Background: an optimization exercise with open tools, aiming at a short achievable clock period and low power. Do not read the settings as production practice. At most, simulation tests tie the RTL to the original design; equivalence was not proved. Some runs may be left out. An edit can pass the tests and still lose a function that they never use. No functional check of the RTL was part of runs 8 to 12.

Run 1, nets reached from selected ports:
Bar = 100 um.
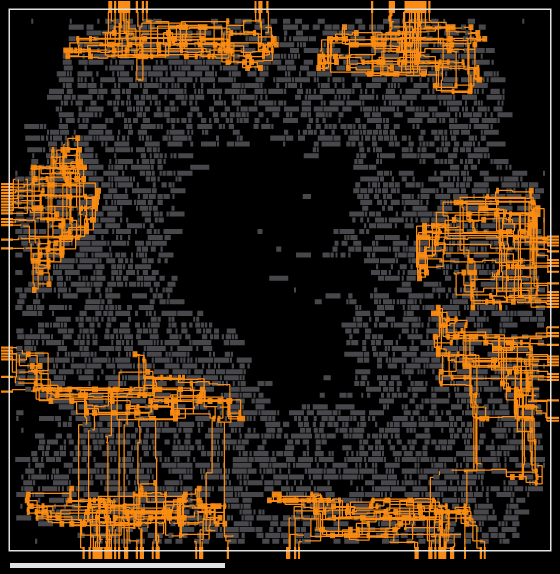
Run 1, finished layout with every layer on:
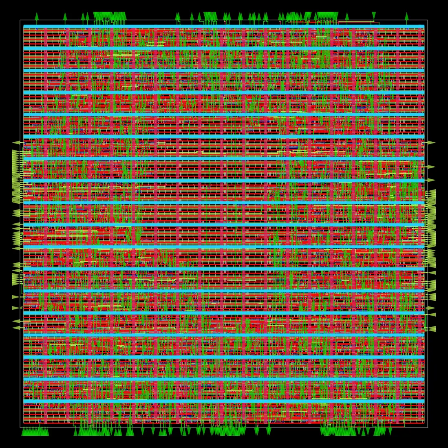
Run 1, ports around the boundary:
Pins as bars across the die edge, other pins in grey.
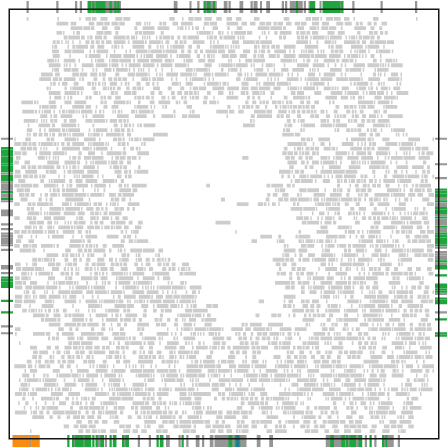
Run 1, PDN straps and rails:
Pins as bars on the die edge. Tap cells in grey.
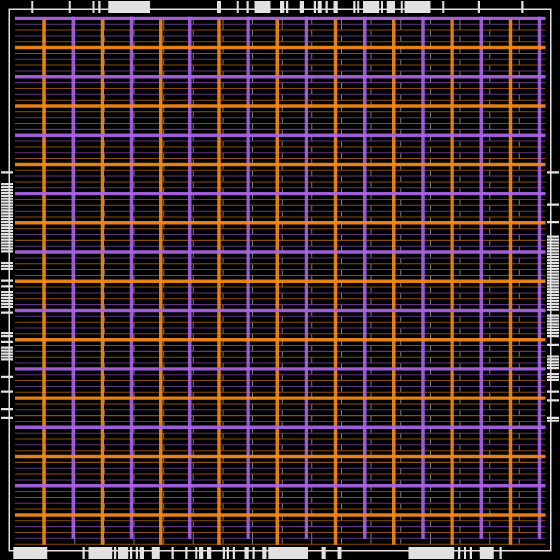
<file path="flow/design.v">
`timescale 1ns / 1ps
module mac_axi4s(
    input valid,
    input reset,
    input clk,
    input wire s_axis_tvalid,        
    output reg s_axis_tready,        
    input wire [15:0] s_axis_tdata,  
    output reg m_axis_tvalid,        
    input wire m_axis_tready,        
    output reg [15:0] m_axis_tdata   
);
    wire [7:0] data, weight;   
    reg [15:0] out1, w1;      
    assign data = s_axis_tdata[7:0];
    assign weight = s_axis_tdata[15:8];
    always @(posedge clk) begin
        if (!reset) begin
            m_axis_tdata <= 16'b0;
            w1 <= 16'b0;
            s_axis_tready <= 1'b0;
        end 
        else begin
            if (s_axis_tvalid && m_axis_tready && valid) begin
                    out1 = data * weight;       
                    m_axis_tdata = out1 + w1;   
                    w1 <= m_axis_tdata;         
            end
            s_axis_tready <= m_axis_tready;     
        end
    end
    always@(posedge clk) begin
        if (!reset)
            m_axis_tvalid <= 1'b0;
        else
            m_axis_tvalid <= s_axis_tvalid;
    end
endmodule
`timescale 1ns / 1ps
module macs_axi4s#(
    parameter NUM_MACS = 8
) (
    input reset,
    input clk,
    input wire s_axis_tvalid,           
    output wire s_axis_tready,          
    input wire [127:0] s_axis_tdata,    
    output wire [127:0] m_axis_tdata,   
    output wire m_axis_tvalid,          
    input wire m_axis_tready,           
    input wire [15:0] s_axis_tkeep,    
    output wire [15:0] m_axis_tkeep,
    input wire s_axis_tlast,
    output reg m_axis_tlast
);
    wire [7:0] mac_tready;                
    wire [7:0] mac_tvalid;                
    assign s_axis_tready = &mac_tready;   
    assign m_axis_tvalid = &mac_tvalid;   
    genvar i;
    generate
        for (i = 0; i < NUM_MACS; i = i + 1) begin
            mac_axi4s mac_i (
                .valid(1'b1),   
                .reset(reset),
                .clk(clk),
                .s_axis_tvalid(s_axis_tvalid),
                .s_axis_tready(mac_tready[i]),
                .s_axis_tdata(s_axis_tdata[(16*i+15):(16*i)]),  
                .m_axis_tvalid(mac_tvalid[i]),
                .m_axis_tready(m_axis_tready),
                .m_axis_tdata(m_axis_tdata[(16*i+15):(16*i)])    
            );
        end
    endgenerate
    always@(posedge clk) begin
        m_axis_tlast <= s_axis_tlast;
    end
    assign m_axis_tkeep = 16'hffff;
endmodule
</file>
<file path="flow/run.sh">
#!/bin/bash
# synth_recipe.tcl (not shown) runs the flow's synth.tcl, then flattens the netlist and writes it again
# the make line also repeats each setting of config.mk as NAME=value (left out here)
make -C /OpenROAD-flow-scripts/flow DESIGN_CONFIG=/design/flow/config.mk WORK_HOME=/design/flow/orfs CLKGATE_MAP_FILE= SYNTH_SCRIPT=/design/flow/synth_recipe.tcl finish
</file>
<file path="flow/config.mk">
export PLATFORM = sky130hd
export DESIGN_NAME = macs_axi4s
export DESIGN_NICKNAME = macs_axi4s
export VERILOG_FILES = /design/flow/design.v
export SDC_FILE = /design/flow/constraint.sdc
export NUM_CORES = 4
export LEC_CHECK = 0
export CAP_MARGIN = 20
export CORE_MARGIN = 2
export CORE_UTILIZATION = 40
export SLEW_MARGIN = 20
</file>
<file path="flow/constraint.sdc">
create_clock -name core_clock -period 5.0 [get_ports {clk}]
set_input_delay 1.0000 -clock core_clock [delete_from_list [all_inputs] [get_ports {clk}]]
set_output_delay 1.0000 -clock core_clock [all_outputs]
set_load 0.01 [all_outputs]
</file>
==> qor.yml, run 1 <==
logic_synthesis:
  synth_fa_ha_area_share_pct: 47.0
  synth_top_family_by_area: "adder cells"
  synth-compound-area-share_pct: 9.00
  synth_top_cell_by_area: "fa_1"
  synth_top_area_share_pct: 32.7
  synth_cells: 2963
  yosys.area_share.simple_pct: 17.3
  seq_area_frac_synth_pct: 10.7
  synth_edf_count: 0
  synth-xor-area-share_pct: 1.97
global_route:
  overflow: 0
  grt_pass1_wl_um: 105000
  grt_max_degree: 65
routing:
  drtPass1Iterations: 5
  detail-route-antenna-nets: 0
  viasPerCell: 4.68
die:
  start_util_pct: 40.5
  core_region_area_sq_mm: 0.0605
clocking:
  cts.path.max_buffers: 2
  clock_latency_ns: 0.48
  cts_tree: "yes"
  cts.sinks: 131
critical_path:
  required_ns: 5.37
  critPathBufInv: 4
  crit_slowest_cell: "fa_1"
  path_cells: "dlygate4sd2_1 -> buf_4 -> and2_1 -> fa_1 -> fa_1 -> fa_1 -> inv_1 -> fa_1 -> inv_1 -> ha_1 -> a21o_1 -> a21oi_1 -> o21ai_0 -> a31o_2 -> or3b_1 -> mux2i_1"
  critPathTopFamily: "adder cells"
  setup.worst_path.start_class: "input pin"
  endpoint_kind: "register"
  ff2ff_path_depth: 15
  max_stage_delay_ns: 0.55
  timing.rr.start: "genblk1[4].mac_i.m_axis_tdata[6]"
  critPathKind: "input pin to register"
cells_and_area:
  final_nets: 4364
  area_growth_pct: 28.9
  nFillCells: 5779
  final_util_pct: 52.2
  final_cells: 4332
  final_cell_mix: "778 x inv_1, 405 x nand2_1, 396 x fa_1"
sta:
  drv_slew: 0
  hold_violations: 0
  holdWs_ns: 0.474
  setup_ws_ns: 0.112
  setup_viol: 0
  fin_crit_ns: 4.89
hold_path:
  whs_path_depth: 2
  hold_path.class: "register to register"
placed_design:
  dp_hpwl_um: 50800
  dpl_cell_area_sq_mm: 0.0305
  io_buffers: 263
  dp.cells: 4292
run_status:
  outcome: "no timing/DRC/antenna violations"
About 'nets reached from selected ports':
legend:
  s_axis_tdata:
    colour: orange
    bits: 128
    direction: input
    edge: 43 south, 32 north, 30 east, 23 west
    end_cells: 512
    buffers: 284
    wire: 14,700 um

About 'finished layout with every layer on':
Chip Height: 251 um
die area: 0.0632 sq mm
Die Span X: 251 um

About 'ports around the boundary':
legend:
  s_axis_tkeep:
    colour: orange
    pins: 16
    direction: input
    edge: south
  reset:
    colour: blue
    pins: 1
    direction: input
    edge: south
  s_axis_tdata:
    colour: green
    pins: 128
    direction: input
    edge: 43 south, 32 north, 30 east, 23 west

About 'PDN straps and rails':
legend:
  VDD:
    colour: purple
  VSS:
    colour: orange
met5 straps: 18
tap cells: 782
met4 straps: 18
met1 rails: 91
signal pins: 296

[run 1: state kept, by name, summed over array words and instances, names as in the netlist]
name                         count
genblk1.mac_i.w1                16
genblk1.mac_i.m_axis_tvalid      1
m_axis_tlast                     1
genblk1.mac_i.s_axis_tready      1
genblk1.mac_i.m_axis_tdata     112
[run 1: how the worst max path moves through the flow]
stage	from	slack, ns	to
global route	s_axis_tdata[56]	-0.01	genblk1[3].mac_i.w1[13]
finish	s_axis_tdata[69]	0.11	genblk1[4].mac_i.m_axis_tdata[15]
global placement	s_axis_tdata[104]	-0.68	genblk1[6].mac_i.m_axis_tdata[15]
detailed placement	s_axis_tdata[105]	-0.73	genblk1[6].mac_i.m_axis_tdata[15]
floorplan	s_axis_tdata[104]	0.01	genblk1[6].mac_i.m_axis_tdata[15]
CTS	s_axis_tdata[57]	0.001	genblk1[3].mac_i.w1[13]
[run 1: what timing repair did]
action,4_1_cts,5_1_grt
pin swaps,10,42
resized for setup,60,148
buffers inserted,0,6
cloned,0,0
endpoints found under the setup margin,19,46
[run 1: cells in the mapped netlist, types with 9 or more instances]
master    number
a211oi_1      33
a21o_1        24
a21oi_1      124
and2_1       268
and3_1         9
buf_4         16
clkbuf_1      48
dfxtp_1      131
fa_1         400
ha_1         280
inv_1        783
mux2i_1       13
nand2_1      409
nand2b_1      19
nand3_1       27
nor2_1        77
nor2b_1       13
nor3_1        20
o21a_1        16
o21ai_0       72
o21bai_1      13
or3_1          9
xnor2_1       42
xor2_1        13
[run 1: layout make-up]
| type | instances | area (sq um) | area share [%] |
|---|---|---|---|
| antenna | 2 | 5.00 | 0.0159 |
| sequential | 131 | 2620 | 8.31 |
| tap | 782 | 978 | 3.10 |
| multi-input combinational | 1990 | 19000 | 60.2 |
| timing repair buffer | 612 | 5420 | 17.2 |
| clock inverter | 15 | 180 | 0.571 |
| inverter | 783 | 2940 | 9.32 |
| clock buffer | 17 | 425 | 1.35 |
[run 1: per-layer routing]
layer / vias to the layer above / global-route usage (%) / share of wire [%]
li1: 10100 / - / -
met1: 9837 / 28.4 / 47
met2: 319 / 34.2 / 47
met3: 54 / 3.14 / 3.7
met4: 0 / 5.53 / 1.7
met5: - / 0 / 0
## Run 2: what changed since run 1
==> flow/design.v (replaced) <==
`timescale 1ns / 1ps
module mac_axi4s (
    input clk, input reset, input en,
    input [7:0] data, input [7:0] weight,
    output reg [15:0] acc
);
    wire [7:0] d = data & {8{en}};
    wire [7:0] w = weight & {8{en}};
    always @(posedge clk)
        if (!reset) acc <= 16'd0;
        else if (en) acc <= acc + d * w;
endmodule
`timescale 1ns / 1ps
module macs_axi4s #(
    parameter NUM_MACS = 8
) (
    input reset,
    input clk,
    input wire s_axis_tvalid,
    output reg s_axis_tready,
    input wire [127:0] s_axis_tdata,
    output wire [127:0] m_axis_tdata,
    output reg m_axis_tvalid,
    input wire m_axis_tready,
    input wire [15:0] s_axis_tkeep,
    output wire [15:0] m_axis_tkeep,
    input wire s_axis_tlast,
    output reg m_axis_tlast
);
    assign m_axis_tkeep = 16'hffff;
    always @(posedge clk) begin
        m_axis_tlast <= s_axis_tlast;
        if (!reset) begin
            s_axis_tready <= 1'b0;
            m_axis_tvalid <= 1'b0;
        end else begin
            s_axis_tready <= m_axis_tready;
            m_axis_tvalid <= s_axis_tvalid;
        end
    end
    wire en = s_axis_tvalid & m_axis_tready & reset;
    genvar i;
    generate
        for (i = 0; i < NUM_MACS; i = i + 1) begin : lane
            mac_axi4s mac_i (.clk(clk), .reset(reset), .en(en),
                .data(s_axis_tdata[16*i +: 8]), .weight(s_axis_tdata[16*i+8 +: 8]),
                .acc(m_axis_tdata[16*i +: 16]));
        end
    endgenerate
endmodule
--- a/flow/config.mk
+++ b/flow/config.mk
@@ -8,4 +8,8 @@
 export CAP_MARGIN = 20
 export CORE_MARGIN = 2
 export CORE_UTILIZATION = 40
+export CTS_BUF_LIST = sky130_fd_sc_hd__clkbuf_4 sky130_fd_sc_hd__clkbuf_8
+export CTS_CLUSTER_DIAMETER = 100
+export CTS_CLUSTER_SIZE = 30
+export SETUP_SLACK_MARGIN = 0.3
 export SLEW_MARGIN = 20
==> run 2 against run 1 <==
  * The layout now fails its checks (setup timing)
  * Highest routed layer unchanged
  * Routed wire length is 14% higher
  * Final cell count is 0.46% higher
  * Global-route usage is 2.0 points higher
  * Critical path depth is 4 higher
==> qor.yml, run 2 <==
cells_and_area:
  final_nets: 4371  # +0.16%
  final_common_cell: "inv_1"
  area_growth_pct: 35.0
  nFillCells: 5599  # -3.1%
  final_util_pct: 54.5  # +2.3 points
  final_area_sq_mm: 0.0335
  final_cell_mix: "757 x inv_1, 375 x fa_1, 333 x buf_4"
  drive_above_1_share_pct: 20.4
  largest_reg_flops: 128  # +14%
  final_cells: 4352  # +0.46%
  top_register: "lane.mac_i.acc"
die:
  start_util_pct: 40.3  # -0.15 points
  die_x_um: 253  # +0.64%
  die_h_um: 253  # +0.64%
  ioPinCount: 296
  die_area_sq_mm: 0.0640  # +1.3%
  core_region_area_sq_mm: 0.0615  # +1.7%
  rows: 91
global_route:
  track_usage_pct: 22.7
  grt_max_degree: 80  # +23%
  overflow: 0  # unchanged
  grt_pass1_vias: 23300
  grt_antenna_before_repair: 5
  grt_pass1_wl_um: 116000  # +11%
clocking:
  post-cts-setup-buffer-count: 24  # +24
  cts_resized: 144  # +140%
  htree_num_levels: 4
  numCtsBuffers: 17
  cts.path.max_buffers: 2  # unchanged
  clk_pin_slew_ns: 0.08
  clock_latency_ns: 0.56  # +0.08 ns
  cts.sinks: 131  # unchanged
  cts_tree: "yes"
  cts_root_buf: "clkbuf_8"
  hold_buffers: 0
routing:
  detail-route-antenna-nets: 0  # unchanged
  vias: 21800
  wire_per_inst_um: 16.2
  drtIter0Drc: 1058
  drcViolationCount: 0
  routed_wl_um: 70500
  drtPass1Iterations: 5  # unchanged
  viasPerCell: 5.02  # +7.1%
critical_path:
  r2r_setup_slack_ns: 0.77
  timing.rr.start: "lane[0].mac_i.acc[7]"
  ff2ff_path_depth: 15  # unchanged
  required_ns: 5.45  # +0.08 ns
  setup.worst_path.start_class: "input pin"
  endpoint_kind: "register"
  crit_arrival_ns: 5.49
  critPathKind: "input pin to register"
  worstReg2RegEnd: "lane[0].mac_i.acc[14]"
  cp_max_fo: 7
sta:
  setup_viol: 4  # +4
  fin_crit_ns: 5.04  # +0.150 ns
  setup_ws_ns: -0.0383  # -0.150 ns
  drv_slew: 0  # unchanged
  rsz0062_at_grt: "true"
  hold_violations: 0  # unchanged
  fmax_ghz: 0.198
  period_share_pct: 101
  holdWs_ns: 0.467  # -0.00701 ns
  fin_skew_ns: 0.0144
  tightestPinTransition_ns: 1.00
logic_synthesis:
  synth_top_area_share_pct: 32.3  # -0.42 points
  synth_seq_cells: 131
  seq_area_frac_synth_pct: 10.6  # -0.14 points
  synthFlopType: "dfxtp_1"
  netlist_top_cells_count: "783 x inv_1, 400 x fa_1, 280 x ha_1"
  synth.most_common_cell: "inv_1"
  synth_cells: 2980  # +0.57%
  synth_top_cell_by_area: "fa_1"
  yosysWarnings: 2
  syn-mean-instance-area_sq_um: 8.32
  synthesis.area_sq_mm: 0.0248
  synth_edf_count: 0  # unchanged
hold_path:
  whs_path_depth: 2  # unchanged
  min_from: "lane[3].mac_i.acc[13]"
  hold_path.class: "register to register"
  hold_end: "lane[3].mac_i.acc[13]"
placed_design:
  dp_hpwl_um: 56600  # +11%
  dp.cells: 4263  # -0.68%
  routabilityCongestion: 0.898
  dpl_cell_area_sq_mm: 0.0313  # +2.8%
  io_buffers: 263  # unchanged
  dp_slack_ns: -1.13
run_status:
  outcome: "complete, but fails checks"
  failed_checks: "setup timing"
run:
  cap_violations: 0
run 2: cell families (layout without fill, tap and decap cells):
family,after synthesis,after routing,share of synthesized area (%)
fa+ha+maj,680,680,46.4
buf+inv,907,1467,14.1
compound gates,324,324,8.46
flops,131,131,10.6
other cells,1,23,0.0151
xor+xnor,83,83,2.93
mux,2,2,0.0807
simple gates,852,852,17.4
run 2: routing by layer:
metal  wire length (um)  global-route usage [%]  vias to the layer above
met5                  0                       0                        -
met4               1760                    7.30                        0
met3               2820                    3.41                      102
met2              36000                    40.1                      438
met1              29900                    28.5                    10900
li1                   -                       -                    10400
run 2: layout make-up:
| class | count | area [sq um] | share of cell area (%) |
|---|---|---|---|
| repair buffers | 652 | 6080 | 18.1 |
| clock buffers | 21 | 277 | 0.826 |
| flip-flops and latches | 131 | 2620 | 7.83 |
| clock inverters | 11 | 158 | 0.471 |
| diodes | 7 | 17.5 | 0.0523 |
| inverters | 783 | 2940 | 8.78 |
| multi-input cells | 1957 | 20400 | 61.0 |
| well taps | 790 | 988 | 2.95 |
run 2: worst max path at each step:
stage | endpoint | cells after the start | slack [ns] | startpoint
floorplan | lane[6].mac_i.acc[15] | 19 | -0.37 | reset
global placement | lane[7].mac_i.acc[15] | 20 | -1.06 | m_axis_tready
detailed placement | lane[7].mac_i.acc[15] | 20 | -1.13 | s_axis_tvalid
CTS | lane[0].mac_i.acc[15] | 21 | 0.04 | m_axis_tready
global route | lane[3].mac_i.acc[15] | 19 | -0.16 | m_axis_tready
finish | lane[0].mac_i.acc[15] | 20 | -0.04 | m_axis_tready
run 2: worst max-delay path, stage by stage:
cell	delay, ns
buf_6	0.09
and3_4	0.22
buf_12	0.16
buf_8	0.13
buf_6	0.12
buf_16	0.12
and3_4	0.18
fa_1	0.51
fa_1	0.53
fa_1	0.57
inv_2	0.04
fa_1	0.48
inv_2	0.05
ha_4	0.23
o21a_1	0.12
o21a_2	0.24
o211ai_1	0.12
nand4_1	0.16
a31o_2	0.27
a21o_1	0.14
Run 2, PDN straps and rails:
Pins as bars on the die edge. Tap cells in grey.
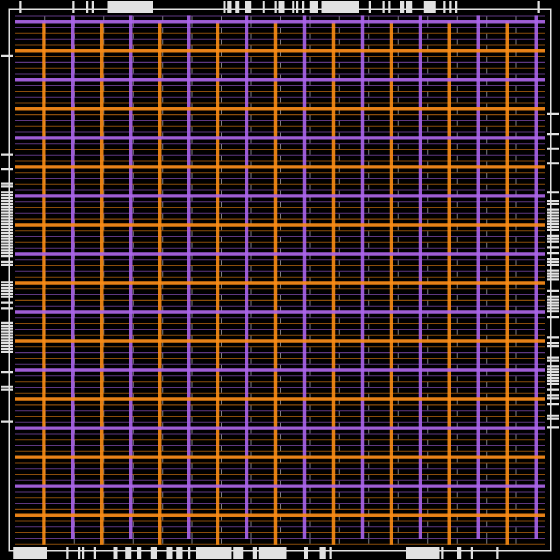
legend:
  VDD:
    colour: purple
  VSS:
    colour: orange
rows: 91
tap cells: 790
signal pins: 296

Run 2, nets reached from selected ports:
Bar = 100 um.
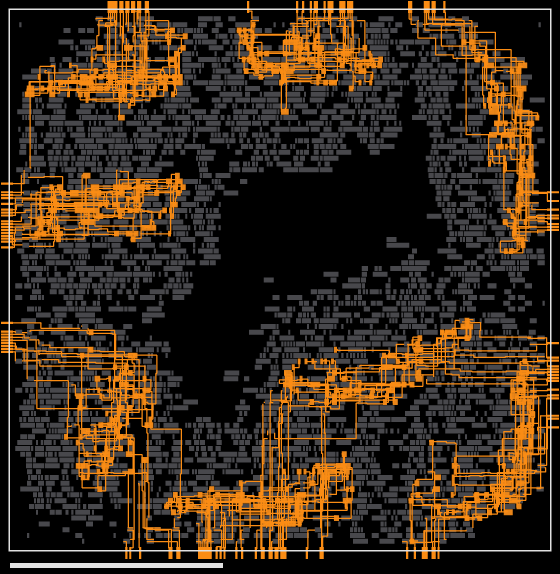
legend:
  s_axis_tdata:
    colour: orange
    bits: 128
    direction: input
    edge: 40 south, 39 north, 26 west, 23 east
    end_cells: 531
    buffers: 255
    wire: 15,500 um

## Run 3: what changed since run 2
--- a/flow/config.mk
+++ b/flow/config.mk
@@ -7,9 +7,10 @@
 export LEC_CHECK = 0
 export CAP_MARGIN = 20
 export CORE_MARGIN = 2
-export CORE_UTILIZATION = 40
+export CORE_UTILIZATION = 65
 export CTS_BUF_LIST = sky130_fd_sc_hd__clkbuf_4 sky130_fd_sc_hd__clkbuf_8
 export CTS_CLUSTER_DIAMETER = 100
 export CTS_CLUSTER_SIZE = 30
+export PLACE_DENSITY = 0.75
 export SETUP_SLACK_MARGIN = 0.3
 export SLEW_MARGIN = 20
==> run 3 against run 2 <==
  * Still fails the layout checks on setup timing
  * Global-route usage is 20 points higher
  * Routed wire length grew 43%
  * Via count up 21%
  * Highest routed layer unchanged
  * Setup slack worse by 0.30 ns
  * Flip-flop and latch count did not move
  * Maximum frequency decreased by 5.6%
  * Die area shrank 38%
  * Sequential share of layout area down 0.33 points
==> qor.yml, run 3 <==
routing:
  detail-route-antenna-nets: 0  # unchanged
  vias: 26300  # +21%
  routed_wl_um: 101000  # +43%
  viasPerCell: 6.36  # +27%
  drcViolationCount: 0  # unchanged
  wire_per_inst_um: 24.4  # +50%
die:
  rows: 71  # -22%
  die_x_um: 199  # -21%
  start_util_pct: 65.9  # +26 points
  die_h_um: 199  # -21%
cells_and_area:
  final_area_sq_mm: 0.0350  # +4.4%
  nFillCells: 1349  # -76%
  final_cells: 4136  # -5.0%
  final_common_cell: "inv_1"
  top_register: "lane.mac_i.acc"
  final_nets: 4439  # +1.6%
  final_util_pct: 92.8  # +38 points
  area_growth_pct: 41.0
critical_path:
  setup.worst_path.start_class: "input pin"
  cp_max_fo: 8  # +1
  critPathKind: "input pin to register"
  crit_arrival_ns: 5.80  # +0.31 ns
  endpoint_kind: "register"
  required_ns: 5.46  # about the same
logic_synthesis:
  synth_seq_cells: 131  # unchanged
  synthFlopType: "dfxtp_1"
  seq_area_frac_synth_pct: 10.6  # unchanged
  syn-mean-instance-area_sq_um: 8.32  # unchanged
  yosysWarnings: 2  # unchanged
  netlist_top_cells_count: "783 x inv_1, 400 x fa_1, 280 x ha_1"
  synth_edf_count: 0  # unchanged
  synth_top_cell_by_area: "fa_1"
  synth_top_area_share_pct: 32.3  # unchanged
  synthArstFlopShare_pct: 0
  synthesis.area_sq_mm: 0.0248  # unchanged
sta:
  setup_viol: 55  # +51
  fin_crit_ns: 5.34  # +0.300 ns
  rsz0062_at_grt: "true"
  drv_slew: 0  # unchanged
  setup_ws_ns: -0.338  # -0.300 ns
  tightestPinTransition_ns: 1.07  # +0.0648 ns
  fin_skew_ns: 0.0273  # +0.0129 ns
  period_share_pct: 107  # +6.0 points
  fmax_ghz: 0.187  # -5.6%
  holdWs_ns: 0.490  # +0.0228 ns
placed_design:
  dpl_cell_area_sq_mm: 0.0309  # -1.3%
  routabilityCongestion: 0.914  # +1.8%
  io_buffers: 263  # unchanged
  dp_hpwl_um: 54900  # -2.9%
global_route:
  overflow: 0  # unchanged
  grt_antenna_before_repair: 2  # -3
  track_usage_pct: 42.3  # +20 points
  grt_pass1_vias: 26500  # +14%
  grt_max_degree: 84  # +5.0%
  grt_pass1_wl_um: 131000  # +12%
clocking:
  clock_latency_ns: 0.60  # +0.04 ns
  cts_root_buf: "clkbuf_8"
  cts_tree: "yes"
  numCtsBuffers: 17  # unchanged
  cts.path.max_buffers: 2  # unchanged
  clk_pin_slew_ns: 0.12  # +0.04 ns
run_status:
  failed_checks: "setup timing"
  outcome: "complete, but fails checks"
run:
  cap_violations: 0  # unchanged
run 3: cell counts after synthesis:
No cell type changed its count.
run 3: cells by family (layout without fill, tap and decap cells):
group,after synthesis,in the layout,share of synthesized area [%]
buffers and inverters,907,1535,14.1
AND/OR/NAND/NOR,852,852,17.4
adder cells (fa/ha/maj),680,680,46.4
AO/OA/AOI/OAI,324,324,8.46
flip-flops,131,131,10.6
XOR/XNOR,83,83,2.93
multiplexers,2,2,0.0807
other,1,18,0.0151
run 3: path summary, 6_finish.rpt:
| kind | to | startpoint | slack, ns | depth (start not counted) |
|---|---|---|---|---|
| min | lane[6].mac_i.acc[13] | lane[6].mac_i.acc[13] | 0.49 | 2 |
| max reg2reg | lane[6].mac_i.acc[12] | lane[6].mac_i.acc[6] | 0.45 | 15 |
| min reg2reg | lane[6].mac_i.acc[13] | lane[6].mac_i.acc[13] | 0.49 | 2 |
| max | lane[0].mac_i.acc[13] | reset | -0.34 | 22 |
run 3: per-layer routing:
layer	track usage [%]	routed length (um)	share of wire, %	vias up
li1	-	-	-	10600
met3	8.32	12000	12	984
met5	0	0	0	-
met2	73.1	46700	46	2309
met1	46.7	31400	31	12500
met4	29.9	10700	11	0
run 3: critical path, cell delays in order:
cell      delay, ns
buf_8          0.09
and3_4         0.25
buf_12         0.13
buf_16         0.16
buf_16         0.15
nand3_4        0.09
fa_1           0.52
fa_1           0.53
inv_2          0.05
fa_1           0.55
inv_2          0.04
fa_1           0.52
inv_2          0.05
ha_4           0.27
buf_4          0.14
buf_6          0.11
o21ai_4        0.06
a21oi_4        0.06
or2_4          0.28
a221oi_4       0.26
xor2_1         0.30
o21ai_0        0.15
run 3: cell type report:
class | count | area [sq um] | area share, %
multi-input combinational | 1957 | 21300 | 61.0
timing repair buffer | 720 | 6990 | 20.0
clock inverter | 13 | 175 | 0.501
antenna | 2 | 5.00 | 0.0143
tap | 511 | 639 | 1.83
sequential | 131 | 2620 | 7.50
inverter | 783 | 2940 | 8.41
clock buffer | 19 | 255 | 0.730
run 3: timing repair:
| item | 4_1_cts | 5_1_grt |
|---|---|---|
| hold buffers | 0 | 0 |
| endpoints found under the setup margin | 88 | 80 |
| buffers inserted | 57 | 51 |
| gates cloned | 15 | 6 |
| gates resized for setup | 364 | 226 |
| pin swaps | 215 | 196 |
Run 3, nets reached from selected ports:
Bar = 50 um.
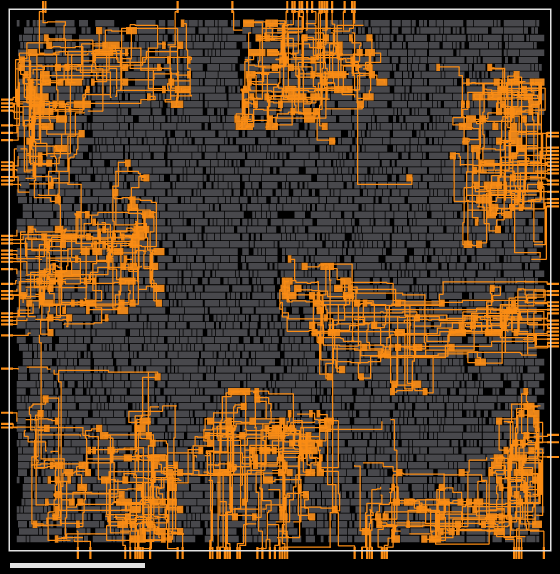
legend:
  s_axis_tdata:
    colour: orange
    bits: 128
    direction: input
    edge: 41 south, 34 west, 34 east, 19 north
    end_cells: 531
    buffers: 245
    wire: 16,900 um

Run 3, close-up of the layout:
Bar = 5 um. Region (90, 50) to (110, 70) um. Cells in grey, sequential cells in the stronger grey; small squares are vias.
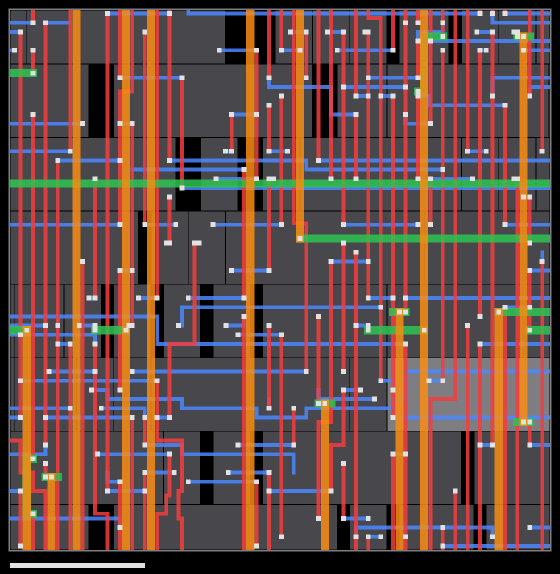
legend:
  metal 2:
    colour: red
  metal 3:
    colour: green
  metal 4:
    colour: orange
  metal 1:
    colour: blue
sequential cells in the window: 1
most frequent: inv_1 (19), fa_1 (9)
cells with their middle in the window: 42
netlist names of flops here include: lane.mac_i.acc (1)

## Run 4: what changed since run 3
==> flow/config.mk (replaced) <==
export PLATFORM = sky130hd
export DESIGN_NAME = macs_axi4s
export DESIGN_NICKNAME = macs_axi4s
export VERILOG_FILES = /design/flow/design.v
export SDC_FILE = /design/flow/constraint.sdc
export NUM_CORES = 4
export LEC_CHECK = 0
export CAP_MARGIN = 20
export CORE_MARGIN = 2
export CORE_UTILIZATION = 40
export SLEW_MARGIN = 20
==> run 4 against run 3 <==
  * The layout still fails its checks (setup timing)
  * Sequential share of layout area is 0.28 points higher
  * Routed wire length is 29% lower
  * Via count is 17% lower
  * Core utilization is 38 points lower
  * Non-clock buffer count is 53 lower
  * Flip-flop and latch count stayed put
  * Register-to-register slack better by 0.35 ns
  * Clock skew is 0.010 ns lower
  * Setup slack better by 0.20 ns
==> qor.yml, run 4 <==
clocking:
  clock_latency_ns: 0.49  # -0.11 ns
  htree_num_levels: 4
  numCtsBuffers: 17  # unchanged
  cts_tree: "yes"
  cts.path.max_buffers: 2  # unchanged
  hold_buffers: 0  # unchanged
  clk_pin_slew_ns: 0.07  # -0.05 ns
  cts.sinks: 131
  cts_root_buf: "clkbuf_16"
hold_path:
  hold_path.class: "register to register"
cells_and_area:
  diodes: 0  # -2
  final_util_pct: 54.8  # -38 points
  largest_reg_flops: 128
  top_register: "lane.mac_i.acc"
  final_nets: 4386  # -1.2%
  final_common_cell: "inv_1"
  final_cell_mix: "755 x inv_1, 384 x fa_1, 357 x buf_4"
  final_area_sq_mm: 0.0337  # -3.6%
  area_growth_pct: 35.9
  final_cells: 4360  # +5.4%
sta:
  fin_setup_tns_ns: -0.685
  tightestPinTransition_ns: 0.825  # -0.242 ns
  fin_crit_ns: 5.14  # -0.199 ns
  period_share_pct: 103  # -4.0 points
  relSlewSlack_pct: 45.0
  drv_slew: 0  # unchanged
  setup_ws_ns: -0.140  # +0.199 ns
  fmax_ghz: 0.195  # +3.9%
  rsz0062_at_grt: "true"
  hold_violations: 0
  setup_viol: 16  # -71%
  holdWs_ns: 0.476  # -0.0136 ns
  fin_skew_ns: 0.0169  # -0.0104 ns
critical_path:
  endpoint_kind: "register"
  cp_max_fo: 7  # -1
  critPathKind: "input pin to register"
  crit_arrival_ns: 5.52  # -0.28 ns
  setup.worst_path.start_class: "input pin"
  required_ns: 5.38  # -0.08 ns
logic_synthesis:
  synth_top_family_by_area: "adder cells"
  synth_top_area_share_pct: 32.3  # unchanged
  synthFlopType: "dfxtp_1"
  synthesis.area_sq_mm: 0.0248  # unchanged
  synth_fa_ha_area_share_pct: 46.4  # unchanged
  yosysWarnings: 2  # unchanged
  synth_cell_type_count: 63
  synthArstFlopShare_pct: 0  # unchanged
  synth_edf_count: 0  # unchanged
  synth-xor-area-share_pct: 2.93  # unchanged
  synth_top_cell_by_area: "fa_1"
  yosys.area_share.simple_pct: 17.4  # unchanged
  synth.most_common_cell: "inv_1"
  synthMuxAreaShare_pct: 0.0807  # unchanged
  synth.area.top_cells: "fa_1 32%, ha_1 14%, inv_1 12%, dfxtp_1 11%, and3_1 6.8%"
  synth_cells: 2980
  netlist_top_cells_count: "783 x inv_1, 400 x fa_1, 280 x ha_1"
  syn-mean-instance-area_sq_um: 8.32  # unchanged
  synth_seq_cells: 131  # unchanged
  seq_area_frac_synth_pct: 10.6  # unchanged
  synth-compound-area-share_pct: 8.46  # unchanged
run:
  cap_violations: 0  # unchanged
die:
  start_util_pct: 40.3  # -26 points
  die_area_sq_mm: 0.0640
  rows: 91  # +28%
  core_region_area_sq_mm: 0.0615
  die_x_um: 253  # +27%
  ioPinCount: 296
  die_h_um: 253  # +27%
routing:
  detail-route-antenna-nets: 0  # unchanged
  drtIter0Drc: 1084
  vias: 21900  # -17%
  drcViolationCount: 0  # unchanged
  drtPass1Iterations: 5
  routed_wl_um: 72000  # -29%
  wire_per_inst_um: 16.5  # -32%
  viasPerCell: 5.03  # -21%
run_status:
  failed_checks: "setup timing"
  outcome: "complete, but fails checks"
global_route:
  track_usage_pct: 23.1  # -19 points
  grtUsageMet1_pct: 29.3  # -17 points
  met3_usage_pct: 4.25  # -4.1 points
  grt_max_degree: 81  # -3.6%
  grt_pass1_wl_um: 118000  # -9.7%
  overflow: 0  # unchanged
  grt_use_met2_pct: 39.3  # -34 points
  grt_antenna_before_repair: 1  # -1
  top_usage_layer: "met2"
  grt_pass1_vias: 23200  # -12%
placed_design:
  routabilityCongestion: 0.881  # -3.7%
  dpl_cell_area_sq_mm: 0.0314  # +1.5%
  dp_hpwl_um: 57300  # +4.3%
  io_buffers: 263  # unchanged
  dp_slack_ns: -1.16
## run 4: changes by cell type in the layout (fill, tap and decap cells not counted), sizes merged
cell / previous run / this run
diode: 2 / 0
bufbuf: 2 / 3
inv: 787 / 783
bufinv: 3 / 4
buf: 452 / 398
clkdlybuf4s50: 258 / 257
dlymetal6s2s: 2 / 3
clkinvlp: 4 / 3
clkbuf: 25 / 29
## run 4: area by class of cell
class	count	area (sq um)
Fill cell	5542	27800
Multi-Input combinational cell	1957	20400
Timing Repair Buffer	667	6190
Inverter	783	2940
Sequential cell	131	2620
Tap cell	790	988
Clock buffer	23	468
Clock inverter	9	153
## run 4: critical path: stages
cell and delay (ns):
buf_6 0.07, and3_4 0.27, buf_12 0.18, buf_12 0.15, buf_16 0.13, buf_12 0.13
nand3_2 0.09, fa_1 0.57, inv_1 0.06, fa_2 0.38, fa_1 0.51, inv_1 0.05
fa_1 0.50, inv_1 0.07, ha_4 0.22, a211o_1 0.36, o2111ai_2 0.24, nand4_1 0.13
a31o_1 0.23, a21o_1 0.14
## run 4: per-layer routing
layer,wire [um],share of wire [%],up-vias
met1,30900,43,10800
li1,-,-,10500
met2,34900,48,522
met3,3750,5.2,119
met4,2480,3.5,2
met5,13,0.018,-
## run 4: final timing paths
path	from	to	slack [ns]	depth (start not counted)
setup / recovery	s_axis_tvalid	lane[3].mac_i.acc[15]	-0.14	20
hold / removal	lane[5].mac_i.acc[2]	lane[5].mac_i.acc[2]	0.48	2
setup reg to reg	lane[4].mac_i.acc[7]	lane[4].mac_i.acc[15]	0.80	15
hold reg to reg	lane[5].mac_i.acc[2]	lane[5].mac_i.acc[2]	0.48	2
## run 4: repair_timing
action | 4_1_cts | 5_1_grt
gates resized for setup | 103 | 198
hold endpoints to repair | 0 | 0
endpoints found under the setup margin | 71 | 54
pin swaps | 58 | 147
cloned | 5 | 7
buffers inserted | 17 | 25
Run 4, ports around the boundary:
Pins as bars across the die edge, other pins in grey.
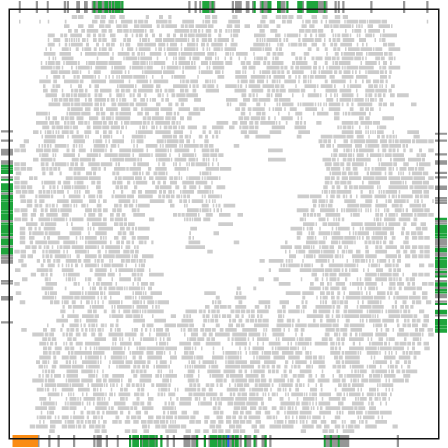
legend:
  reset:
    colour: blue
    pins: 1
    direction: input
    edge: south
  s_axis_tkeep:
    colour: orange
    pins: 16
    direction: input
    edge: south
  s_axis_tdata:
    colour: green
    pins: 128
    direction: input
    edge: 34 north, 33 south, 32 west, 29 east

Run 4, close-up of the layout:
Bar = 5 um. Region (117, 66) to (137, 86) um. Cells in grey, sequential cells in the stronger grey; small squares are vias.
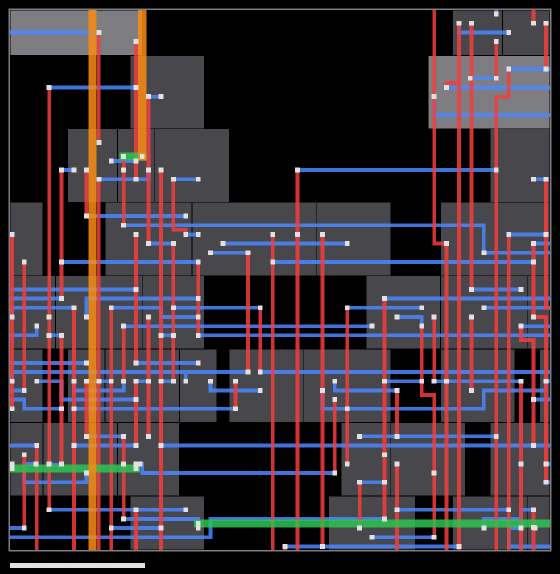
legend:
  metal 2:
    colour: red
  metal 3:
    colour: green
  metal 1:
    colour: blue
  metal 4:
    colour: orange
cells with their middle in the window: 33
netlist names of flops here include: lane.mac_i.acc (2)
sequential cells in the window: 2
most frequent: buf_4 (8), nor2_1 (3), xor2_1 (3)

## Run 5: what changed since run 4
--- a/flow/design.v
+++ b/flow/design.v
@@ -1,11 +1,24 @@
 `timescale 1ns / 1ps
+module mac_iso (
+    input s_axis_tvalid, input m_axis_tready, input reset,
+    input [7:0] a, input [7:0] b,
+    output en,
+    output [7:0] ya, output [7:0] yb
+);
+    assign en = s_axis_tvalid & m_axis_tready & reset;
+    assign ya = a & {8{en}};
+    assign yb = b & {8{en}};
+endmodule
 module mac_axi4s (
-    input clk, input reset, input en,
+    input clk, input reset,
+    input s_axis_tvalid, input m_axis_tready,
     input [7:0] data, input [7:0] weight,
     output reg [15:0] acc
 );
-    wire [7:0] d = data & {8{en}};
-    wire [7:0] w = weight & {8{en}};
+    wire en;
+    wire [7:0] d, w;
+    mac_iso iso (.s_axis_tvalid(s_axis_tvalid), .m_axis_tready(m_axis_tready), .reset(reset),
+                 .a(data), .b(weight), .en(en), .ya(d), .yb(w));
     always @(posedge clk)
         if (!reset) acc <= 16'd0;
         else if (en) acc <= acc + d * w;
@@ -18,8 +31,8 @@
     input clk,
     input wire s_axis_tvalid,
     output reg s_axis_tready,
-    input wire [127:0] s_axis_tdata,
-    output wire [127:0] m_axis_tdata,
+    input wire [127:0] s_axis_tdata,    
+    output wire [127:0] m_axis_tdata,   
     output reg m_axis_tvalid,
     input wire m_axis_tready,
     input wire [15:0] s_axis_tkeep,
@@ -38,11 +51,12 @@
             m_axis_tvalid <= s_axis_tvalid;
         end
     end
-    wire en = s_axis_tvalid & m_axis_tready & reset;
     genvar i;
     generate
         for (i = 0; i < NUM_MACS; i = i + 1) begin : lane
-            mac_axi4s mac_i (.clk(clk), .reset(reset), .en(en),
+            mac_axi4s mac_i (
+                .clk(clk), .reset(reset),
+                .s_axis_tvalid(s_axis_tvalid), .m_axis_tready(m_axis_tready),
                 .data(s_axis_tdata[16*i +: 8]), .weight(s_axis_tdata[16*i+8 +: 8]),
                 .acc(m_axis_tdata[16*i +: 16]));
         end
--- a/flow/config.mk
+++ b/flow/config.mk
@@ -8,4 +8,7 @@
 export CAP_MARGIN = 20
 export CORE_MARGIN = 2
 export CORE_UTILIZATION = 40
+export CTS_BUF_LIST = sky130_fd_sc_hd__clkbuf_4 sky130_fd_sc_hd__clkbuf_8
+export SETUP_SLACK_MARGIN = 0.5
 export SLEW_MARGIN = 20
+export SYNTH_HIERARCHICAL = 1
==> run 5 against run 4 <==
  * Setup slack improved by 0.28 ns
  * Critical path depth fell by 1
  * Now clean on timing, DRC and antenna
  * Maximum frequency rose by 5.8%
  * Highest routed layer unchanged
  * Flip-flop and latch count did not move
  * Area after synthesis rose by 7.5%
==> qor.yml, run 5 <==
die:
  ioPinCount: 296  # unchanged
  start_util_pct: 40.5  # +0.15 points
  rows: 94  # +3.3%
logic_synthesis:
  synth_seq_cells: 131  # unchanged
  synth_cells: 3062  # +2.8%
  syn-mean-instance-area_sq_um: 8.71  # +4.6%
  synth_top_cell_by_area: "fa_1"
  synth.area.top_cells: "fa_1 30%, ha_1 13%, inv_1 11%, dfxtp_1 9.8%, and2_1 7.0%"
  synth_edf_count: 0  # unchanged
  synth_cell_type_count: 40  # -37%
critical_path:
  timing.rr.start: "lane[3].mac_i.acc[6]"
  setup.worst_path.start_class: "input pin"
  crit_arrival_ns: 5.33  # -0.19 ns
  endpoint_kind: "register"
  required_ns: 5.47  # +0.09 ns
  cp_max_fo: 7  # unchanged
  ff2ff_path_depth: 16  # +1
  worstReg2RegEnd: "lane[3].mac_i.acc[12]"
clocking:
  cts.sinks: 131  # unchanged
  clock_latency_ns: 0.56  # +0.07 ns
  htree_num_levels: 4  # unchanged
  cts_tree: "yes"
  clk_pin_slew_ns: 0.09  # +0.02 ns
  cts.path.max_buffers: 2  # unchanged
sta:
  relSlewSlack_pct: 31.6  # -13 points
  drv_slew: 0  # unchanged
  fmax_ghz: 0.206  # +5.8%
  tightestPinTransition_ns: 1.03  # +0.201 ns
  fin_crit_ns: 4.86  # -0.281 ns
  holdWs_ns: 0.471  # -0.00469 ns
  period_share_pct: 97.2  # -5.6 points
placed_design:
  dp_hpwl_um: 58100  # +1.3%
  dpl_cell_area_sq_mm: 0.0337  # +7.6%
  dp_slack_ns: -0.571  # +0.592 ns
global_route:
  grt_max_degree: 46  # -43%
routing:
  drtIter0Drc: 836  # -23%
  vias: 22800  # +4.2%
  drcViolationCount: 0  # unchanged
  wire_per_inst_um: 16.8  # +1.9%
  drtPass1Iterations: 5  # unchanged
  viasPerCell: 4.93  # -2.0%
cells_and_area:
  largest_reg_flops: 128  # unchanged
  final_area_sq_mm: 0.0376  # +11%
  final_cells: 4636  # +6.3%
  final_nets: 4586  # +4.6%
run_status:
  outcome: "no timing/DRC/antenna violations"
hold_path:
  hold_end: "lane[0].mac_i.acc[15]"
  hold_path.class: "register to register"
run 5: worst max-delay path by stage:
| stage | startpoint | end | slack, ns |
|---|---|---|---|
| 2_1_floorplan | reset | lane[1].mac_i.acc[13] | 0.28 |
| 4_1_cts | reset | lane[3].mac_i.acc[12] | 0.21 |
| 3_5_place_dp | s_axis_tdata[47] | lane[2].mac_i.acc[13] | -0.57 |
| 5_1_grt | s_axis_tdata[41] | lane[2].mac_i.acc[12] | 0.04 |
| 3_3_place_gp | s_axis_tdata[66] | lane[4].mac_i.acc[10] | -0.58 |
| 6_report | s_axis_tvalid | lane[6].mac_i.acc[12] | 0.14 |
run 5: cell families (layout without fill, tap and decap cells):
family	after synthesis	after routing	synth area share (%)
AO/OA/AOI/OAI	256	256	7.62
XOR/XNOR	72	72	2.36
adder cells (fa/ha/maj)	680	680	43.2
buffers and inverters	872	1565	12.7
flip-flops	131	131	9.83
multiplexers	80	80	3.00
other	1	18	0.0141
AND/OR/NAND/NOR	970	970	21.3
run 5: worst max-delay path: stages:
cell      delay (ns)
buf_16          0.15
buf_12          0.16
buf_8           0.11
and4_4          0.26
nand2_2         0.06
fa_1            0.52
inv_2           0.04
fa_1            0.52
inv_2           0.04
fa_1            0.46
fa_1            0.53
inv_2           0.05
ha_4            0.25
a21o_1          0.20
a21oi_2         0.21
o31ai_4         0.15
a221oi_2        0.31
nand4_1         0.13
o211ai_1        0.14
run 5: layout make-up:
| cell class | instances | area [sq um] |
|---|---|---|
| multi-input combinational | 2074 | 23000 |
| fill | 5791 | 28300 |
| clock buffer | 22 | 290 |
| sequential | 131 | 2620 |
| inverter | 792 | 2970 |
| tap | 864 | 1080 |
| antenna | 2 | 5.00 |
| clock inverter | 10 | 146 |
| timing repair buffer | 741 | 7430 |
run 5: what timing repair did:
action / in CTS / in global routing
gates resized for setup: 323 / 216
setup buffers: 91 / 57
hold endpoints to repair: 0 / 0
pin swaps: 257 / 233
gates cloned: 21 / 2
endpoints found under the setup margin: 75 / 82
run 5: Yosys stat by module (local to each module, per instance):
module      flops+latches  area (sq um)
mac_iso                 0           161
macs_axi4s              3           196
mac_axi4s              16          3150
run 5: layer usage:
metal	global-route usage (%)	part of all wire (%)	vias up
met5	0	0.047	-
met3	3.10	3.9	104
met2	39.8	49	416
li1	-	-	10900
met4	6.28	2.5	8
met1	30.3	45	11400
Run 5, finished layout with every layer on:
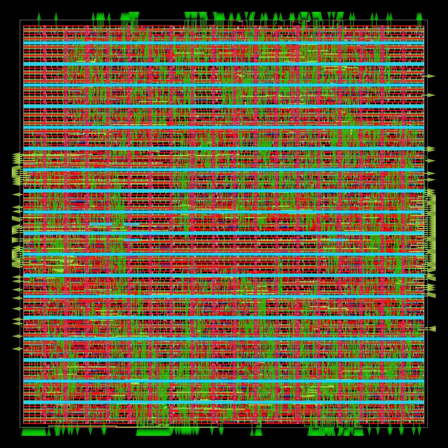
Chip Height: 262 um
die area: 0.0688 sq mm
Die Span X: 262 um
WL final: 78,000 um

Run 5, nets reached from selected ports:
Bar = 100 um.
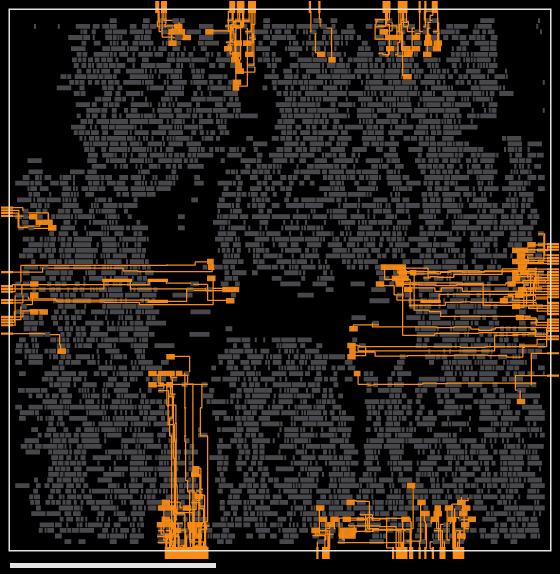
legend:
  s_axis_tdata:
    colour: orange
    bits: 128
    direction: input
    edge: 49 south, 32 north, 32 east, 15 west
    end_cells: 128
    buffers: 128
    wire: 5,400 um

## Run 6: what changed since run 5
==> flow/flow/run.sh (new file) <==
#!/bin/bash
# Own layout flow: the standard flow, run in two parts.
#  1. the standard synthesis, unchanged;
#  2. the rest of the standard flow, with clock tree synthesis told not to add dummy
#     load cells (they only balance the tree and burn clock power).
# Each part's full output goes to its own log file in the work folder.
set -euo pipefail
bash standard.sh synth > flow_synth.log 2>&1
CTS="-sink_clustering_enable -repair_clock_nets -dont_use_dummy_load"
CTS="$CTS -buf_list {sky130_fd_sc_hd__clkbuf_4 sky130_fd_sc_hd__clkbuf_8}"
bash standard.sh "CTS_ARGS=$CTS" finish > flow_layout.log 2>&1
==> flow/standard.sh (new file) <==
#!/bin/bash
# synth_recipe.tcl (not shown) runs the flow's synth.tcl, then flattens the netlist and writes it again
# the make line also repeats each setting of config.mk as NAME=value (left out here)
make -C /OpenROAD-flow-scripts/flow DESIGN_CONFIG=/design/flow/config.mk WORK_HOME=/design/flow/orfs CLKGATE_MAP_FILE= SYNTH_SCRIPT=/design/flow/synth_recipe.tcl "${@:-finish}"
removed: flow/run.sh
==> run 6 against run 5 <==
  * Area after synthesis stayed put
  * Critical path depth unchanged
  * Critical endpoint unchanged
  * Register-to-register slack worse by 0.03 ns
  * Final cell count fell by 0.47%
  * Still clean on timing, DRC and antenna
  * Via count shrank 0.47%
  * Critical path type unchanged
  * Global-route usage decreased by 0.37 points
  * Die area unchanged
  * Sequential share of layout area up 0.076 points
  * First-iteration DRC count rose by 4.5%
  * Highest routed layer unchanged
==> qor.yml, run 6 <==
logic_synthesis:
  synth_top_area_share_pct: 30.0
  synth_top_cell_by_area: "fa_1"
  synthArstFlopShare_pct: 0
  synth_cells: 3062  # unchanged
  synth_cell_type_count: 40  # unchanged
  synth.most_common_cell: "inv_1"
  synthMuxAreaShare_pct: 3.00  # unchanged
  synth_top_family_by_area: "adder cells"
  synth-compound-area-share_pct: 7.62  # unchanged
  netlist_top_cells_count: "792 x inv_1, 400 x fa_1, 304 x nand2_1"
  synth_seq_cells: 131  # unchanged
  syn-mean-instance-area_sq_um: 8.71  # unchanged
  synthFlopType: "dfxtp_1"
  synth.area.top_cells: "fa_1 30%, ha_1 13%, inv_1 11%, dfxtp_1 9.8%, and2_1 7.0%"
  yosys.area_share.simple_pct: 21.3  # unchanged
  synth_edf_count: 0  # unchanged
  synth-xor-area-share_pct: 2.36  # unchanged
  yosysWarnings: 8
  seq_area_frac_synth_pct: 9.83
  synthesis.area_sq_mm: 0.0267
  synth_fa_ha_area_share_pct: 43.2  # unchanged
sta:
  drv_slew: 0  # unchanged
  relSlewSlack_pct: 30.9  # -0.69 points
  rsz0062_at_grt: "true"
  hold_violations: 0
  period_share_pct: 97.6  # +0.43 points
  tightestPinTransition_ns: 1.04  # +0.0104 ns
  fin_skew_ns: 0.0343
  fin_setup_tns_ns: 0
  fmax_ghz: 0.205  # -0.44%
  fin_crit_ns: 4.88  # +0.0213 ns
  setup_viol: 0
routing:
  drtIter0Drc: 874  # +4.5%
  drt-met1-wl_um: 34900  # +0.49%
  viasPerCell: 4.93  # about the same
  top_layer: "met5"
  drcViolationCount: 0  # unchanged
  detail-route-antenna-nets: 0
  wire_per_inst_um: 17.0  # +1.3%
  route.met3.wl_um: 3090  # +2.1%
  drtPass1Iterations: 5  # unchanged
  routed-wl-met2_um: 38100  # -0.39%
  vias: 22700  # -0.47%
die:
  rows: 94  # unchanged
  die_area_sq_mm: 0.0688  # unchanged
  die_x_um: 262  # unchanged
  die_h_um: 262  # unchanged
  start_util_pct: 40.5  # unchanged
  core_region_area_sq_mm: 0.0659
cells_and_area:
  drive_above_1_share_pct: 26.9
  final_cell_mix: "723 x inv_1, 366 x fa_1, 348 x buf_4"
  multi_input_area_sq_mm: 0.0228  # -0.91%
  top_register: "lane.mac_i.acc"
  ff_latch_area_sq_mm: 0.00262  # unchanged
  nFillCells: 5814  # +0.40%
  area_growth_pct: 39.4
  largest_reg_flops: 128  # unchanged
  final_common_cell: "inv_1"
  final_nets: 4576  # -0.22%
clocking:
  htree_num_levels: 4  # unchanged
  cts.sinks: 131  # unchanged
  numCtsBuffers: 17
  clk_pin_slew_ns: 0.07  # -0.02 ns
  clock_latency_ns: 0.55  # about the same
  cts_tree: "yes"
  cts_root_buf: "clkbuf_8"
  cts.path.max_buffers: 2  # unchanged
placed_design:
  dpl_cell_area_sq_mm: 0.0337  # unchanged
  dp_hpwl_um: 58100  # unchanged
  io_buffers: 263
  routabilityCongestion: 0.875
critical_path:
  critPathKind: "input pin to register"
  max_stage_delay_ns: 0.53  # about the same
  critPathBufInv: 6  # unchanged
  setup.worst_path.start_class: "input pin"
  critPathTopFamily: "adder cells"
  crit_slowest_cell: "fa_1"
  cp_max_fo: 8  # +1
  cpMostUsedCell: "fa_1"
  path_cells: "buf_16 -> buf_16 -> buf_6 -> and4_4 -> nand2_2 -> fa_1 -> inv_1 -> fa_1 -> inv_1 -> fa_1 -> fa_1 -> inv_2 -> ha_4 -> a21o_1 -> a21oi_2 -> o31ai_4 -> a221oi_2 -> nand4_1 -> o211ai_1"
  crit_arrival_ns: 5.33  # about the same
  endpoint_kind: "register"
  required_ns: 5.45  # -0.02 ns
global_route:
  track_usage_pct: 22.7
  grt_pass1_wl_um: 126000
  grt_use_met2_pct: 38.2  # -1.5 points
  grt_antenna_before_repair: 10
  grt_max_degree: 46  # unchanged
  met3_usage_pct: 3.54  # +0.44 points
  grtUsageMet1_pct: 29.5  # -0.84 points
  grt_pass1_vias: 24500
  top_usage_layer: "met2"
  overflow: 0
run_status:
  outcome: "no timing/DRC/antenna violations"
hold_path:
  hold_path.class: "register to register"
run:
  cap_violations: 0
==> run 6: kinds of logic after synthesis <==
| logic type | count (synthesis) |
|---|---|
| flip-flops | 131 |
| adder cells (fa/ha/maj) | 680 |
| XOR/XNOR | 72 |
| AND/OR/NAND/NOR | 970 |
| multiplexers | 80 |
| AO/OA/AOI/OAI | 256 |
| buffers and inverters | 872 |
| other | 1 |
==> run 6: per-module statistics from Yosys, one instance, submodules excluded <==
module,flops+latches,cell area [sq um]
macs_axi4s,3,196
mac_iso,0,161
mac_axi4s,16,3150
==> run 6: what timing repair did <==
action	CTS	global route
cloned	19	10
setup endpoints to repair	80	84
setup buffers	48	84
hold buffers	0	0
resized for setup	180	254
pin swaps	148	272
==> run 6: final cells by class <==
class / instances / share of cell area, %
flip-flops and latches: 131 / 7.06
multi-input cells: 2074 / 61.4
inverters: 792 / 8.00
diodes: 5 / 0.0337
clock buffers: 17 / 0.629
well taps: 864 / 2.91
repair buffers: 731 / 20.0
==> run 6: path summary, 6_finish.rpt <==
check	startpoint	slack, ns	end	cells past startpoint
min	lane[2].mac_i.acc[15]	0.47	lane[2].mac_i.acc[15]	2
min reg2reg	lane[2].mac_i.acc[15]	0.47	lane[2].mac_i.acc[15]	2
max reg2reg	lane[3].mac_i.acc[6]	0.82	lane[3].mac_i.acc[12]	16
max	reset	0.12	lane[6].mac_i.acc[12]	19
==> run 6: tightest hold or removal path: cells and delay by family (launching register included) <==
kind / cells / cell delay, ns
flip-flops: 1 / 0.31
multiplexers: 1 / 0.05
AND/OR/NAND/NOR: 1 / 0.06
==> run 6: stage by stage <==
step | util (%) | hold slack [ns] | std cells | setup WS [ns]
6_report | 56.4 | 0.469 | 4614 | 0.120
4_1_cts | 53.8 | 0.471 | 4515 | 0.216
3_5_place_dp | 51.2 | 0.461 | 4431 | -0.571
2_1_floorplan | - | 0.484 | 3077 | 0.285
5_1_grt | 56.4 | 0.488 | 4613 | 0.00744
3_3_place_gp | 51.2 | 0.453 | 4431 | -0.577
Run 6, finished layout with every layer on:
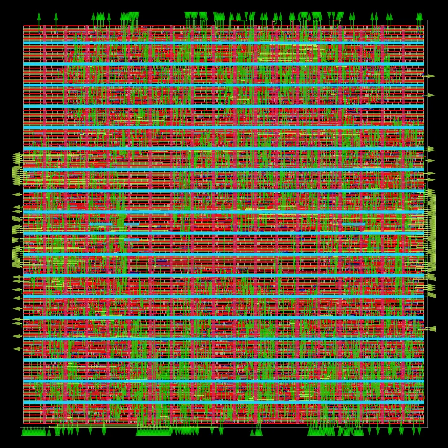
IO Pins: 296
utilization after layout: 56.4%
final instance area: 0.0372 sq mm
WL final: 78,600 um
Finished Layout Cells: 4,614

Run 6, close-up of the layout:
Bar = 5 um. Region (121, 69) to (141, 89) um. Cells in grey, sequential cells in the stronger grey; small squares are vias.
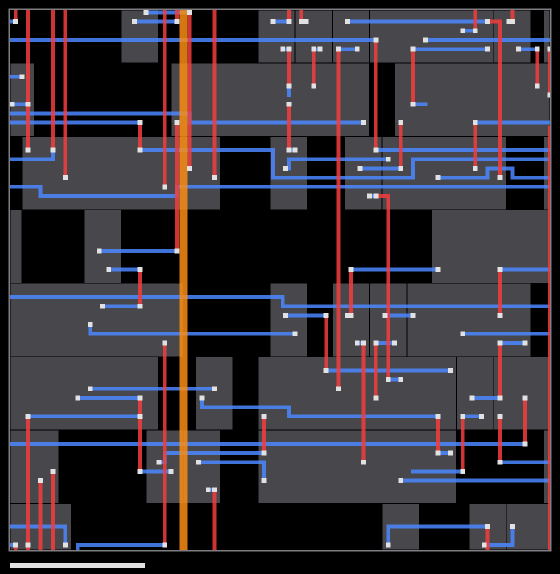
legend:
  metal 2:
    colour: red
  metal 1:
    colour: blue
  metal 4:
    colour: orange
most frequent: inv_1 (16), fa_1 (6), ha_1 (3)
sequential cells in the window: 0
cells with their middle in the window: 31

## Run 7: what changed since run 6
==> flow/flow/run.sh (replaced) <==
#!/bin/bash
# Own layout flow: the standard flow, run in two parts.
#  1. the standard synthesis, unchanged;
#  2. the rest of the standard flow, with clock tree synthesis told not to add dummy
#     load cells (they only balance the tree and burn clock power), plus any extra ORFS
#     make variables listed one per line in flow/extra_vars.txt.
# Each part's full output goes to its own log file in the work folder.
set -euo pipefail
bash standard.sh synth > flow_synth.log 2>&1
CTS="-sink_clustering_enable -repair_clock_nets -dont_use_dummy_load"
CTS="$CTS -buf_list {sky130_fd_sc_hd__clkbuf_4 sky130_fd_sc_hd__clkbuf_8}"
EXTRA=()
if [[ -f flow/extra_vars.txt ]]; then
  mapfile -t EXTRA < <(grep -v '^#' flow/extra_vars.txt | grep . || true)
fi
bash standard.sh "CTS_ARGS=$CTS" "${EXTRA[@]}" finish > flow_layout.log 2>&1
==> run 7 against run 6 <==
  * Highest routed layer unchanged
  * Critical path type unchanged
  * Count of clock-buffer cells in the layout did not move
  * Via count did not move
  * Setup slack did not move
  * Area after synthesis did not move
  * Still clean
  * Non-clock buffer count did not move
  * Register-to-register slack barely moved
==> qor.yml, run 7 <==
placed_design:
  routabilityCongestion: 0.875  # unchanged
  dpl_cell_area_sq_mm: 0.0337  # unchanged
  dp.cells: 4431  # unchanged
  io_buffers: 263  # unchanged
logic_synthesis:
  synth_top_cell_by_area: "fa_1"
  synthMuxAreaShare_pct: 3.00  # unchanged
  synth_cells: 3062  # unchanged
  synthFlopType: "dfxtp_1"
  synth-xor-area-share_pct: 2.36  # unchanged
  syn-mean-instance-area_sq_um: 8.71  # unchanged
  synth.area.top_cells: "fa_1 30%, ha_1 13%, inv_1 11%, dfxtp_1 9.8%, and2_1 7.0%"
  seq_area_frac_synth_pct: 9.83  # unchanged
  yosysWarnings: 8  # unchanged
  synth_seq_cells: 131  # unchanged
  synth_top_area_share_pct: 30.0  # unchanged
sta:
  period_share_pct: 97.6  # unchanged
  fmax_ghz: 0.205  # unchanged
  fin_crit_ns: 4.88  # unchanged
  holdWs_ns: 0.469  # unchanged
  fin_skew_ns: 0.0343  # unchanged
cells_and_area:
  final_cells: 4614  # unchanged
  top_register: "lane.mac_i.acc"
  drive_above_1_share_pct: 26.9  # unchanged
  area_growth_pct: 39.4  # unchanged
  nFillCells: 5814  # unchanged
run_status:
  outcome: "no timing/DRC/antenna violations"
routing:
  viasPerCell: 4.93  # unchanged
  drcViolationCount: 0  # unchanged
critical_path:
  critPathTopFamily: "adder cells"
  r2r_setup_slack_ns: 0.82  # about the same
  critPathKind: "input pin to register"
  crit_slowest_cell: "fa_1"
  timing.rr.start: "lane[3].mac_i.acc[6]"
  path_cells: "buf_16 -> buf_16 -> buf_6 -> and4_4 -> nand2_2 -> fa_1 -> inv_1 -> fa_1 -> inv_1 -> fa_1 -> fa_1 -> inv_2 -> ha_4 -> a21o_1 -> a21oi_2 -> o31ai_4 -> a221oi_2 -> nand4_1 -> o211ai_1"
  crit_cells: 19  # unchanged
  ff2ff_path_depth: 16  # unchanged
  crit_start: "reset"
clocking:
  clock_latency_ns: 0.55  # about the same
  cts.path.max_buffers: 2  # unchanged
  htree_num_levels: 4  # unchanged
  hold_buffers: 0  # unchanged
die:
  die_area_sq_mm: 0.0688  # unchanged
  ioPinCount: 296  # unchanged
  die_h_um: 262  # unchanged
run:
  cap_violations: 0  # unchanged
global_route:
  grt_pass1_wl_um: 126000  # unchanged
==> run 7: layout make-up <==
cell class	instances	area [sq um]	area share, %
Multi-Input combinational cell	2074	22800	61.4
Timing Repair Buffer	731	7430	20.0
Inverter	792	2970	8.00
Sequential cell	131	2620	7.06
Tap cell	864	1080	2.91
Clock buffer	17	234	0.629
Antenna cell	5	12.5	0.0337
==> run 7: repair_timing <==
item                       in CTS  in global routing
setup endpoints to repair      80                 84
gates cloned                   19                 10
pin swaps                     148                272
setup buffers                  48                 84
gates resized for setup       180                254
==> run 7: how the worst min path moves through the flow <==
stage / start / end / slack, ns / cells after the start
after floorplan: lane[0].mac_i.acc[14] / lane[0].mac_i.acc[14] / 0.48 / 2
after global placement: lane[1].mac_i.acc[15] / lane[1].mac_i.acc[15] / 0.45 / 2
after detailed placement: lane[0].mac_i.acc[15] / lane[0].mac_i.acc[15] / 0.46 / 2
after CTS: lane[0].mac_i.acc[15] / lane[0].mac_i.acc[15] / 0.47 / 2
after global routing: lane[1].mac_i.acc[15] / lane[1].mac_i.acc[15] / 0.49 / 2
final: lane[2].mac_i.acc[15] / lane[2].mac_i.acc[15] / 0.47 / 2
==> run 7: modules after synthesis (local to each module, per instance) <==
module / cells inside / times used
mac_axi4s: 360 / 8
macs_axi4s: 22 / 1
mac_iso: 20 / 8
==> run 7: layer usage <==
metal,part of all wire [%],global-route usage [%]
met1,44,29.5
met2,48,38.2
met3,3.9,3.54
met4,3.2,8.22
met5,0.053,0
==> run 7: worst min-delay path, delay by kind of cell, from the launching register on <==
| family | cells | cell delay (ns) |
|---|---|---|
| flip-flops | 1 | 0.31 |
| multiplexers | 1 | 0.05 |
| AND/OR/NAND/NOR | 1 | 0.06 |
==> run 7: stage by stage <==
| step | setup slack (ns) | TNS (ns) | util, % |
|---|---|---|---|
| 2_1_floorplan | 0.285 | 0 | - |
| 3_3_place_gp | -0.577 | -28.37 | 51.2 |
| 3_5_place_dp | -0.571 | -31.56 | 51.2 |
| 4_1_cts | 0.216 | 0 | 53.8 |
| 5_1_grt | 0.00744 | 0 | 56.4 |
| 6_report | 0.120 | 0 | 56.4 |
Run 7, PDN straps and rails:
Pins as bars on the die edge. Tap cells in grey.
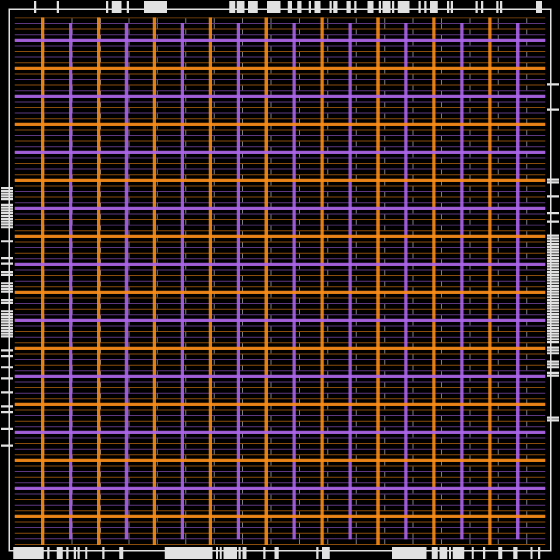
legend:
  VDD:
    colour: purple
  VSS:
    colour: orange
met5 straps: 18
met4 straps: 18
tap cells: 864
met1 rails: 95
signal pins: 296

Run 7, ports around the boundary:
Pins as bars across the die edge, other pins in grey.
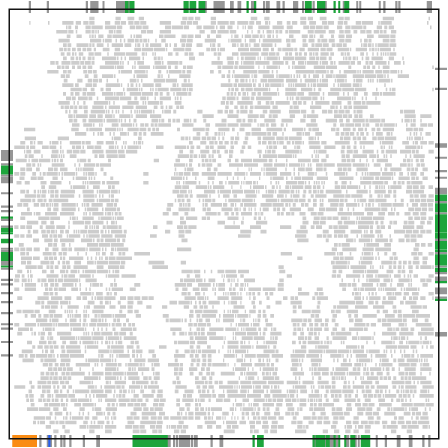
legend:
  s_axis_tkeep:
    colour: orange
    pins: 16
    direction: input
    edge: south
  s_axis_tdata:
    colour: green
    pins: 128
    direction: input
    edge: 49 south, 32 north, 32 east, 15 west
  reset:
    colour: blue
    pins: 1
    direction: input
    edge: south
all pins by edge: 112 south, 84 north, 56 east, 44 west

## Run 8: what changed since run 7
--- a/flow/design.v
+++ b/flow/design.v
@@ -1,11 +1,15 @@
 `timescale 1ns / 1ps
+module mac_en (
+    input s_axis_tvalid, input m_axis_tready, input reset,
+    output en
+);
+    assign en = s_axis_tvalid & m_axis_tready & reset;
+endmodule
 module mac_iso (
-    input s_axis_tvalid, input m_axis_tready, input reset,
+    input en,
     input [7:0] a, input [7:0] b,
-    output en,
     output [7:0] ya, output [7:0] yb
 );
-    assign en = s_axis_tvalid & m_axis_tready & reset;
     assign ya = a & {8{en}};
     assign yb = b & {8{en}};
 endmodule
@@ -17,11 +21,11 @@
 );
     wire en;
     wire [7:0] d, w;
-    mac_iso iso (.s_axis_tvalid(s_axis_tvalid), .m_axis_tready(m_axis_tready), .reset(reset),
-                 .a(data), .b(weight), .en(en), .ya(d), .yb(w));
+    mac_en acc_en (.s_axis_tvalid(s_axis_tvalid), .m_axis_tready(m_axis_tready), .reset(reset), .en(en));
+    mac_iso iso (.en(en), .a(data), .b(weight), .ya(d), .yb(w));
     always @(posedge clk)
-        if (!reset) acc <= 16'd0;
-        else if (en) acc <= acc + d * w;
+        if (en) acc <= acc + d * w;
+        else acc <= acc & {16{reset}};
 endmodule
 `timescale 1ns / 1ps
 module macs_axi4s #(
==> flow/flow/extra_vars.txt (new file) <==
RECOVER_POWER=100
==> flow/config.mk (replaced) <==
export PLATFORM = sky130hd
export DESIGN_NAME = macs_axi4s
export DESIGN_NICKNAME = macs_axi4s
export VERILOG_FILES = /design/flow/design.v
export SDC_FILE = /design/flow/constraint.sdc
export NUM_CORES = 4
export LEC_CHECK = 0
export CAP_MARGIN = 0
export CORE_MARGIN = 2
export CORE_UTILIZATION = 40
export CTS_BUF_LIST = sky130_fd_sc_hd__clkbuf_4 sky130_fd_sc_hd__clkbuf_8
export SETUP_SLACK_MARGIN = 0.1
export SLEW_MARGIN = 0
export SYNTH_HIERARCHICAL = 1
==> run 8 against run 7 <==
  * The layout now fails its checks (setup timing)
  * Final cell count down 1.2%
  * Count of clock-buffer cells in the layout stayed put
  * Largest cell class unchanged
==> qor.yml, run 8 <==
cells_and_area:
  final_nets: 4541
  final_common_cell: "inv_1"
  drive_above_1_share_pct: 25.4  # -1.6 points
  nFillCells: 5934  # +2.1%
  largest_reg_flops: 128
  final_area_sq_mm: 0.0348
  area_growth_pct: 35.6
  final_cell_mix: "748 x inv_1, 365 x buf_4, 357 x fa_1"
  final_cells: 4559  # -1.2%
  top_register: "lane.mac_i.acc"
  final_util_pct: 55.0  # -1.4 points
logic_synthesis:
  yosys.area_share.simple_pct: 19.8
  synthArstFlopShare_pct: 0
  synth_cells: 3070  # +0.26%
  netlist_top_cells_count: "792 x inv_1, 400 x fa_1, 392 x nand2_1"
  synth_top_area_share_pct: 31.2  # +1.1 points
  synth_top_cell_by_area: "fa_1"
  synth-xor-area-share_pct: 2.18  # -0.18 points
  synth_seq_cells: 131  # unchanged
  synth.area.top_cells: "fa_1 31%, ha_1 14%, inv_1 12%, dfxtp_1 10%, and2_1 7.1%"
  synth-compound-area-share_pct: 9.19
  synth_edf_count: 0
  yosysWarnings: 8  # unchanged
  synth_cell_type_count: 43
  syn-mean-instance-area_sq_um: 8.37  # -3.9%
  synthFlopType: "dfxtp_1"
  synth.most_common_cell: "inv_1"
  seq_area_frac_synth_pct: 10.2  # +0.38 points
  synthMuxAreaShare_pct: 0.312  # -2.7 points
placed_design:
  io_buffers: 263  # unchanged
  dpl_cell_area_sq_mm: 0.0324  # -4.1%
  dp.cells: 4438  # +0.16%
  dp_slack_ns: -1.07  # -0.502 ns
  routabilityCongestion: 0.867  # -0.88%
critical_path:
  crit_cells: 19  # unchanged
  path_cells: "buf_12 -> buf_12 -> buf_12 -> and3_4 -> and2_4 -> nand2_2 -> fa_1 -> fa_1 -> inv_1 -> fa_1 -> inv_1 -> fa_1 -> inv_2 -> ha_4 -> a21o_1 -> a31oi_4 -> a211oi_2 -> or3_1 -> a32o_1"
  critPathBufInv: 6
  setup.worst_path.start_class: "input pin"
  crit_slowest_cell: "fa_1"
  ff2ff_path_depth: 14  # -2
  cpMostUsedCell: "fa_1"
  critPathKind: "input pin to register"
  endpoint_kind: "register"
  critPathTopFamily: "adder cells"
run:
  cap_violations: 0  # unchanged
die:
  ioPinCount: 296  # unchanged
  die_area_sq_mm: 0.0663  # -3.6%
  core_region_area_sq_mm: 0.0633
  die_h_um: 257  # -1.8%
clocking:
  cts.sinks: 131
  cts.path.max_buffers: 2  # unchanged
  clock_latency_ns: 0.54  # about the same
  htree_num_levels: 4  # unchanged
  cts_tree: "yes"
  clk_pin_slew_ns: 0.07
  hold_buffers: 0  # unchanged
  cts_root_buf: "clkbuf_8"
  numCtsBuffers: 17
routing:
  vias: 22000
  drcViolationCount: 0  # unchanged
  drtIter0Drc: 936
  routed_wl_um: 73000
  viasPerCell: 4.82  # -2.2%
  wire_per_inst_um: 16.0
global_route:
  grt_pass1_vias: 23100
  track_usage_pct: 22.8
  grt_max_degree: 58
  grt_pass1_wl_um: 121000  # -4.7%
sta:
  tightestPinTransition_ns: 1.24
  fin_crit_ns: 5.10  # +0.218 ns
  drv_slew: 0
  setup_ws_ns: -0.0978  # -0.218 ns
  fin_setup_tns_ns: -0.431  # -0.431 ns
  rsz0062_at_grt: "true"
  fmax_ghz: 0.196  # -4.3%
  fin_skew_ns: 0.0327  # -0.00158 ns
  setup_viol: 9
  holdWs_ns: 0.474  # +0.00489 ns
  period_share_pct: 102  # +4.4 points
run_status:
  failed_checks: "setup timing"
  outcome: "complete, but fails checks"
hold_path:
  hold_path.class: "register to register"
  whs_path_depth: 2  # unchanged
## run 8: changes by cell type after synthesis, sizes merged, moves of 32 or more
cell   change
and4     -128
and2      +88
nand2     +88
o21ai     +80
mux2i     -72
nor2b     -72
xor2      -40
a21o      -32
xnor2     +32
## run 8: repair_timing
action                                  in CTS  in global routing
cloned                                      20                  0
pin swaps                                  108                189
gates resized for setup                    182                211
endpoints found under the setup margin      70                 55
buffers inserted                            37                 45
## run 8: logic make-up (layout without fill, tap and decap cells)
logic type	Yosys count	in the layout
and+or+nand+nor	954	969
buffers and inverters	880	1490
adders and majority gates	680	680
AOI/OAI and AO/OA	352	352
DFF	131	131
xor gates and xnor gates	64	64
muxes	8	8
other	1	19
## run 8: worst paths after layout
| check | slack [ns] | endpoint | startpoint |
|---|---|---|---|
| min | 0.47 | lane[2].mac_i.acc[1] | lane[2].mac_i.acc[1] |
| min reg2reg | 0.47 | lane[2].mac_i.acc[1] | lane[2].mac_i.acc[1] |
| max reg2reg | 0.83 | lane[1].mac_i.acc[12] | lane[1].mac_i.acc[7] |
| max | -0.1 | lane[5].mac_i.acc[12] | s_axis_tvalid |
## run 8: area by class of cell
class / instances / area [sq um] / area share (%)
diodes: 3 / 7.51 / 0.0215
clock buffers: 17 / 234 / 0.671
inverters: 800 / 3000 / 8.62
multi-input cells: 2089 / 21800 / 62.6
flip-flops and latches: 131 / 2620 / 7.53
well taps: 846 / 1060 / 3.04
repair buffers: 673 / 6090 / 17.5
## run 8: worst min-delay path, delay by kind of cell, from the launching register on
kind,cells,cell delay [ns]
and+or+nand+nor,1,0.07
DFF,1,0.32
AOI/OAI and AO/OA,1,0.05
## run 8: layer usage
metal / wire, um / up-vias / GRT usage [%] / part of all wire [%]
met2: 36000 / 370 / 38.6 / 49
met4: 1850 / 4 / 7.42 / 2.5
li1: - / 10700 / - / -
met3: 3120 / 90 / 3.70 / 4.3
met1: 32000 / 10800 / 29.7 / 44
met5: 23 / - / 0 / 0.032
## run 8: modules after synthesis (local to each module, per instance)
module	cell area, sq um	times used	flip-flops and latches	cells inside
macs_axi4s	196	1	3	22
mac_iso	126	8	0	17
mac_axi4s	3050	8	16	363
mac_en	6.26	8	0	1
Run 8, close-up of the layout:
Bar = 5 um. Region (119, 67) to (139, 87) um. Cells in grey, sequential cells in the stronger grey; small squares are vias.
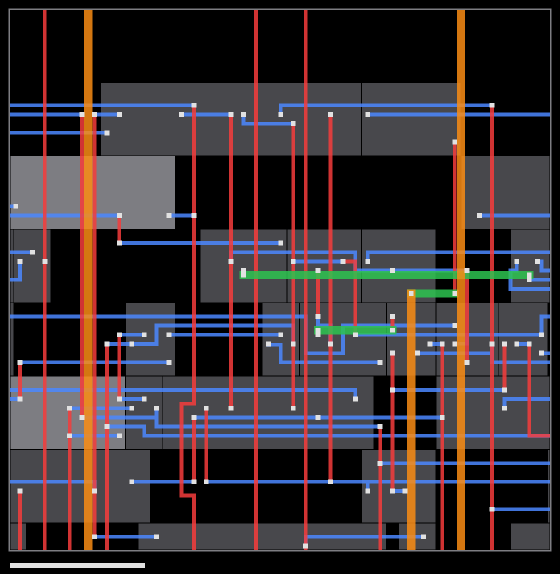
legend:
  metal 4:
    colour: orange
  metal 1:
    colour: blue
  metal 3:
    colour: green
  metal 2:
    colour: red
cells with their middle in the window: 20
netlist names of flops here include: lane.mac_i.acc (2)
sequential cells in the window: 2
most frequent: nand2_1 (3), buf_4 (3)

Run 8, ports around the boundary:
Pins as bars across the die edge, other pins in grey.
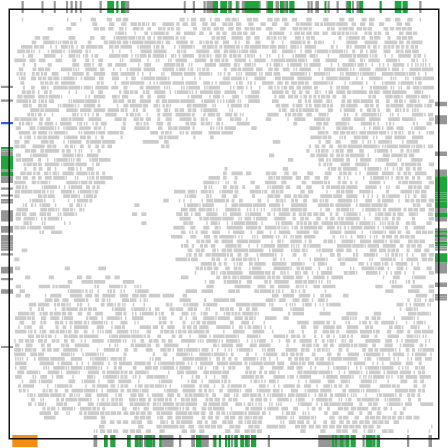
legend:
  s_axis_tkeep:
    colour: orange
    pins: 16
    direction: input
    edge: south
  s_axis_tdata:
    colour: green
    pins: 128
    direction: input
    edge: 48 south, 47 north, 24 east, 9 west
  reset:
    colour: blue
    pins: 1
    direction: input
    edge: west
all pins by edge: 109 south, 86 north, 55 east, 46 west

==> run 9: a larger rewrite; changed files in full <==
removed: flow/flow/run.sh
removed: flow/flow/extra_vars.txt
removed: flow/standard.sh
==> flow/design.v <==
`timescale 1ns / 1ps
module mac_iso (
    input en,
    input [7:0] a, input [7:0] b,
    output [7:0] ya, output [7:0] yb
);
    assign ya = a & {8{en}};
    assign yb = b & {8{en}};
endmodule
module mac_axi4s (
    input clk, input reset, input en,
    input [7:0] data, input [7:0] weight,
    output [15:0] acc
);
    wire [7:0] d, w;
    mac_iso iso (.en(en), .a(data), .b(weight), .ya(d), .yb(w));
    reg [15:0] s;
    reg [2:0] c;
    wire [7:0] pp0 = d & {8{w[0]}};
    wire [7:0] pp1 = d & {8{w[1]}};
    wire [7:0] pp2 = d & {8{w[2]}};
    wire [7:0] pp3 = d & {8{w[3]}};
    wire [7:0] pp4 = d & {8{w[4]}};
    wire [7:0] pp5 = d & {8{w[5]}};
    wire [7:0] pp6 = d & {8{w[6]}};
    wire [7:0] pp7 = d & {8{w[7]}};
    wire t1 = pp0[4] ^ pp1[3];
    wire u2 = pp0[4] & pp1[3];
    wire t3 = pp0[5] ^ pp1[4] ^ pp2[3];
    wire u4 = (pp0[5] & pp1[4]) | (pp0[5] & pp2[3]) | (pp1[4] & pp2[3]);
    wire t5 = pp0[6] ^ pp1[5] ^ pp2[4];
    wire u6 = (pp0[6] & pp1[5]) | (pp0[6] & pp2[4]) | (pp1[5] & pp2[4]);
    wire t7 = pp3[3] ^ pp4[2];
    wire u8 = pp3[3] & pp4[2];
    wire t9 = pp0[7] ^ pp1[6] ^ pp2[5];
    wire u10 = (pp0[7] & pp1[6]) | (pp0[7] & pp2[5]) | (pp1[6] & pp2[5]);
    wire t11 = pp3[4] ^ pp4[3] ^ pp5[2];
    wire u12 = (pp3[4] & pp4[3]) | (pp3[4] & pp5[2]) | (pp4[3] & pp5[2]);
    wire t13 = pp6[1] ^ pp7[0];
    wire u14 = pp6[1] & pp7[0];
    wire t15 = pp1[7] ^ pp2[6] ^ pp3[5];
    wire u16 = (pp1[7] & pp2[6]) | (pp1[7] & pp3[5]) | (pp2[6] & pp3[5]);
    wire t17 = pp4[4] ^ pp5[3] ^ pp6[2];
    wire u18 = (pp4[4] & pp5[3]) | (pp4[4] & pp6[2]) | (pp5[3] & pp6[2]);
    wire t19 = pp7[1] ^ s[8] ^ c[1];
    wire u20 = (pp7[1] & s[8]) | (pp7[1] & c[1]) | (s[8] & c[1]);
    wire t21 = pp2[7] ^ pp3[6] ^ pp4[5];
    wire u22 = (pp2[7] & pp3[6]) | (pp2[7] & pp4[5]) | (pp3[6] & pp4[5]);
    wire t23 = pp5[4] ^ pp6[3] ^ pp7[2];
    wire u24 = (pp5[4] & pp6[3]) | (pp5[4] & pp7[2]) | (pp6[3] & pp7[2]);
    wire t25 = pp3[7] ^ pp4[6] ^ pp5[5];
    wire u26 = (pp3[7] & pp4[6]) | (pp3[7] & pp5[5]) | (pp4[6] & pp5[5]);
    wire t27 = pp0[3] ^ pp1[2];
    wire u28 = pp0[3] & pp1[2];
    wire t29 = t1 ^ pp2[2] ^ pp3[1];
    wire u30 = (t1 & pp2[2]) | (t1 & pp3[1]) | (pp2[2] & pp3[1]);
    wire t31 = pp4[0] ^ s[4];
    wire u32 = pp4[0] & s[4];
    wire t33 = u2 ^ t3 ^ pp3[2];
    wire u34 = (u2 & t3) | (u2 & pp3[2]) | (t3 & pp3[2]);
    wire t35 = pp4[1] ^ pp5[0] ^ s[5];
    wire u36 = (pp4[1] & pp5[0]) | (pp4[1] & s[5]) | (pp5[0] & s[5]);
    wire t37 = u4 ^ t5 ^ t7;
    wire u38 = (u4 & t5) | (u4 & t7) | (t5 & t7);
    wire t39 = pp5[1] ^ pp6[0] ^ s[6];
    wire u40 = (pp5[1] & pp6[0]) | (pp5[1] & s[6]) | (pp6[0] & s[6]);
    wire t41 = u6 ^ u8 ^ t9;
    wire u42 = (u6 & u8) | (u6 & t9) | (u8 & t9);
    wire t43 = t11 ^ t13 ^ s[7];
    wire u44 = (t11 & t13) | (t11 & s[7]) | (t13 & s[7]);
    wire t45 = u10 ^ u12 ^ u14;
    wire u46 = (u10 & u12) | (u10 & u14) | (u12 & u14);
    wire t47 = t15 ^ t17 ^ t19;
    wire u48 = (t15 & t17) | (t15 & t19) | (t17 & t19);
    wire t49 = u16 ^ u18 ^ u20;
    wire u50 = (u16 & u18) | (u16 & u20) | (u18 & u20);
    wire t51 = t21 ^ t23 ^ s[9];
    wire u52 = (t21 & t23) | (t21 & s[9]) | (t23 & s[9]);
    wire t53 = u22 ^ u24 ^ t25;
    wire u54 = (u22 & u24) | (u22 & t25) | (u24 & t25);
    wire t55 = pp6[4] ^ pp7[3] ^ s[10];
    wire u56 = (pp6[4] & pp7[3]) | (pp6[4] & s[10]) | (pp7[3] & s[10]);
    wire t57 = u26 ^ pp4[7] ^ pp5[6];
    wire u58 = (u26 & pp4[7]) | (u26 & pp5[6]) | (pp4[7] & pp5[6]);
    wire t59 = pp6[5] ^ pp7[4] ^ s[11];
    wire u60 = (pp6[5] & pp7[4]) | (pp6[5] & s[11]) | (pp7[4] & s[11]);
    wire t61 = pp5[7] ^ pp6[6] ^ pp7[5];
    wire u62 = (pp5[7] & pp6[6]) | (pp5[7] & pp7[5]) | (pp6[6] & pp7[5]);
    wire t63 = s[12] ^ c[2];
    wire u64 = s[12] & c[2];
    wire t65 = pp6[7] ^ pp7[6];
    wire u66 = pp6[7] & pp7[6];
    wire t67 = pp0[2] ^ pp1[1];
    wire u68 = pp0[2] & pp1[1];
    wire t69 = t27 ^ pp2[1] ^ pp3[0];
    wire u70 = (t27 & pp2[1]) | (t27 & pp3[0]) | (pp2[1] & pp3[0]);
    wire t71 = u28 ^ t29 ^ t31;
    wire u72 = (u28 & t29) | (u28 & t31) | (t29 & t31);
    wire t73 = u30 ^ u32 ^ t33;
    wire u74 = (u30 & u32) | (u30 & t33) | (u32 & t33);
    wire t75 = u34 ^ u36 ^ t37;
    wire u76 = (u34 & u36) | (u34 & t37) | (u36 & t37);
    wire t77 = u38 ^ u40 ^ t41;
    wire u78 = (u38 & u40) | (u38 & t41) | (u40 & t41);
    wire t79 = u42 ^ u44 ^ t45;
    wire u80 = (u42 & u44) | (u42 & t45) | (u44 & t45);
    wire t81 = u46 ^ u48 ^ t49;
    wire u82 = (u46 & u48) | (u46 & t49) | (u48 & t49);
    wire t83 = u50 ^ u52 ^ t53;
    wire u84 = (u50 & u52) | (u50 & t53) | (u52 & t53);
    wire t85 = u54 ^ u56 ^ t57;
    wire u86 = (u54 & u56) | (u54 & t57) | (u56 & t57);
    wire t87 = u58 ^ u60 ^ t61;
    wire u88 = (u58 & u60) | (u58 & t61) | (u60 & t61);
    wire t89 = u62 ^ u64 ^ t65;
    wire u90 = (u62 & u64) | (u62 & t65) | (u64 & t65);
    wire t91 = u66 ^ pp7[7];
    wire u92 = u66 & pp7[7];
    wire t93 = pp0[1] ^ pp1[0];
    wire u94 = pp0[1] & pp1[0];
    wire t95 = t67 ^ pp2[0] ^ s[2];
    wire u96 = (t67 & pp2[0]) | (t67 & s[2]) | (pp2[0] & s[2]);
    wire t97 = u68 ^ t69 ^ s[3];
    wire u98 = (u68 & t69) | (u68 & s[3]) | (t69 & s[3]);
    wire t99 = u70 ^ t71 ^ c[0];
    wire u100 = (u70 & t71) | (u70 & c[0]) | (t71 & c[0]);
    wire t101 = u72 ^ t73 ^ t35;
    wire u102 = (u72 & t73) | (u72 & t35) | (t73 & t35);
    wire t103 = u74 ^ t75 ^ t39;
    wire u104 = (u74 & t75) | (u74 & t39) | (t75 & t39);
    wire t105 = u76 ^ t77 ^ t43;
    wire u106 = (u76 & t77) | (u76 & t43) | (t77 & t43);
    wire t107 = u78 ^ t79 ^ t47;
    wire u108 = (u78 & t79) | (u78 & t47) | (t79 & t47);
    wire t109 = u80 ^ t81 ^ t51;
    wire u110 = (u80 & t81) | (u80 & t51) | (t81 & t51);
    wire t111 = u82 ^ t83 ^ t55;
    wire u112 = (u82 & t83) | (u82 & t55) | (t83 & t55);
    wire t113 = u84 ^ t85 ^ t59;
    wire u114 = (u84 & t85) | (u84 & t59) | (t85 & t59);
    wire t115 = u86 ^ t87 ^ t63;
    wire u116 = (u86 & t87) | (u86 & t63) | (t87 & t63);
    wire t117 = u88 ^ t89 ^ s[13];
    wire u118 = (u88 & t89) | (u88 & s[13]) | (t89 & s[13]);
    wire t119 = u90 ^ t91 ^ s[14];
    wire u120 = (u90 & t91) | (u90 & s[14]) | (t91 & s[14]);
    wire t121 = u92 ^ s[15];
    wire u122 = u92 & s[15];
    wire [15:0] x = {u120, u118, u116, u114, u112, u110, u108, u106, u104, u102, u100, u98, u96, u94, t93, pp0[0]};
    wire [15:0] y = {t121, t119, t117, t115, t113, t111, t109, t107, t105, t103, t101, t99, t97, t95, s[1], s[0]};
    wire [4:0] blk0 = {1'b0, x[3:0]} + {1'b0, y[3:0]};
    wire [4:0] blk1 = {1'b0, x[7:4]} + {1'b0, y[7:4]};
    wire [4:0] blk2 = {1'b0, x[11:8]} + {1'b0, y[11:8]};
    wire [4:0] blk3 = {1'b0, x[15:12]} + {1'b0, y[15:12]};
    wire [15:0] s_next = {blk3[3:0], blk2[3:0], blk1[3:0], blk0[3:0]};
    wire [2:0] c_next = {blk2[4], blk1[4], blk0[4]};
    assign acc = s + ({15'd0, c[0]} << 4) + ({15'd0, c[1]} << 8) + ({15'd0, c[2]} << 12);
    always @(posedge clk)
        if (!reset) begin
            s <= 16'd0;
            c <= 0;
        end else if (en) begin
            s <= s_next;
            c <= c_next;
        end
endmodule
`timescale 1ns / 1ps
module macs_axi4s #(
    parameter NUM_MACS = 8
) (
    input reset,
    input clk,
    input wire s_axis_tvalid,
    output reg s_axis_tready,
    input wire [127:0] s_axis_tdata,
    output wire [127:0] m_axis_tdata,
    output reg m_axis_tvalid,
    input wire m_axis_tready,
    input wire [15:0] s_axis_tkeep,
    output wire [15:0] m_axis_tkeep,
    input wire s_axis_tlast,
    output reg m_axis_tlast
);
    assign m_axis_tkeep = 16'hffff;
    always @(posedge clk) begin
        m_axis_tlast <= s_axis_tlast;
        if (!reset) begin
            s_axis_tready <= 1'b0;
            m_axis_tvalid <= 1'b0;
        end else begin
            s_axis_tready <= m_axis_tready;
            m_axis_tvalid <= s_axis_tvalid;
        end
    end
    wire en = s_axis_tvalid & m_axis_tready & reset;
    genvar i;
    generate
        for (i = 0; i < NUM_MACS; i = i + 1) begin : lane
            mac_axi4s mac_i (.clk(clk), .reset(reset), .en(en),
                .data(s_axis_tdata[16*i +: 8]), .weight(s_axis_tdata[16*i+8 +: 8]),
                .acc(m_axis_tdata[16*i +: 16]));
        end
    endgenerate
endmodule
==> flow/run.sh <==
#!/bin/bash
# synth_recipe.tcl (not shown) runs the flow's synth.tcl, then flattens the netlist and writes it again
# the make line also repeats each setting of config.mk as NAME=value (left out here)
make -C /OpenROAD-flow-scripts/flow DESIGN_CONFIG=/design/flow/config.mk WORK_HOME=/design/flow/orfs CLKGATE_MAP_FILE= SYNTH_SCRIPT=/design/flow/synth_recipe.tcl finish
==> flow/config.mk <==
export PLATFORM = sky130hd
export DESIGN_NAME = macs_axi4s
export DESIGN_NICKNAME = macs_axi4s
export VERILOG_FILES = /design/flow/design.v
export SDC_FILE = /design/flow/constraint.sdc
export NUM_CORES = 4
export LEC_CHECK = 0
export CAP_MARGIN = 20
export CORE_MARGIN = 2
export CORE_UTILIZATION = 40
export CTS_BUF_LIST = sky130_fd_sc_hd__clkbuf_4 sky130_fd_sc_hd__clkbuf_8
export SETUP_SLACK_MARGIN = 0.3
export SLEW_MARGIN = 20
export SYNTH_HIERARCHICAL = 1
==> run 9 against run 8 <==
  * The run now finishes clean
  * Sequential share of layout area is 2.4 points higher
  * Worst hold slack better by 0.038 ns
  * Routed wire length is 15% lower
  * Maximum frequency is 9.9% higher
  * Critical path depth stayed put
  * Synthesized cell count is 8.3% lower
==> qor.yml, run 9 <==
run_status:
  outcome: "no timing/DRC/antenna violations"
logic_synthesis:
  syn-mean-instance-area_sq_um: 9.27  # +11%
  seq_area_frac_synth_pct: 11.9  # +1.7 points
  yosysWarnings: 8  # unchanged
  synthArstFlopShare_pct: 0  # unchanged
  synth_top_family_by_area: "adder cells"
  synth_top_cell_by_area: "fa_1"
  synth.area.top_cells: "fa_1 33%, dfxtp_1 12%, ha_1 11%, and2_1 9.0%, inv_1 6.8%"
  synth_cells: 2815  # -8.3%
  synthesis.area_sq_mm: 0.0261
  synthMuxAreaShare_pct: 2.15  # +1.8 points
  synth-xor-area-share_pct: 3.22  # +1.0 points
  netlist_top_cells_count: "472 x inv_1, 432 x fa_1, 376 x and2_1"
  synth.most_common_cell: "inv_1"
  synthFlopType: "dfxtp_1"
  synth-compound-area-share_pct: 7.25  # -1.9 points
  synth_edf_count: 0  # unchanged
  synth_cell_type_count: 36  # -16%
  yosys.area_share.simple_pct: 22.3  # +2.5 points
  synth_seq_cells: 155  # +18%
  synth_top_area_share_pct: 33.1  # +2.0 points
die:
  core_region_area_sq_mm: 0.0645  # +1.8%
  die_x_um: 259
  die_area_sq_mm: 0.0673  # +1.5%
  ioPinCount: 296  # unchanged
  die_h_um: 259  # +0.76%
sta:
  hold_violations: 0
  relSlewSlack_pct: 48.2
  fmax_ghz: 0.216  # +9.9%
  fin_skew_ns: 0.0196  # -0.0132 ns
  fin_setup_tns_ns: 0  # +0.431 ns
  tightestPinTransition_ns: 0.776  # -0.468 ns
  drv_slew: 0  # unchanged
  setup_viol: 0  # -9
  fin_crit_ns: 4.64  # -0.460 ns
  holdWs_ns: 0.512  # +0.0382 ns
  rsz0062_at_grt: "false"
  setup_ws_ns: 0.362  # +0.460 ns
  period_share_pct: 92.8  # -9.2 points
critical_path:
  cp_max_fo: 7
  crit_arrival_ns: 5.15
  ff2ff_path_depth: 12  # -2
  critPathKind: "input pin to register"
  endpoint_kind: "register"
  r2r_setup_slack_ns: 1.55  # +0.72 ns
  setup.worst_path.start_class: "input pin"
  required_ns: 5.52
  worstReg2RegEnd: "lane[7].mac_i.s[10]"
  crit_start: "reset"
  timing.rr.start: "lane[7].mac_i.c[1]"
  crit_path_end: "lane[6].mac_i.s[6]"
global_route:
  overflow: 0
  track_usage_pct: 19.3  # -3.5 points
  met3_usage_pct: 3.31  # -0.39 points
  grt_antenna_before_repair: 6
  grt_use_met2_pct: 35.5  # -3.0 points
  grtUsageMet1_pct: 22.8  # -6.9 points
  grt_pass1_vias: 21900  # -5.1%
  grt_max_degree: 77  # +33%
  top_usage_layer: "met2"
  grt_pass1_wl_um: 105000  # -13%
clocking:
  cts_root_buf: "clkbuf_8"
  htree_num_levels: 4  # unchanged
  cts_tree: "yes"
  numCtsBuffers: 17  # unchanged
  hold_buffers: 0  # unchanged
  cts.sinks: 155  # +18%
  clock_latency_ns: 0.59  # +0.05 ns
  cts.path.max_buffers: 2  # unchanged
  clk_pin_slew_ns: 0.09  # +0.02 ns
hold_path:
  hold_path.class: "register to register"
placed_design:
  dp.cells: 4003  # -9.8%
  dpl_cell_area_sq_mm: 0.0307  # -5.0%
  dp_hpwl_um: 52000
  routabilityCongestion: 0.904  # +4.2%
  dp_slack_ns: -0.506  # +0.568 ns
  io_buffers: 263  # unchanged
routing:
  drtIter0Drc: 672  # -28%
  wire_per_inst_um: 15.2  # -4.8%
  vias: 19900  # -9.6%
  viasPerCell: 4.90  # +1.8%
  drcViolationCount: 0  # unchanged
  detail-route-antenna-nets: 0
  routed_wl_um: 61700  # -15%
cells_and_area:
  reg_top3: "lane.mac_i.s x128, lane.mac_i.c x24"
  final_cell_mix: "460 x inv_1, 384 x fa_1, 343 x and2_1"
  final_util_pct: 48.7  # -6.3 points
  area_growth_pct: 20.4
  final_cells: 4050  # -11%
  drive_above_1_share_pct: 13.9  # -11 points
  final_nets: 3985  # -12%
  final_common_cell: "inv_1"
  top_register: "lane.mac_i.s"
  final_area_sq_mm: 0.0314  # -9.8%
  largest_reg_flops: 128  # unchanged
run:
  cap_violations: 0  # unchanged
## run 9: per-module statistics from Yosys, one instance, submodules excluded
| module | times used | cell area [sq um] |
|---|---|---|
| macs_axi4s | 1 | 205 |
| mac_iso | 8 | 126 |
| mac_axi4s | 8 | 3110 |
## run 9: per-layer routing
layer | share of wire (%) | routed length, um | up-vias
met5 | 0.063 | 39 | -
met4 | 2.7 | 1660 | 6
met3 | 3.2 | 1990 | 98
met2 | 52 | 32400 | 267
met1 | 42 | 25600 | 9952
li1 | - | - | 9539
## run 9: final cells by class
type	instances	area, sq um
timing repair buffer	435	4070
antenna	2	5.00
tap	855	1070
fill	6168	33100
clock buffer	20	269
clock inverter	12	129
inverter	472	1770
multi-input combinational	2099	21000
sequential	155	3100
## run 9: logic make-up after synthesis
kind of cell / after synthesis
fa+ha+maj: 656
other cells: 1
xor+xnor: 96
compound gates: 264
flops: 155
mux: 56
buf+inv: 576
simple gates: 1011
## run 9: worst max-delay path, cell delays in order
cell and delay [ns]:
buf_6 0.12, and3_4 0.20, buf_12 0.14, buf_16 0.15
buf_8 0.14, and2_4 0.18, and2_4 0.14, fa_1 0.55
inv_2 0.04, fa_1 0.47, fa_1 0.51, inv_1 0.05
fa_1 0.55, inv_2 0.05, fa_2 0.37, nor2b_4 0.14
nor3_2 0.14, a21oi_1 0.06, nor2b_1 0.12
## run 9: what timing repair did
action,in CTS,in global routing
setup endpoints to repair,64,80
pin swaps,3,17
cloned,1,1
buffers inserted,3,8
resized for setup,15,29
## run 9: how the worst min path moves through the flow
stage                   startpoint                  end  cells after the start
6_report        lane[6].mac_i.s[2]   lane[6].mac_i.s[2]                      1
5_1_grt         lane[5].mac_i.s[3]   lane[5].mac_i.s[3]                      2
3_5_place_dp    lane[6].mac_i.s[2]   lane[6].mac_i.s[2]                      1
4_1_cts        lane[0].mac_i.s[15]  lane[0].mac_i.s[15]                      2
3_3_place_gp   lane[3].mac_i.s[15]  lane[3].mac_i.s[15]                      2
2_1_floorplan  lane[0].mac_i.s[15]  lane[0].mac_i.s[15]                      2
Run 9, placed cells, one colour a class:
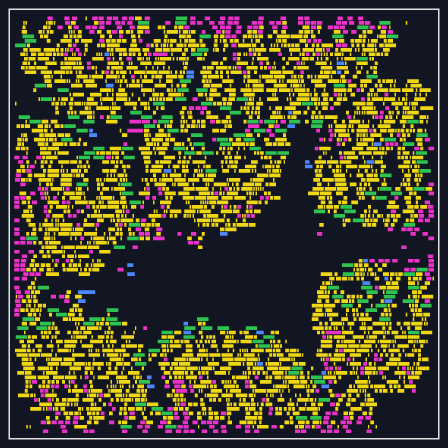
legend:
  flops:
    colour: green
    cells: 155
  other buffers and delay cells:
    colour: magenta
    cells: 435
  clock drivers and dummy loads:
    colour: blue
    cells: 32
  combinational and other logic:
    colour: yellow
    cells: 2,571

Run 9, ports around the boundary:
Pins as bars across the die edge, other pins in grey.
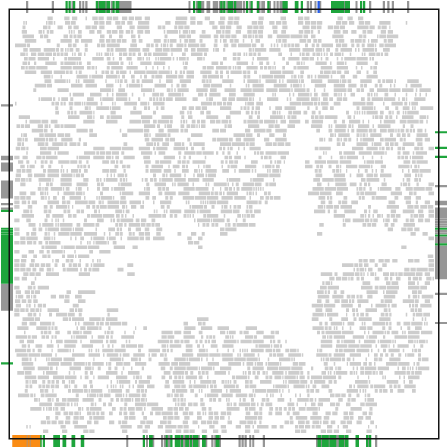
legend:
  s_axis_tdata:
    colour: green
    pins: 128
    direction: input
    edge: 50 south, 45 north, 27 west, 6 east
  s_axis_tkeep:
    colour: orange
    pins: 16
    direction: input
    edge: south
  reset:
    colour: blue
    pins: 1
    direction: input
    edge: north

## Run 10: what changed since run 9
--- a/flow/design.v
+++ b/flow/design.v
@@ -1,19 +1,24 @@
 `timescale 1ns / 1ps
 module mac_iso (
-    input en,
+    input s_axis_tvalid, input m_axis_tready, input reset,
     input [7:0] a, input [7:0] b,
+    output en,
     output [7:0] ya, output [7:0] yb
 );
+    assign en = s_axis_tvalid & m_axis_tready & reset;
     assign ya = a & {8{en}};
     assign yb = b & {8{en}};
 endmodule
 module mac_axi4s (
-    input clk, input reset, input en,
+    input clk, input reset,
+    input s_axis_tvalid, input m_axis_tready,
     input [7:0] data, input [7:0] weight,
     output [15:0] acc
 );
+    wire en;
     wire [7:0] d, w;
-    mac_iso iso (.en(en), .a(data), .b(weight), .ya(d), .yb(w));
+    mac_iso iso (.s_axis_tvalid(s_axis_tvalid), .m_axis_tready(m_axis_tready), .reset(reset),
+                 .a(data), .b(weight), .en(en), .ya(d), .yb(w));
     reg [15:0] s;
     reg [2:0] c;
     wire [7:0] pp0 = d & {8{w[0]}};
@@ -172,8 +177,8 @@
     input clk,
     input wire s_axis_tvalid,
     output reg s_axis_tready,
-    input wire [127:0] s_axis_tdata,
-    output wire [127:0] m_axis_tdata,
+    input wire [127:0] s_axis_tdata,    
+    output wire [127:0] m_axis_tdata,   
     output reg m_axis_tvalid,
     input wire m_axis_tready,
     input wire [15:0] s_axis_tkeep,
@@ -192,11 +197,12 @@
             m_axis_tvalid <= s_axis_tvalid;
         end
     end
-    wire en = s_axis_tvalid & m_axis_tready & reset;
     genvar i;
     generate
         for (i = 0; i < NUM_MACS; i = i + 1) begin : lane
-            mac_axi4s mac_i (.clk(clk), .reset(reset), .en(en),
+            mac_axi4s mac_i (
+                .clk(clk), .reset(reset),
+                .s_axis_tvalid(s_axis_tvalid), .m_axis_tready(m_axis_tready),
                 .data(s_axis_tdata[16*i +: 8]), .weight(s_axis_tdata[16*i+8 +: 8]),
                 .acc(m_axis_tdata[16*i +: 16]));
         end
==> flow/flow/run.sh (new file) <==
#!/bin/bash
# Own layout flow: the standard flow, run in two parts.
#  1. the standard synthesis, unchanged;
#  2. the rest of the standard flow, with clock tree synthesis told not to add dummy
#     load cells (they only balance the tree and burn clock power).
# Each part's full output goes to its own log file in the work folder.
set -euo pipefail
bash standard.sh synth > flow_synth.log 2>&1
CTS="-sink_clustering_enable -repair_clock_nets -dont_use_dummy_load"
CTS="$CTS -buf_list {sky130_fd_sc_hd__clkbuf_4 sky130_fd_sc_hd__clkbuf_8}"
bash standard.sh "CTS_ARGS=$CTS" finish > flow_layout.log 2>&1
==> flow/standard.sh (new file) <==
#!/bin/bash
# synth_recipe.tcl (not shown) runs the flow's synth.tcl, then flattens the netlist and writes it again
# the make line also repeats each setting of config.mk as NAME=value (left out here)
make -C /OpenROAD-flow-scripts/flow DESIGN_CONFIG=/design/flow/config.mk WORK_HOME=/design/flow/orfs CLKGATE_MAP_FILE= SYNTH_SCRIPT=/design/flow/synth_recipe.tcl "${@:-finish}"
--- a/flow/config.mk
+++ b/flow/config.mk
@@ -9,6 +9,6 @@
 export CORE_MARGIN = 2
 export CORE_UTILIZATION = 40
 export CTS_BUF_LIST = sky130_fd_sc_hd__clkbuf_4 sky130_fd_sc_hd__clkbuf_8
-export SETUP_SLACK_MARGIN = 0.3
+export SETUP_SLACK_MARGIN = 1.0
 export SLEW_MARGIN = 20
 export SYNTH_HIERARCHICAL = 1
removed: flow/run.sh
==> run 10 against run 9 <==
  * Register-to-register slack barely moved
  * Maximum frequency rose by 6.4%
  * Via count rose by 7.6%
  * Design area rose by 9.8%
  * Final cell count rose by 2.6%
  * Count of clock-buffer cells in the layout fell by 3
  * Core utilization rose by 3.9 points
  * Routed wire length rose by 20%
==> qor.yml, run 10 <==
sta:
  fin_crit_ns: 4.36  # -0.278 ns
  fin_skew_ns: 0.0292  # +0.00960 ns
  rsz0062_at_grt: "true"
  fin_setup_tns_ns: 0  # unchanged
  hold_violations: 0  # unchanged
  setup_ws_ns: 0.640  # +0.278 ns
  tightestPinTransition_ns: 0.609  # -0.168 ns
  period_share_pct: 87.2  # -5.6 points
  holdWs_ns: 0.515  # +0.00331 ns
  fmax_ghz: 0.229  # +6.4%
global_route:
  grt_pass1_vias: 22400  # +2.3%
  track_usage_pct: 21.8  # +2.5 points
  grt_pass1_wl_um: 117000  # +11%
  grt_antenna_before_repair: 16  # +10
  grt_max_degree: 58  # -25%
  overflow: 0  # unchanged
routing:
  routed_wl_um: 74000  # +20%
  drcViolationCount: 0  # unchanged
  wire_per_inst_um: 17.8  # +17%
  vias: 21400  # +7.6%
  drtIter0Drc: 895  # +33%
placed_design:
  routabilityCongestion: 0.877  # -3.0%
  dpl_cell_area_sq_mm: 0.0311  # +1.1%
  dp_slack_ns: -0.0800  # +0.426 ns
  io_buffers: 263  # unchanged
  dp.cells: 3946  # -1.4%
  dp_hpwl_um: 54200  # +4.1%
die:
  die_h_um: 261  # +0.51%
  core_region_area_sq_mm: 0.0655  # +1.6%
  die_area_sq_mm: 0.0680  # +1.0%
  ioPinCount: 296  # unchanged
  die_x_um: 261  # +0.51%
clocking:
  post-cts-setup-buffer-count: 102  # +99
  cts.path.max_buffers: 2  # unchanged
  clk_pin_slew_ns: 0.08  # about the same
  numCtsBuffers: 17  # unchanged
  cts.sinks: 155  # unchanged
  clock_latency_ns: 0.57  # -0.02 ns
  cts_root_buf: "clkbuf_8"
  hold_buffers: 0  # unchanged
critical_path:
  required_ns: 5.50  # -0.02 ns
  endpoint_kind: "register"
  critPathKind: "input pin to register"
  setup.worst_path.start_class: "input pin"
  crit_slowest_cell: "fa_1"
  ff2ff_path_depth: 12  # unchanged
  path_cells: "buf_16 -> buf_16 -> clkbuf_16 -> and4_4 -> and2_1 -> ha_1 -> inv_1 -> fa_1 -> inv_1 -> fa_1 -> fa_1 -> ha_2 -> inv_1 -> fa_2 -> nor2b_1 -> nor3_1 -> a21oi_1 -> nor2b_1"
  crit_arrival_ns: 4.86  # -0.29 ns
  critPathBufInv: 6  # -1
  worstReg2RegEnd: "lane[0].mac_i.s[10]"
  r2r_setup_slack_ns: 1.55  # about the same
hold_path:
  min_from: "lane[6].mac_i.s[15]"
  whs_path_depth: 2  # +1
  hold_end: "lane[6].mac_i.s[15]"
cells_and_area:
  final_area_sq_mm: 0.0345  # +9.8%
  final_cell_mix: "402 x inv_1, 300 x and2_1, 289 x fa_1"
  largest_reg_flops: 128  # unchanged
  drive_above_1_share_pct: 25.4  # +11 points
  final_nets: 4092  # +2.7%
  top_register: "lane.mac_i.s"
  final_common_cell: "inv_1"
  nFillCells: 5878  # -4.7%
  reg_top3: "lane.mac_i.s x128, lane.mac_i.c x24"
  final_cells: 4156  # +2.6%
logic_synthesis:
  yosysWarnings: 8  # unchanged
  synthesis.area_sq_mm: 0.0264  # +1.0%
  synth_edf_count: 0  # unchanged
  synth.area.top_cells: "fa_1 33%, dfxtp_1 12%, ha_1 11%, and2_1 8.2%, inv_1 6.7%"
  netlist_top_cells_count: "472 x inv_1, 432 x fa_1, 346 x and2_1"
  syn-mean-instance-area_sq_um: 9.29  # +0.22%
  synth.most_common_cell: "inv_1"
  synth_cells: 2838  # +0.82%
  synth_cell_type_count: 35  # -2.8%
  seq_area_frac_synth_pct: 11.8  # -0.12 points
  synth_seq_cells: 155  # unchanged
run_status:
  outcome: "no timing/DRC/antenna violations"
run:
  cap_violations: 0  # unchanged
## run 10: cell count changes in the layout (fill, tap and decap cells not counted), sizes merged, moves of 2 or more
cell	change
clkinv	-4
clkinvlp	-2
diode	+5
buf	+91
dlygate4sd2	+30
clkbuf	+5
and3	+7
inv	-5
dlymetal6s2s	+13
bufbuf	+3
and2	-128
and4	+128
clkdlybuf4s50	-45
## run 10: logic make-up (layout without fill, tap and decap cells)
| family | count (synthesis) | after routing | synth area share (%) |
|---|---|---|---|
| AND/OR/NAND/NOR | 1018 | 1018 | 23.0 |
| adder cells (fa/ha/maj) | 656 | 656 | 43.4 |
| buffers and inverters | 592 | 1024 | 9.26 |
| AO/OA/AOI/OAI | 264 | 264 | 7.18 |
| flip-flops | 155 | 155 | 11.8 |
| XOR/XNOR | 96 | 96 | 3.19 |
| multiplexers | 56 | 56 | 2.13 |
| other | 1 | 23 | 0.0142 |
## run 10: worst max path at each step
| stage | start | end | slack [ns] | cells after the start |
|---|---|---|---|---|
| finish | s_axis_tvalid | lane[2].mac_i.s[6] | 0.64 | 18 |
| global route | reset | lane[2].mac_i.s[6] | 0.54 | 17 |
| CTS | s_axis_tvalid | lane[6].mac_i.s[6] | 0.73 | 17 |
| detailed placement | s_axis_tvalid | lane[0].mac_i.s[6] | -0.08 | 16 |
| global placement | s_axis_tvalid | lane[5].mac_i.s[6] | -0.01 | 16 |
| floorplan | m_axis_tready | lane[0].mac_i.s[6] | 0.61 | 15 |
## run 10: layer usage
layer | vias up | global-route usage [%] | part of all wire, %
met5 | - | 0 | 0.16
met4 | 20 | 6.73 | 1.9
met3 | 93 | 4.19 | 5.3
met2 | 427 | 37.0 | 49
met1 | 10800 | 28.0 | 43
li1 | 10000 | - | -
## run 10: area by class of cell
| cell class | count | area, sq um | area share (%) |
|---|---|---|---|
| Sequential cell | 155 | 3100 | 9.00 |
| Multi-Input combinational cell | 2106 | 22500 | 65.4 |
| Inverter | 472 | 1770 | 5.14 |
| Clock buffer | 17 | 234 | 0.679 |
| Tap cell | 864 | 1080 | 3.14 |
| Timing Repair Buffer | 535 | 5740 | 16.6 |
| Antenna cell | 7 | 17.5 | 0.0508 |
Run 10, ports around the boundary:
Pins as bars across the die edge, other pins in grey.
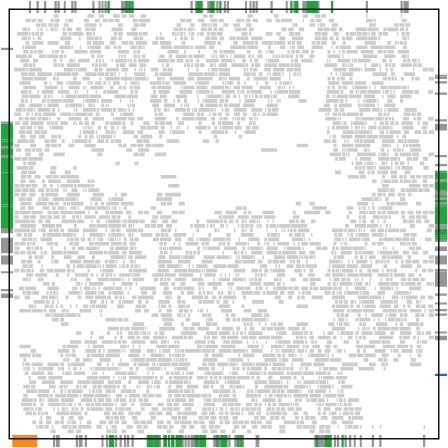
legend:
  s_axis_tdata:
    colour: green
    pins: 128
    direction: input
    edge: 45 west, 38 south, 24 east, 21 north
  reset:
    colour: blue
    pins: 1
    direction: input
    edge: east
  s_axis_tkeep:
    colour: orange
    pins: 16
    direction: input
    edge: south
all pins by edge: 103 south, 66 west, 64 east, 63 north

Run 10, nets reached from selected ports:
Bar = 100 um.
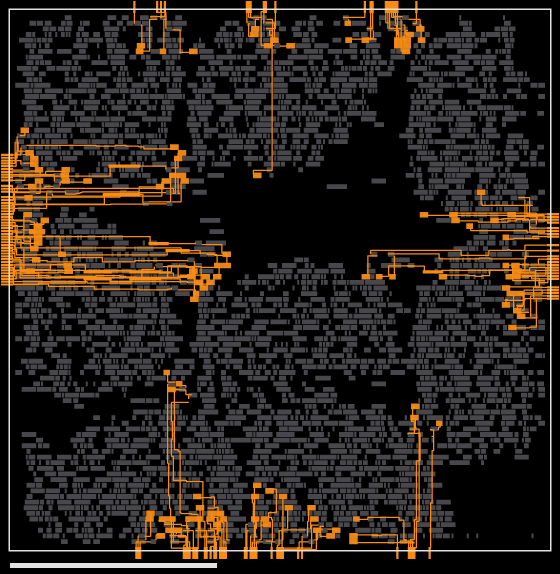
legend:
  s_axis_tdata:
    colour: orange
    bits: 128
    direction: input
    edge: 45 west, 38 south, 24 east, 21 north
    end_cells: 128
    buffers: 128
    wire: 5,400 um

## Run 11: what changed since run 10
--- a/flow/design.v
+++ b/flow/design.v
@@ -1,11 +1,15 @@
 `timescale 1ns / 1ps
+module mac_en (
+    input s_axis_tvalid, input m_axis_tready, input reset,
+    output en
+);
+    assign en = s_axis_tvalid & m_axis_tready & reset;
+endmodule
 module mac_iso (
-    input s_axis_tvalid, input m_axis_tready, input reset,
+    input en,
     input [7:0] a, input [7:0] b,
-    output en,
     output [7:0] ya, output [7:0] yb
 );
-    assign en = s_axis_tvalid & m_axis_tready & reset;
     assign ya = a & {8{en}};
     assign yb = b & {8{en}};
 endmodule
@@ -17,8 +21,8 @@
 );
     wire en;
     wire [7:0] d, w;
-    mac_iso iso (.s_axis_tvalid(s_axis_tvalid), .m_axis_tready(m_axis_tready), .reset(reset),
-                 .a(data), .b(weight), .en(en), .ya(d), .yb(w));
+    mac_en acc_en (.s_axis_tvalid(s_axis_tvalid), .m_axis_tready(m_axis_tready), .reset(reset), .en(en));
+    mac_iso iso (.en(en), .a(data), .b(weight), .ya(d), .yb(w));
     reg [15:0] s;
     reg [2:0] c;
     wire [7:0] pp0 = d & {8{w[0]}};
==> run 11 against run 10 <==
  * Non-clock buffer count grew 34
  * Worst hold slack gained 0.0017 ns
  * Core utilization increased by 0.69 points
  * Routed wire length shrank 5.2%
  * Register-to-register slack about the same
  * Critical path depth unchanged
  * Clock skew is 0.0074 ns higher
  * First-iteration DRC count decreased by 12%
  * Critical path type unchanged
  * Critical endpoint is now lane[5].mac_i.s[6]
  * Largest cell class unchanged
==> qor.yml, run 11 <==
die:
  die_x_um: 260  # -0.43%
  core_region_area_sq_mm: 0.0645  # -1.6%
  die_h_um: 260  # -0.43%
  ioPinCount: 296  # unchanged
hold_path:
  whs_path_depth: 2  # unchanged
  hold_end: "lane[5].mac_i.s[15]"
  min_from: "lane[5].mac_i.s[15]"
cells_and_area:
  reg_top3: "lane.mac_i.s x128, lane.mac_i.c x24"
  largest_reg_flops: 128  # unchanged
  nFillCells: 5838  # -0.68%
  final_area_sq_mm: 0.0344  # -0.30%
  final_common_cell: "inv_1"
  top_register: "lane.mac_i.s"
  final_cell_mix: "377 x inv_1, 296 x and2_1, 279 x fa_1"
  final_cells: 4190  # +0.82%
  drive_above_1_share_pct: 28.9  # +3.5 points
  final_nets: 4139  # +1.1%
placed_design:
  dpl_cell_area_sq_mm: 0.0313  # +0.93%
  io_buffers: 263  # unchanged
  dp_slack_ns: -0.471  # -0.391 ns
sta:
  fmax_ghz: 0.226  # -1.2%
  fin_crit_ns: 4.42  # +0.0550 ns
  tightestPinTransition_ns: 0.829  # +0.220 ns
  setup_ws_ns: 0.585  # -0.0550 ns
  hold_violations: 0  # unchanged
  fin_skew_ns: 0.0366  # +0.00741 ns
  rsz0062_at_grt: "true"
  period_share_pct: 88.3  # +1.1 points
global_route:
  grt_pass1_vias: 22700  # +1.2%
  grt_use_met2_pct: 37.6  # +0.62 points
  grt_antenna_before_repair: 3  # -13
  met3_usage_pct: 3.75  # -0.43 points
  grt_max_degree: 88  # +52%
  grtUsageMet1_pct: 26.9  # -1.2 points
  track_usage_pct: 21.6  # -0.21 points
  top_usage_layer: "met2"
  grt_pass1_wl_um: 115000  # -1.0%
critical_path:
  critPathBufInv: 6  # unchanged
  path_cells: "buf_16 -> buf_12 -> buf_12 -> and3_4 -> and2_4 -> and2_4 -> fa_1 -> inv_1 -> fa_1 -> fa_1 -> inv_1 -> fa_1 -> inv_2 -> fa_2 -> nor2b_4 -> nor3_2 -> a21oi_2 -> nor2b_1"
  crit_arrival_ns: 4.92  # +0.06 ns
  ff2ff_path_depth: 12  # unchanged
  crit_start: "s_axis_tvalid"
  setup.worst_path.start_class: "input pin"
  critPathKind: "input pin to register"
  crit_slowest_cell: "fa_1"
  r2r_setup_slack_ns: 1.54  # about the same
  endpoint_kind: "register"
clocking:
  cts.path.max_buffers: 2  # unchanged
  clock_latency_ns: 0.58  # about the same
  cts_root_buf: "clkbuf_8"
  clk_pin_slew_ns: 0.10  # +0.02 ns
  cts.sinks: 155  # unchanged
  numCtsBuffers: 17  # unchanged
run_status:
  outcome: "no timing/DRC/antenna violations"
logic_synthesis:
  yosysWarnings: 8  # unchanged
  synth_edf_count: 0  # unchanged
  synth.area.top_cells: "fa_1 33%, dfxtp_1 12%, ha_1 11%, and2_1 9.0%, inv_1 6.8%"
  netlist_top_cells_count: "472 x inv_1, 432 x fa_1, 378 x and2_1"
  seq_area_frac_synth_pct: 11.9  # +0.10 points
  synth_seq_cells: 155  # unchanged
  synth.most_common_cell: "inv_1"
  synth_cell_type_count: 36  # +2.9%
  synthesis.area_sq_mm: 0.0261  # -0.87%
  syn-mean-instance-area_sq_um: 9.26  # -0.31%
routing:
  vias: 20700  # -3.1%
  routed_wl_um: 70100  # -5.2%
  wire_per_inst_um: 16.7  # -6.0%
  drtIter0Drc: 787  # -12%
run:
  cap_violations: 0  # unchanged
-- run 11: per-stage QoR --
| stage | hold WS, ns | TNS [ns] |
|---|---|---|
| after detailed placement | 0.505 | -21.79 |
| after global routing | 0.542 | 0 |
| final | 0.517 | 0 |
| after global placement | 0.486 | -18.48 |
| after floorplan | 0.475 | 0 |
| after CTS | 0.516 | 0 |
-- run 11: per-module statistics from Yosys, one instance, submodules excluded --
module      cells  times used
mac_axi4s     332           8
mac_en          1           8
macs_axi4s     22           1
mac_iso        17           8
-- run 11: cell type report --
cell class                      instances  area [sq um]  area share (%)
Antenna cell                            3          7.51          0.0218
Clock buffer                           17           234           0.681
Inverter                              472          1770            5.15
Multi-Input combinational cell       2119         22700            66.0
Sequential cell                       155          3100            9.03
Tap cell                              855          1070            3.11
Timing Repair Buffer                  569          5510            16.0
-- run 11: what timing repair did --
action	CTS	global route
pin swaps	307	152
buffers inserted	84	37
resized for setup	325	147
endpoints found under the setup margin	114	92
gates cloned	20	0
-- run 11: worst max path at each step --
stage	endpoint	cells past startpoint
4_1_cts	lane[4].mac_i.s[6]	17
3_5_place_dp	lane[6].mac_i.s[10]	17
5_1_grt	lane[5].mac_i.s[7]	17
6_report	lane[5].mac_i.s[6]	18
2_1_floorplan	lane[0].mac_i.s[6]	15
3_3_place_gp	lane[6].mac_i.s[10]	17
-- run 11: layer usage --
layer	part of all wire, %	vias to the layer above
met5	0	-
met1	43	10400
met4	2.5	0
met2	51	352
met3	4.0	93
li1	-	9867
-- run 11: logic make-up after synthesis --
family | after synthesis | synth area share [%]
adder cells (fa/ha/maj) | 656 | 43.8
AO/OA/AOI/OAI | 264 | 7.24
buffers and inverters | 576 | 9.23
multiplexers | 56 | 2.15
XOR/XNOR | 96 | 3.22
flip-flops | 155 | 11.9
other | 1 | 0.0144
AND/OR/NAND/NOR | 1018 | 22.5
Run 11, nets reached from selected ports:
Bar = 100 um.
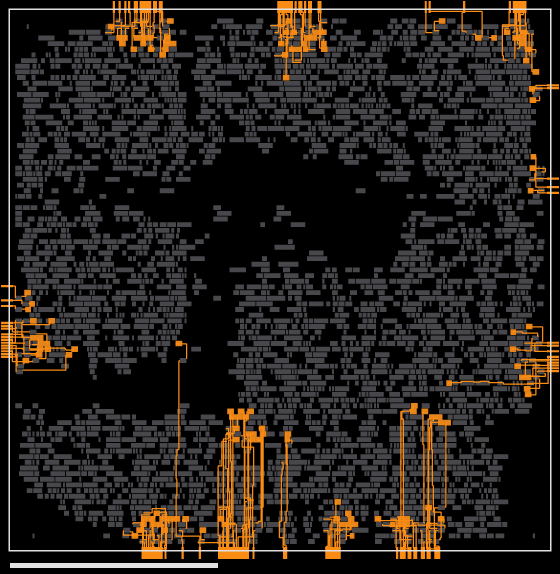
legend:
  s_axis_tdata:
    colour: orange
    bits: 128
    direction: input
    edge: 56 south, 43 north, 15 west, 14 east
    end_cells: 128
    buffers: 128
    wire: 3,880 um

Run 11, PDN straps and rails:
Pins as bars on the die edge. Tap cells in grey.
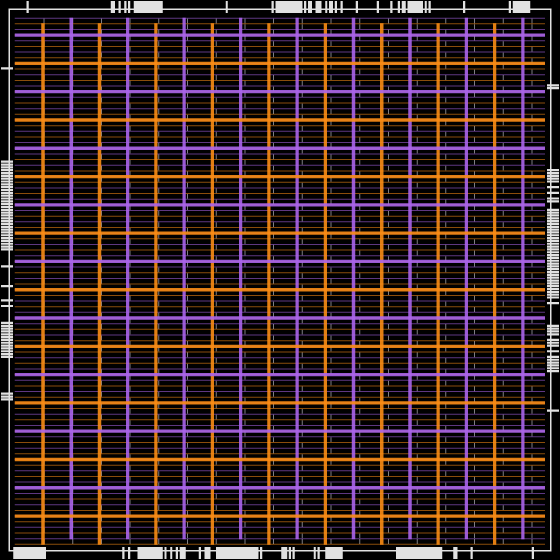
legend:
  VDD:
    colour: purple
  VSS:
    colour: orange
met1 rails: 94
signal pins: 296
tap cells: 855

==> run 12: too many edits to list; what changed since run 11 <==
flow/design.v: 214 -> 214 lines; modules unchanged: 3
  mac_axi4s: edited, 160 -> 160 lines
==> flow/flow/run.sh (replaced) <==
#!/bin/bash
# Own layout flow: the standard flow, run in two parts.
#  1. the standard synthesis, unchanged;
#  2. the rest of the standard flow, with clock tree synthesis told not to add dummy
#     load cells (they only balance the tree and burn clock power), plus any extra ORFS
#     make variables listed one per line in flow/extra_vars.txt.
# Each part's full output goes to its own log file in the work folder.
set -euo pipefail
bash standard.sh synth > flow_synth.log 2>&1
CTS="-sink_clustering_enable -repair_clock_nets -dont_use_dummy_load"
CTS="$CTS -buf_list {sky130_fd_sc_hd__clkbuf_4 sky130_fd_sc_hd__clkbuf_8}"
EXTRA=()
if [[ -f flow/extra_vars.txt ]]; then
  mapfile -t EXTRA < <(grep -v '^#' flow/extra_vars.txt | grep . || true)
fi
bash standard.sh "CTS_ARGS=$CTS" "${EXTRA[@]}" finish > flow_layout.log 2>&1
==> flow/flow/extra_vars.txt (new file) <==
RECOVER_POWER=100
--- a/flow/config.mk
+++ b/flow/config.mk
@@ -6,9 +6,9 @@
 export NUM_CORES = 4
 export LEC_CHECK = 0
-export CAP_MARGIN = 20
+export CAP_MARGIN = 0
 export CORE_MARGIN = 2
 export CORE_UTILIZATION = 40
 export CTS_BUF_LIST = sky130_fd_sc_hd__clkbuf_4 sky130_fd_sc_hd__clkbuf_8
 export SETUP_SLACK_MARGIN = 1.0
-export SLEW_MARGIN = 20
+export SLEW_MARGIN = 0
 export SYNTH_HIERARCHICAL = 1
==> run 12 against run 11 <==
  * Still clean
  * Routed wire length shrank 1.2%
  * Setup slack worse by 0.43 ns
  * Worst hold slack worse by 0.036 ns
  * Via count down 0.15%
  * Maximum frequency shrank 9.0%
  * Highest routed layer unchanged
==> qor.yml, run 12 <==
run_status:
  outcome: "no timing/DRC/antenna violations"
critical_path:
  critPathBufInv: 5  # -1
  critPathKind: "input pin to register"
  setup.worst_path.start_class: "input pin"
  cpMostUsedCell: "fa_1"
  crit_cells: 18  # unchanged
  path_cells: "buf_12 -> buf_12 -> and3_1 -> and2_4 -> nand2_1 -> fa_1 -> fa_1 -> inv_2 -> fa_1 -> inv_1 -> fa_1 -> inv_2 -> ha_4 -> nand4_1 -> nor2b_4 -> o31a_1 -> or3_1 -> a32o_1"
  endpoint_kind: "register"
  crit_arrival_ns: 5.30  # +0.38 ns
  crit_slowest_cell: "fa_1"
  ff2ff_path_depth: 14  # +2
  cp_max_fo: 7
logic_synthesis:
  synth.area.top_cells: "fa_1 31%, ha_1 12%, dfxtp_1 11%, and2_1 11%, inv_1 9.3%"
  seq_area_frac_synth_pct: 10.9  # -1.0 points
  synthesis.area_sq_mm: 0.0256  # -1.9%
  synth_cell_type_count: 36  # unchanged
  synth_edf_count: 0  # unchanged
  syn-mean-instance-area_sq_um: 8.74  # -5.6%
  synth.most_common_cell: "inv_1"
  synth_seq_cells: 139  # -10%
  netlist_top_cells_count: "632 x inv_1, 434 x and2_1, 392 x fa_1"
routing:
  drtIter0Drc: 757  # -3.8%
  route.met3.wl_um: 2780  # -1.9%
  top_layer: "met4"
  routed-wl-met2_um: 34700  # -2.5%
  vias: 20700  # -0.15%
  wire_per_inst_um: 16.0  # -4.7%
  drt-met1-wl_um: 30300  # +1.1%
global_route:
  track_usage_pct: 21.6  # about the same
  grt_pass1_wl_um: 115000  # -0.17%
  grt_pass1_vias: 22700  # -0.10%
  grt_antenna_before_repair: 1  # -2
  grt_max_degree: 17  # -81%
die:
  core_region_area_sq_mm: 0.0632  # -2.0%
clocking:
  clk_pin_slew_ns: 0.09  # about the same
  numCtsBuffers: 17  # unchanged
  cts_root_buf: "clkbuf_8"
  cts.sinks: 139  # -10%
placed_design:
  dpl_cell_area_sq_mm: 0.0318  # +1.5%
  io_buffers: 263  # unchanged
sta:
  holdWs_ns: 0.481  # -0.0357 ns
  rsz0062_at_grt: "true"
  hold_violations: 0  # unchanged
  tightestPinTransition_ns: 1.09  # +0.257 ns
  period_share_pct: 97.0  # +8.7 points
  fin_crit_ns: 4.85  # +0.435 ns
  fmax_ghz: 0.206  # -9.0%
  fin_setup_tns_ns: 0  # unchanged
  fin_skew_ns: 0.0326  # -0.00399 ns
cells_and_area:
  top_register: "lane.mac_i.s"
  ff_latch_area_sq_mm: 0.00278  # -10%
  final_cells: 4345  # +3.7%
  largest_reg_flops: 128  # unchanged
  nFillCells: 5784  # -0.92%
  final_common_cell: "inv_1"
  reg_top3: "lane.mac_i.s x128, lane.mac_i.c x8"
  final_cell_mix: "540 x inv_1, 346 x and2_1, 336 x fa_1"
  final_area_sq_mm: 0.0339  # -1.4%
  drive_above_1_share_pct: 25.8  # -3.1 points
hold_path:
  whs_path_depth: 2  # unchanged
==> run 12: cell types whose count changed after synthesis, sizes merged, moves of 32 or more <==
cell	before	now
mux2i	56	0
buf	64	104
o21ai	48	136
and2	474	530
xor2	40	72
nor2b	104	16
inv	472	632
fa	432	392
==> run 12: modules after synthesis, one instance, submodules excluded <==
module,cells,area (sq um),times used
mac_axi4s,346,3050,8
macs_axi4s,22,196,1
mac_iso,17,126,8
mac_en,1,6.26,8
==> run 12: kinds of logic after synthesis <==
| group | after synthesis | share of synthesized area, % |
|---|---|---|
| simple gates | 882 | 19.5 |
| buf+inv | 760 | 12.8 |
| fa+ha+maj | 640 | 42.7 |
| compound gates | 376 | 9.49 |
| flops | 139 | 10.9 |
| xor+xnor | 136 | 4.65 |
| other cells | 1 | 0.0146 |
==> run 12: final timing paths <==
check	from	endpoint	slack (ns)
min	lane[6].mac_i.s[2]	lane[6].mac_i.s[2]	0.48
min reg2reg	lane[6].mac_i.s[2]	lane[6].mac_i.s[2]	0.48
max reg2reg	lane[7].mac_i.s[8]	lane[7].mac_i.s[14]	1.60
max	m_axis_tready	lane[0].mac_i.s[8]	0.15
==> run 12: what timing repair did <==
item                                    4_1_cts  5_1_grt
endpoints found under the setup margin      110      100
buffers inserted                             45       12
pin swaps                                   194      180
resized for setup                           345      186
gates cloned                                 13        0
==> run 12: layout make-up <==
cell class / instances / share of cell area [%]
clock buffer: 17 / 0.690
multi-input combinational: 2058 / 63.4
antenna: 1 / 0.00738
inverter: 632 / 7.00
sequential: 139 / 8.21
timing repair buffer: 652 / 17.6
tap: 846 / 3.12
==> run 12: per-layer routing <==
layer	global-route usage, %	vias up
met5	0	-
met4	6.04	0
met2	37.2	332
met3	3.62	92
met1	27.8	10200
li1	-	10100
==> run 12: metrics by stage <==
step / setup WS, ns / utilization (%)
after floorplan: 0.155 / -
after CTS: 0.335 / 52.9
after global routing: 0.0982 / 53.6
after global placement: -0.703 / 50.4
final: 0.150 / 53.6
after detailed placement: -0.726 / 50.4
Run 12, close-up of the layout:
Bar = 5 um. Region (119, 67) to (139, 87) um. Cells in grey, sequential cells in the stronger grey; small squares are vias.
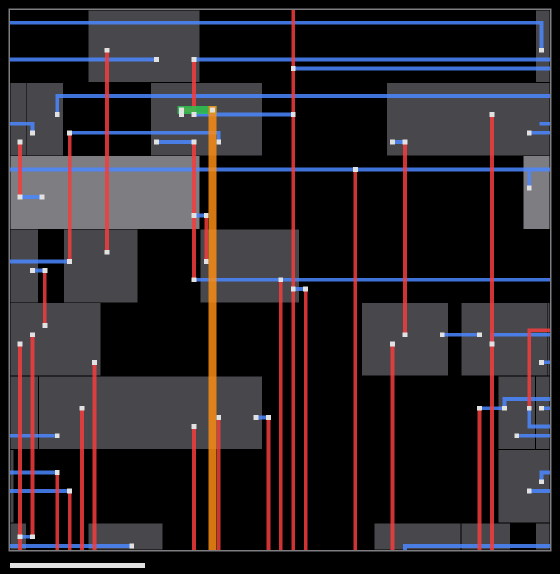
legend:
  metal 2:
    colour: red
  metal 3:
    colour: green
  metal 4:
    colour: orange
  metal 1:
    colour: blue
most frequent: xor2_1 (2)
netlist names of flops here include: m_axis_tvalid (1)
cells with their middle in the window: 12
sequential cells in the window: 1

Run 12, finished layout with every layer on:
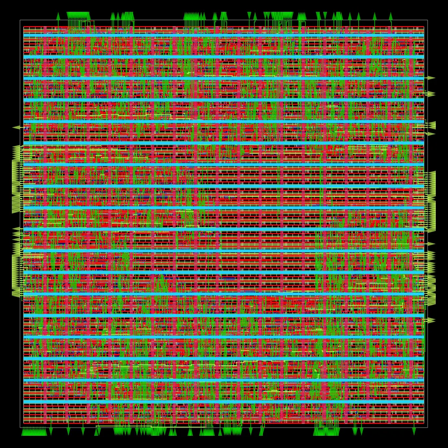
die area: 0.0661 sq mm
Die Span X: 257 um
WL final: 69,300 um

-- static timing again, ports no longer ideal --
The flow's constraints put no driver on any port. The routed layouts listed below were extracted and timed again, unchanged, in two steps.
Step 1 assumes that a clkbuf_16 drives the clock port and a buf_2 every other input.
Step 2 times the ports against the registers' clock, not the clock port: input delays grow and output delays shrink by t, the midpoint of the rising clock arrivals with the driver on.
Three values: ideal, step 1, step 2; two values: the first two.
run | t (ns) | setup WS [ns] | worst register clock-pin slew, ns | cell pins on the clock port's net
run 1 | 0.533 | 0.112 / 0.152 / -0.381 | 0.07 / 0.07 | 1
run 2 | 0.608 | -0.038 / -0.017 / -0.625 | 0.10 / 0.10 | 1
run 3 | 0.643 | -0.338 / -0.402 / -1.045 | 0.12 / 0.12 | 1
run 4 | 0.546 | -0.140 / -0.117 / -0.663 | 0.07 / 0.07 | 1
run 5 | 0.603 | 0.141 / -0.008 / -0.611 | 0.10 / 0.10 | 1
run 6 | 0.588 | 0.120 / -0.028 / -0.616 | 0.09 / 0.09 | 1
run 7 | 0.588 | 0.120 / -0.028 / -0.616 | 0.09 / 0.09 | 1
run 8 | 0.583 | -0.098 / -0.125 / -0.707 | 0.10 / 0.10 | 1
run 9 | 0.625 | 0.362 / 0.351 / -0.274 | 0.12 / 0.12 | 1
run 10 | 0.611 | 0.640 / 0.489 / -0.121 | 0.10 / 0.10 | 1
run 11 | 0.619 | 0.585 / 0.585 / -0.034 | 0.11 / 0.11 | 1
run 12 | 0.583 | 0.150 / 0.141 / -0.443 | 0.09 / 0.09 | 1
Met with ideal ports but missed after step 2: setup timing in 8 of these runs. The setup slack of run 10, which loses most, moves by -0.151 ns with the drivers and by -0.761 ns with both steps.
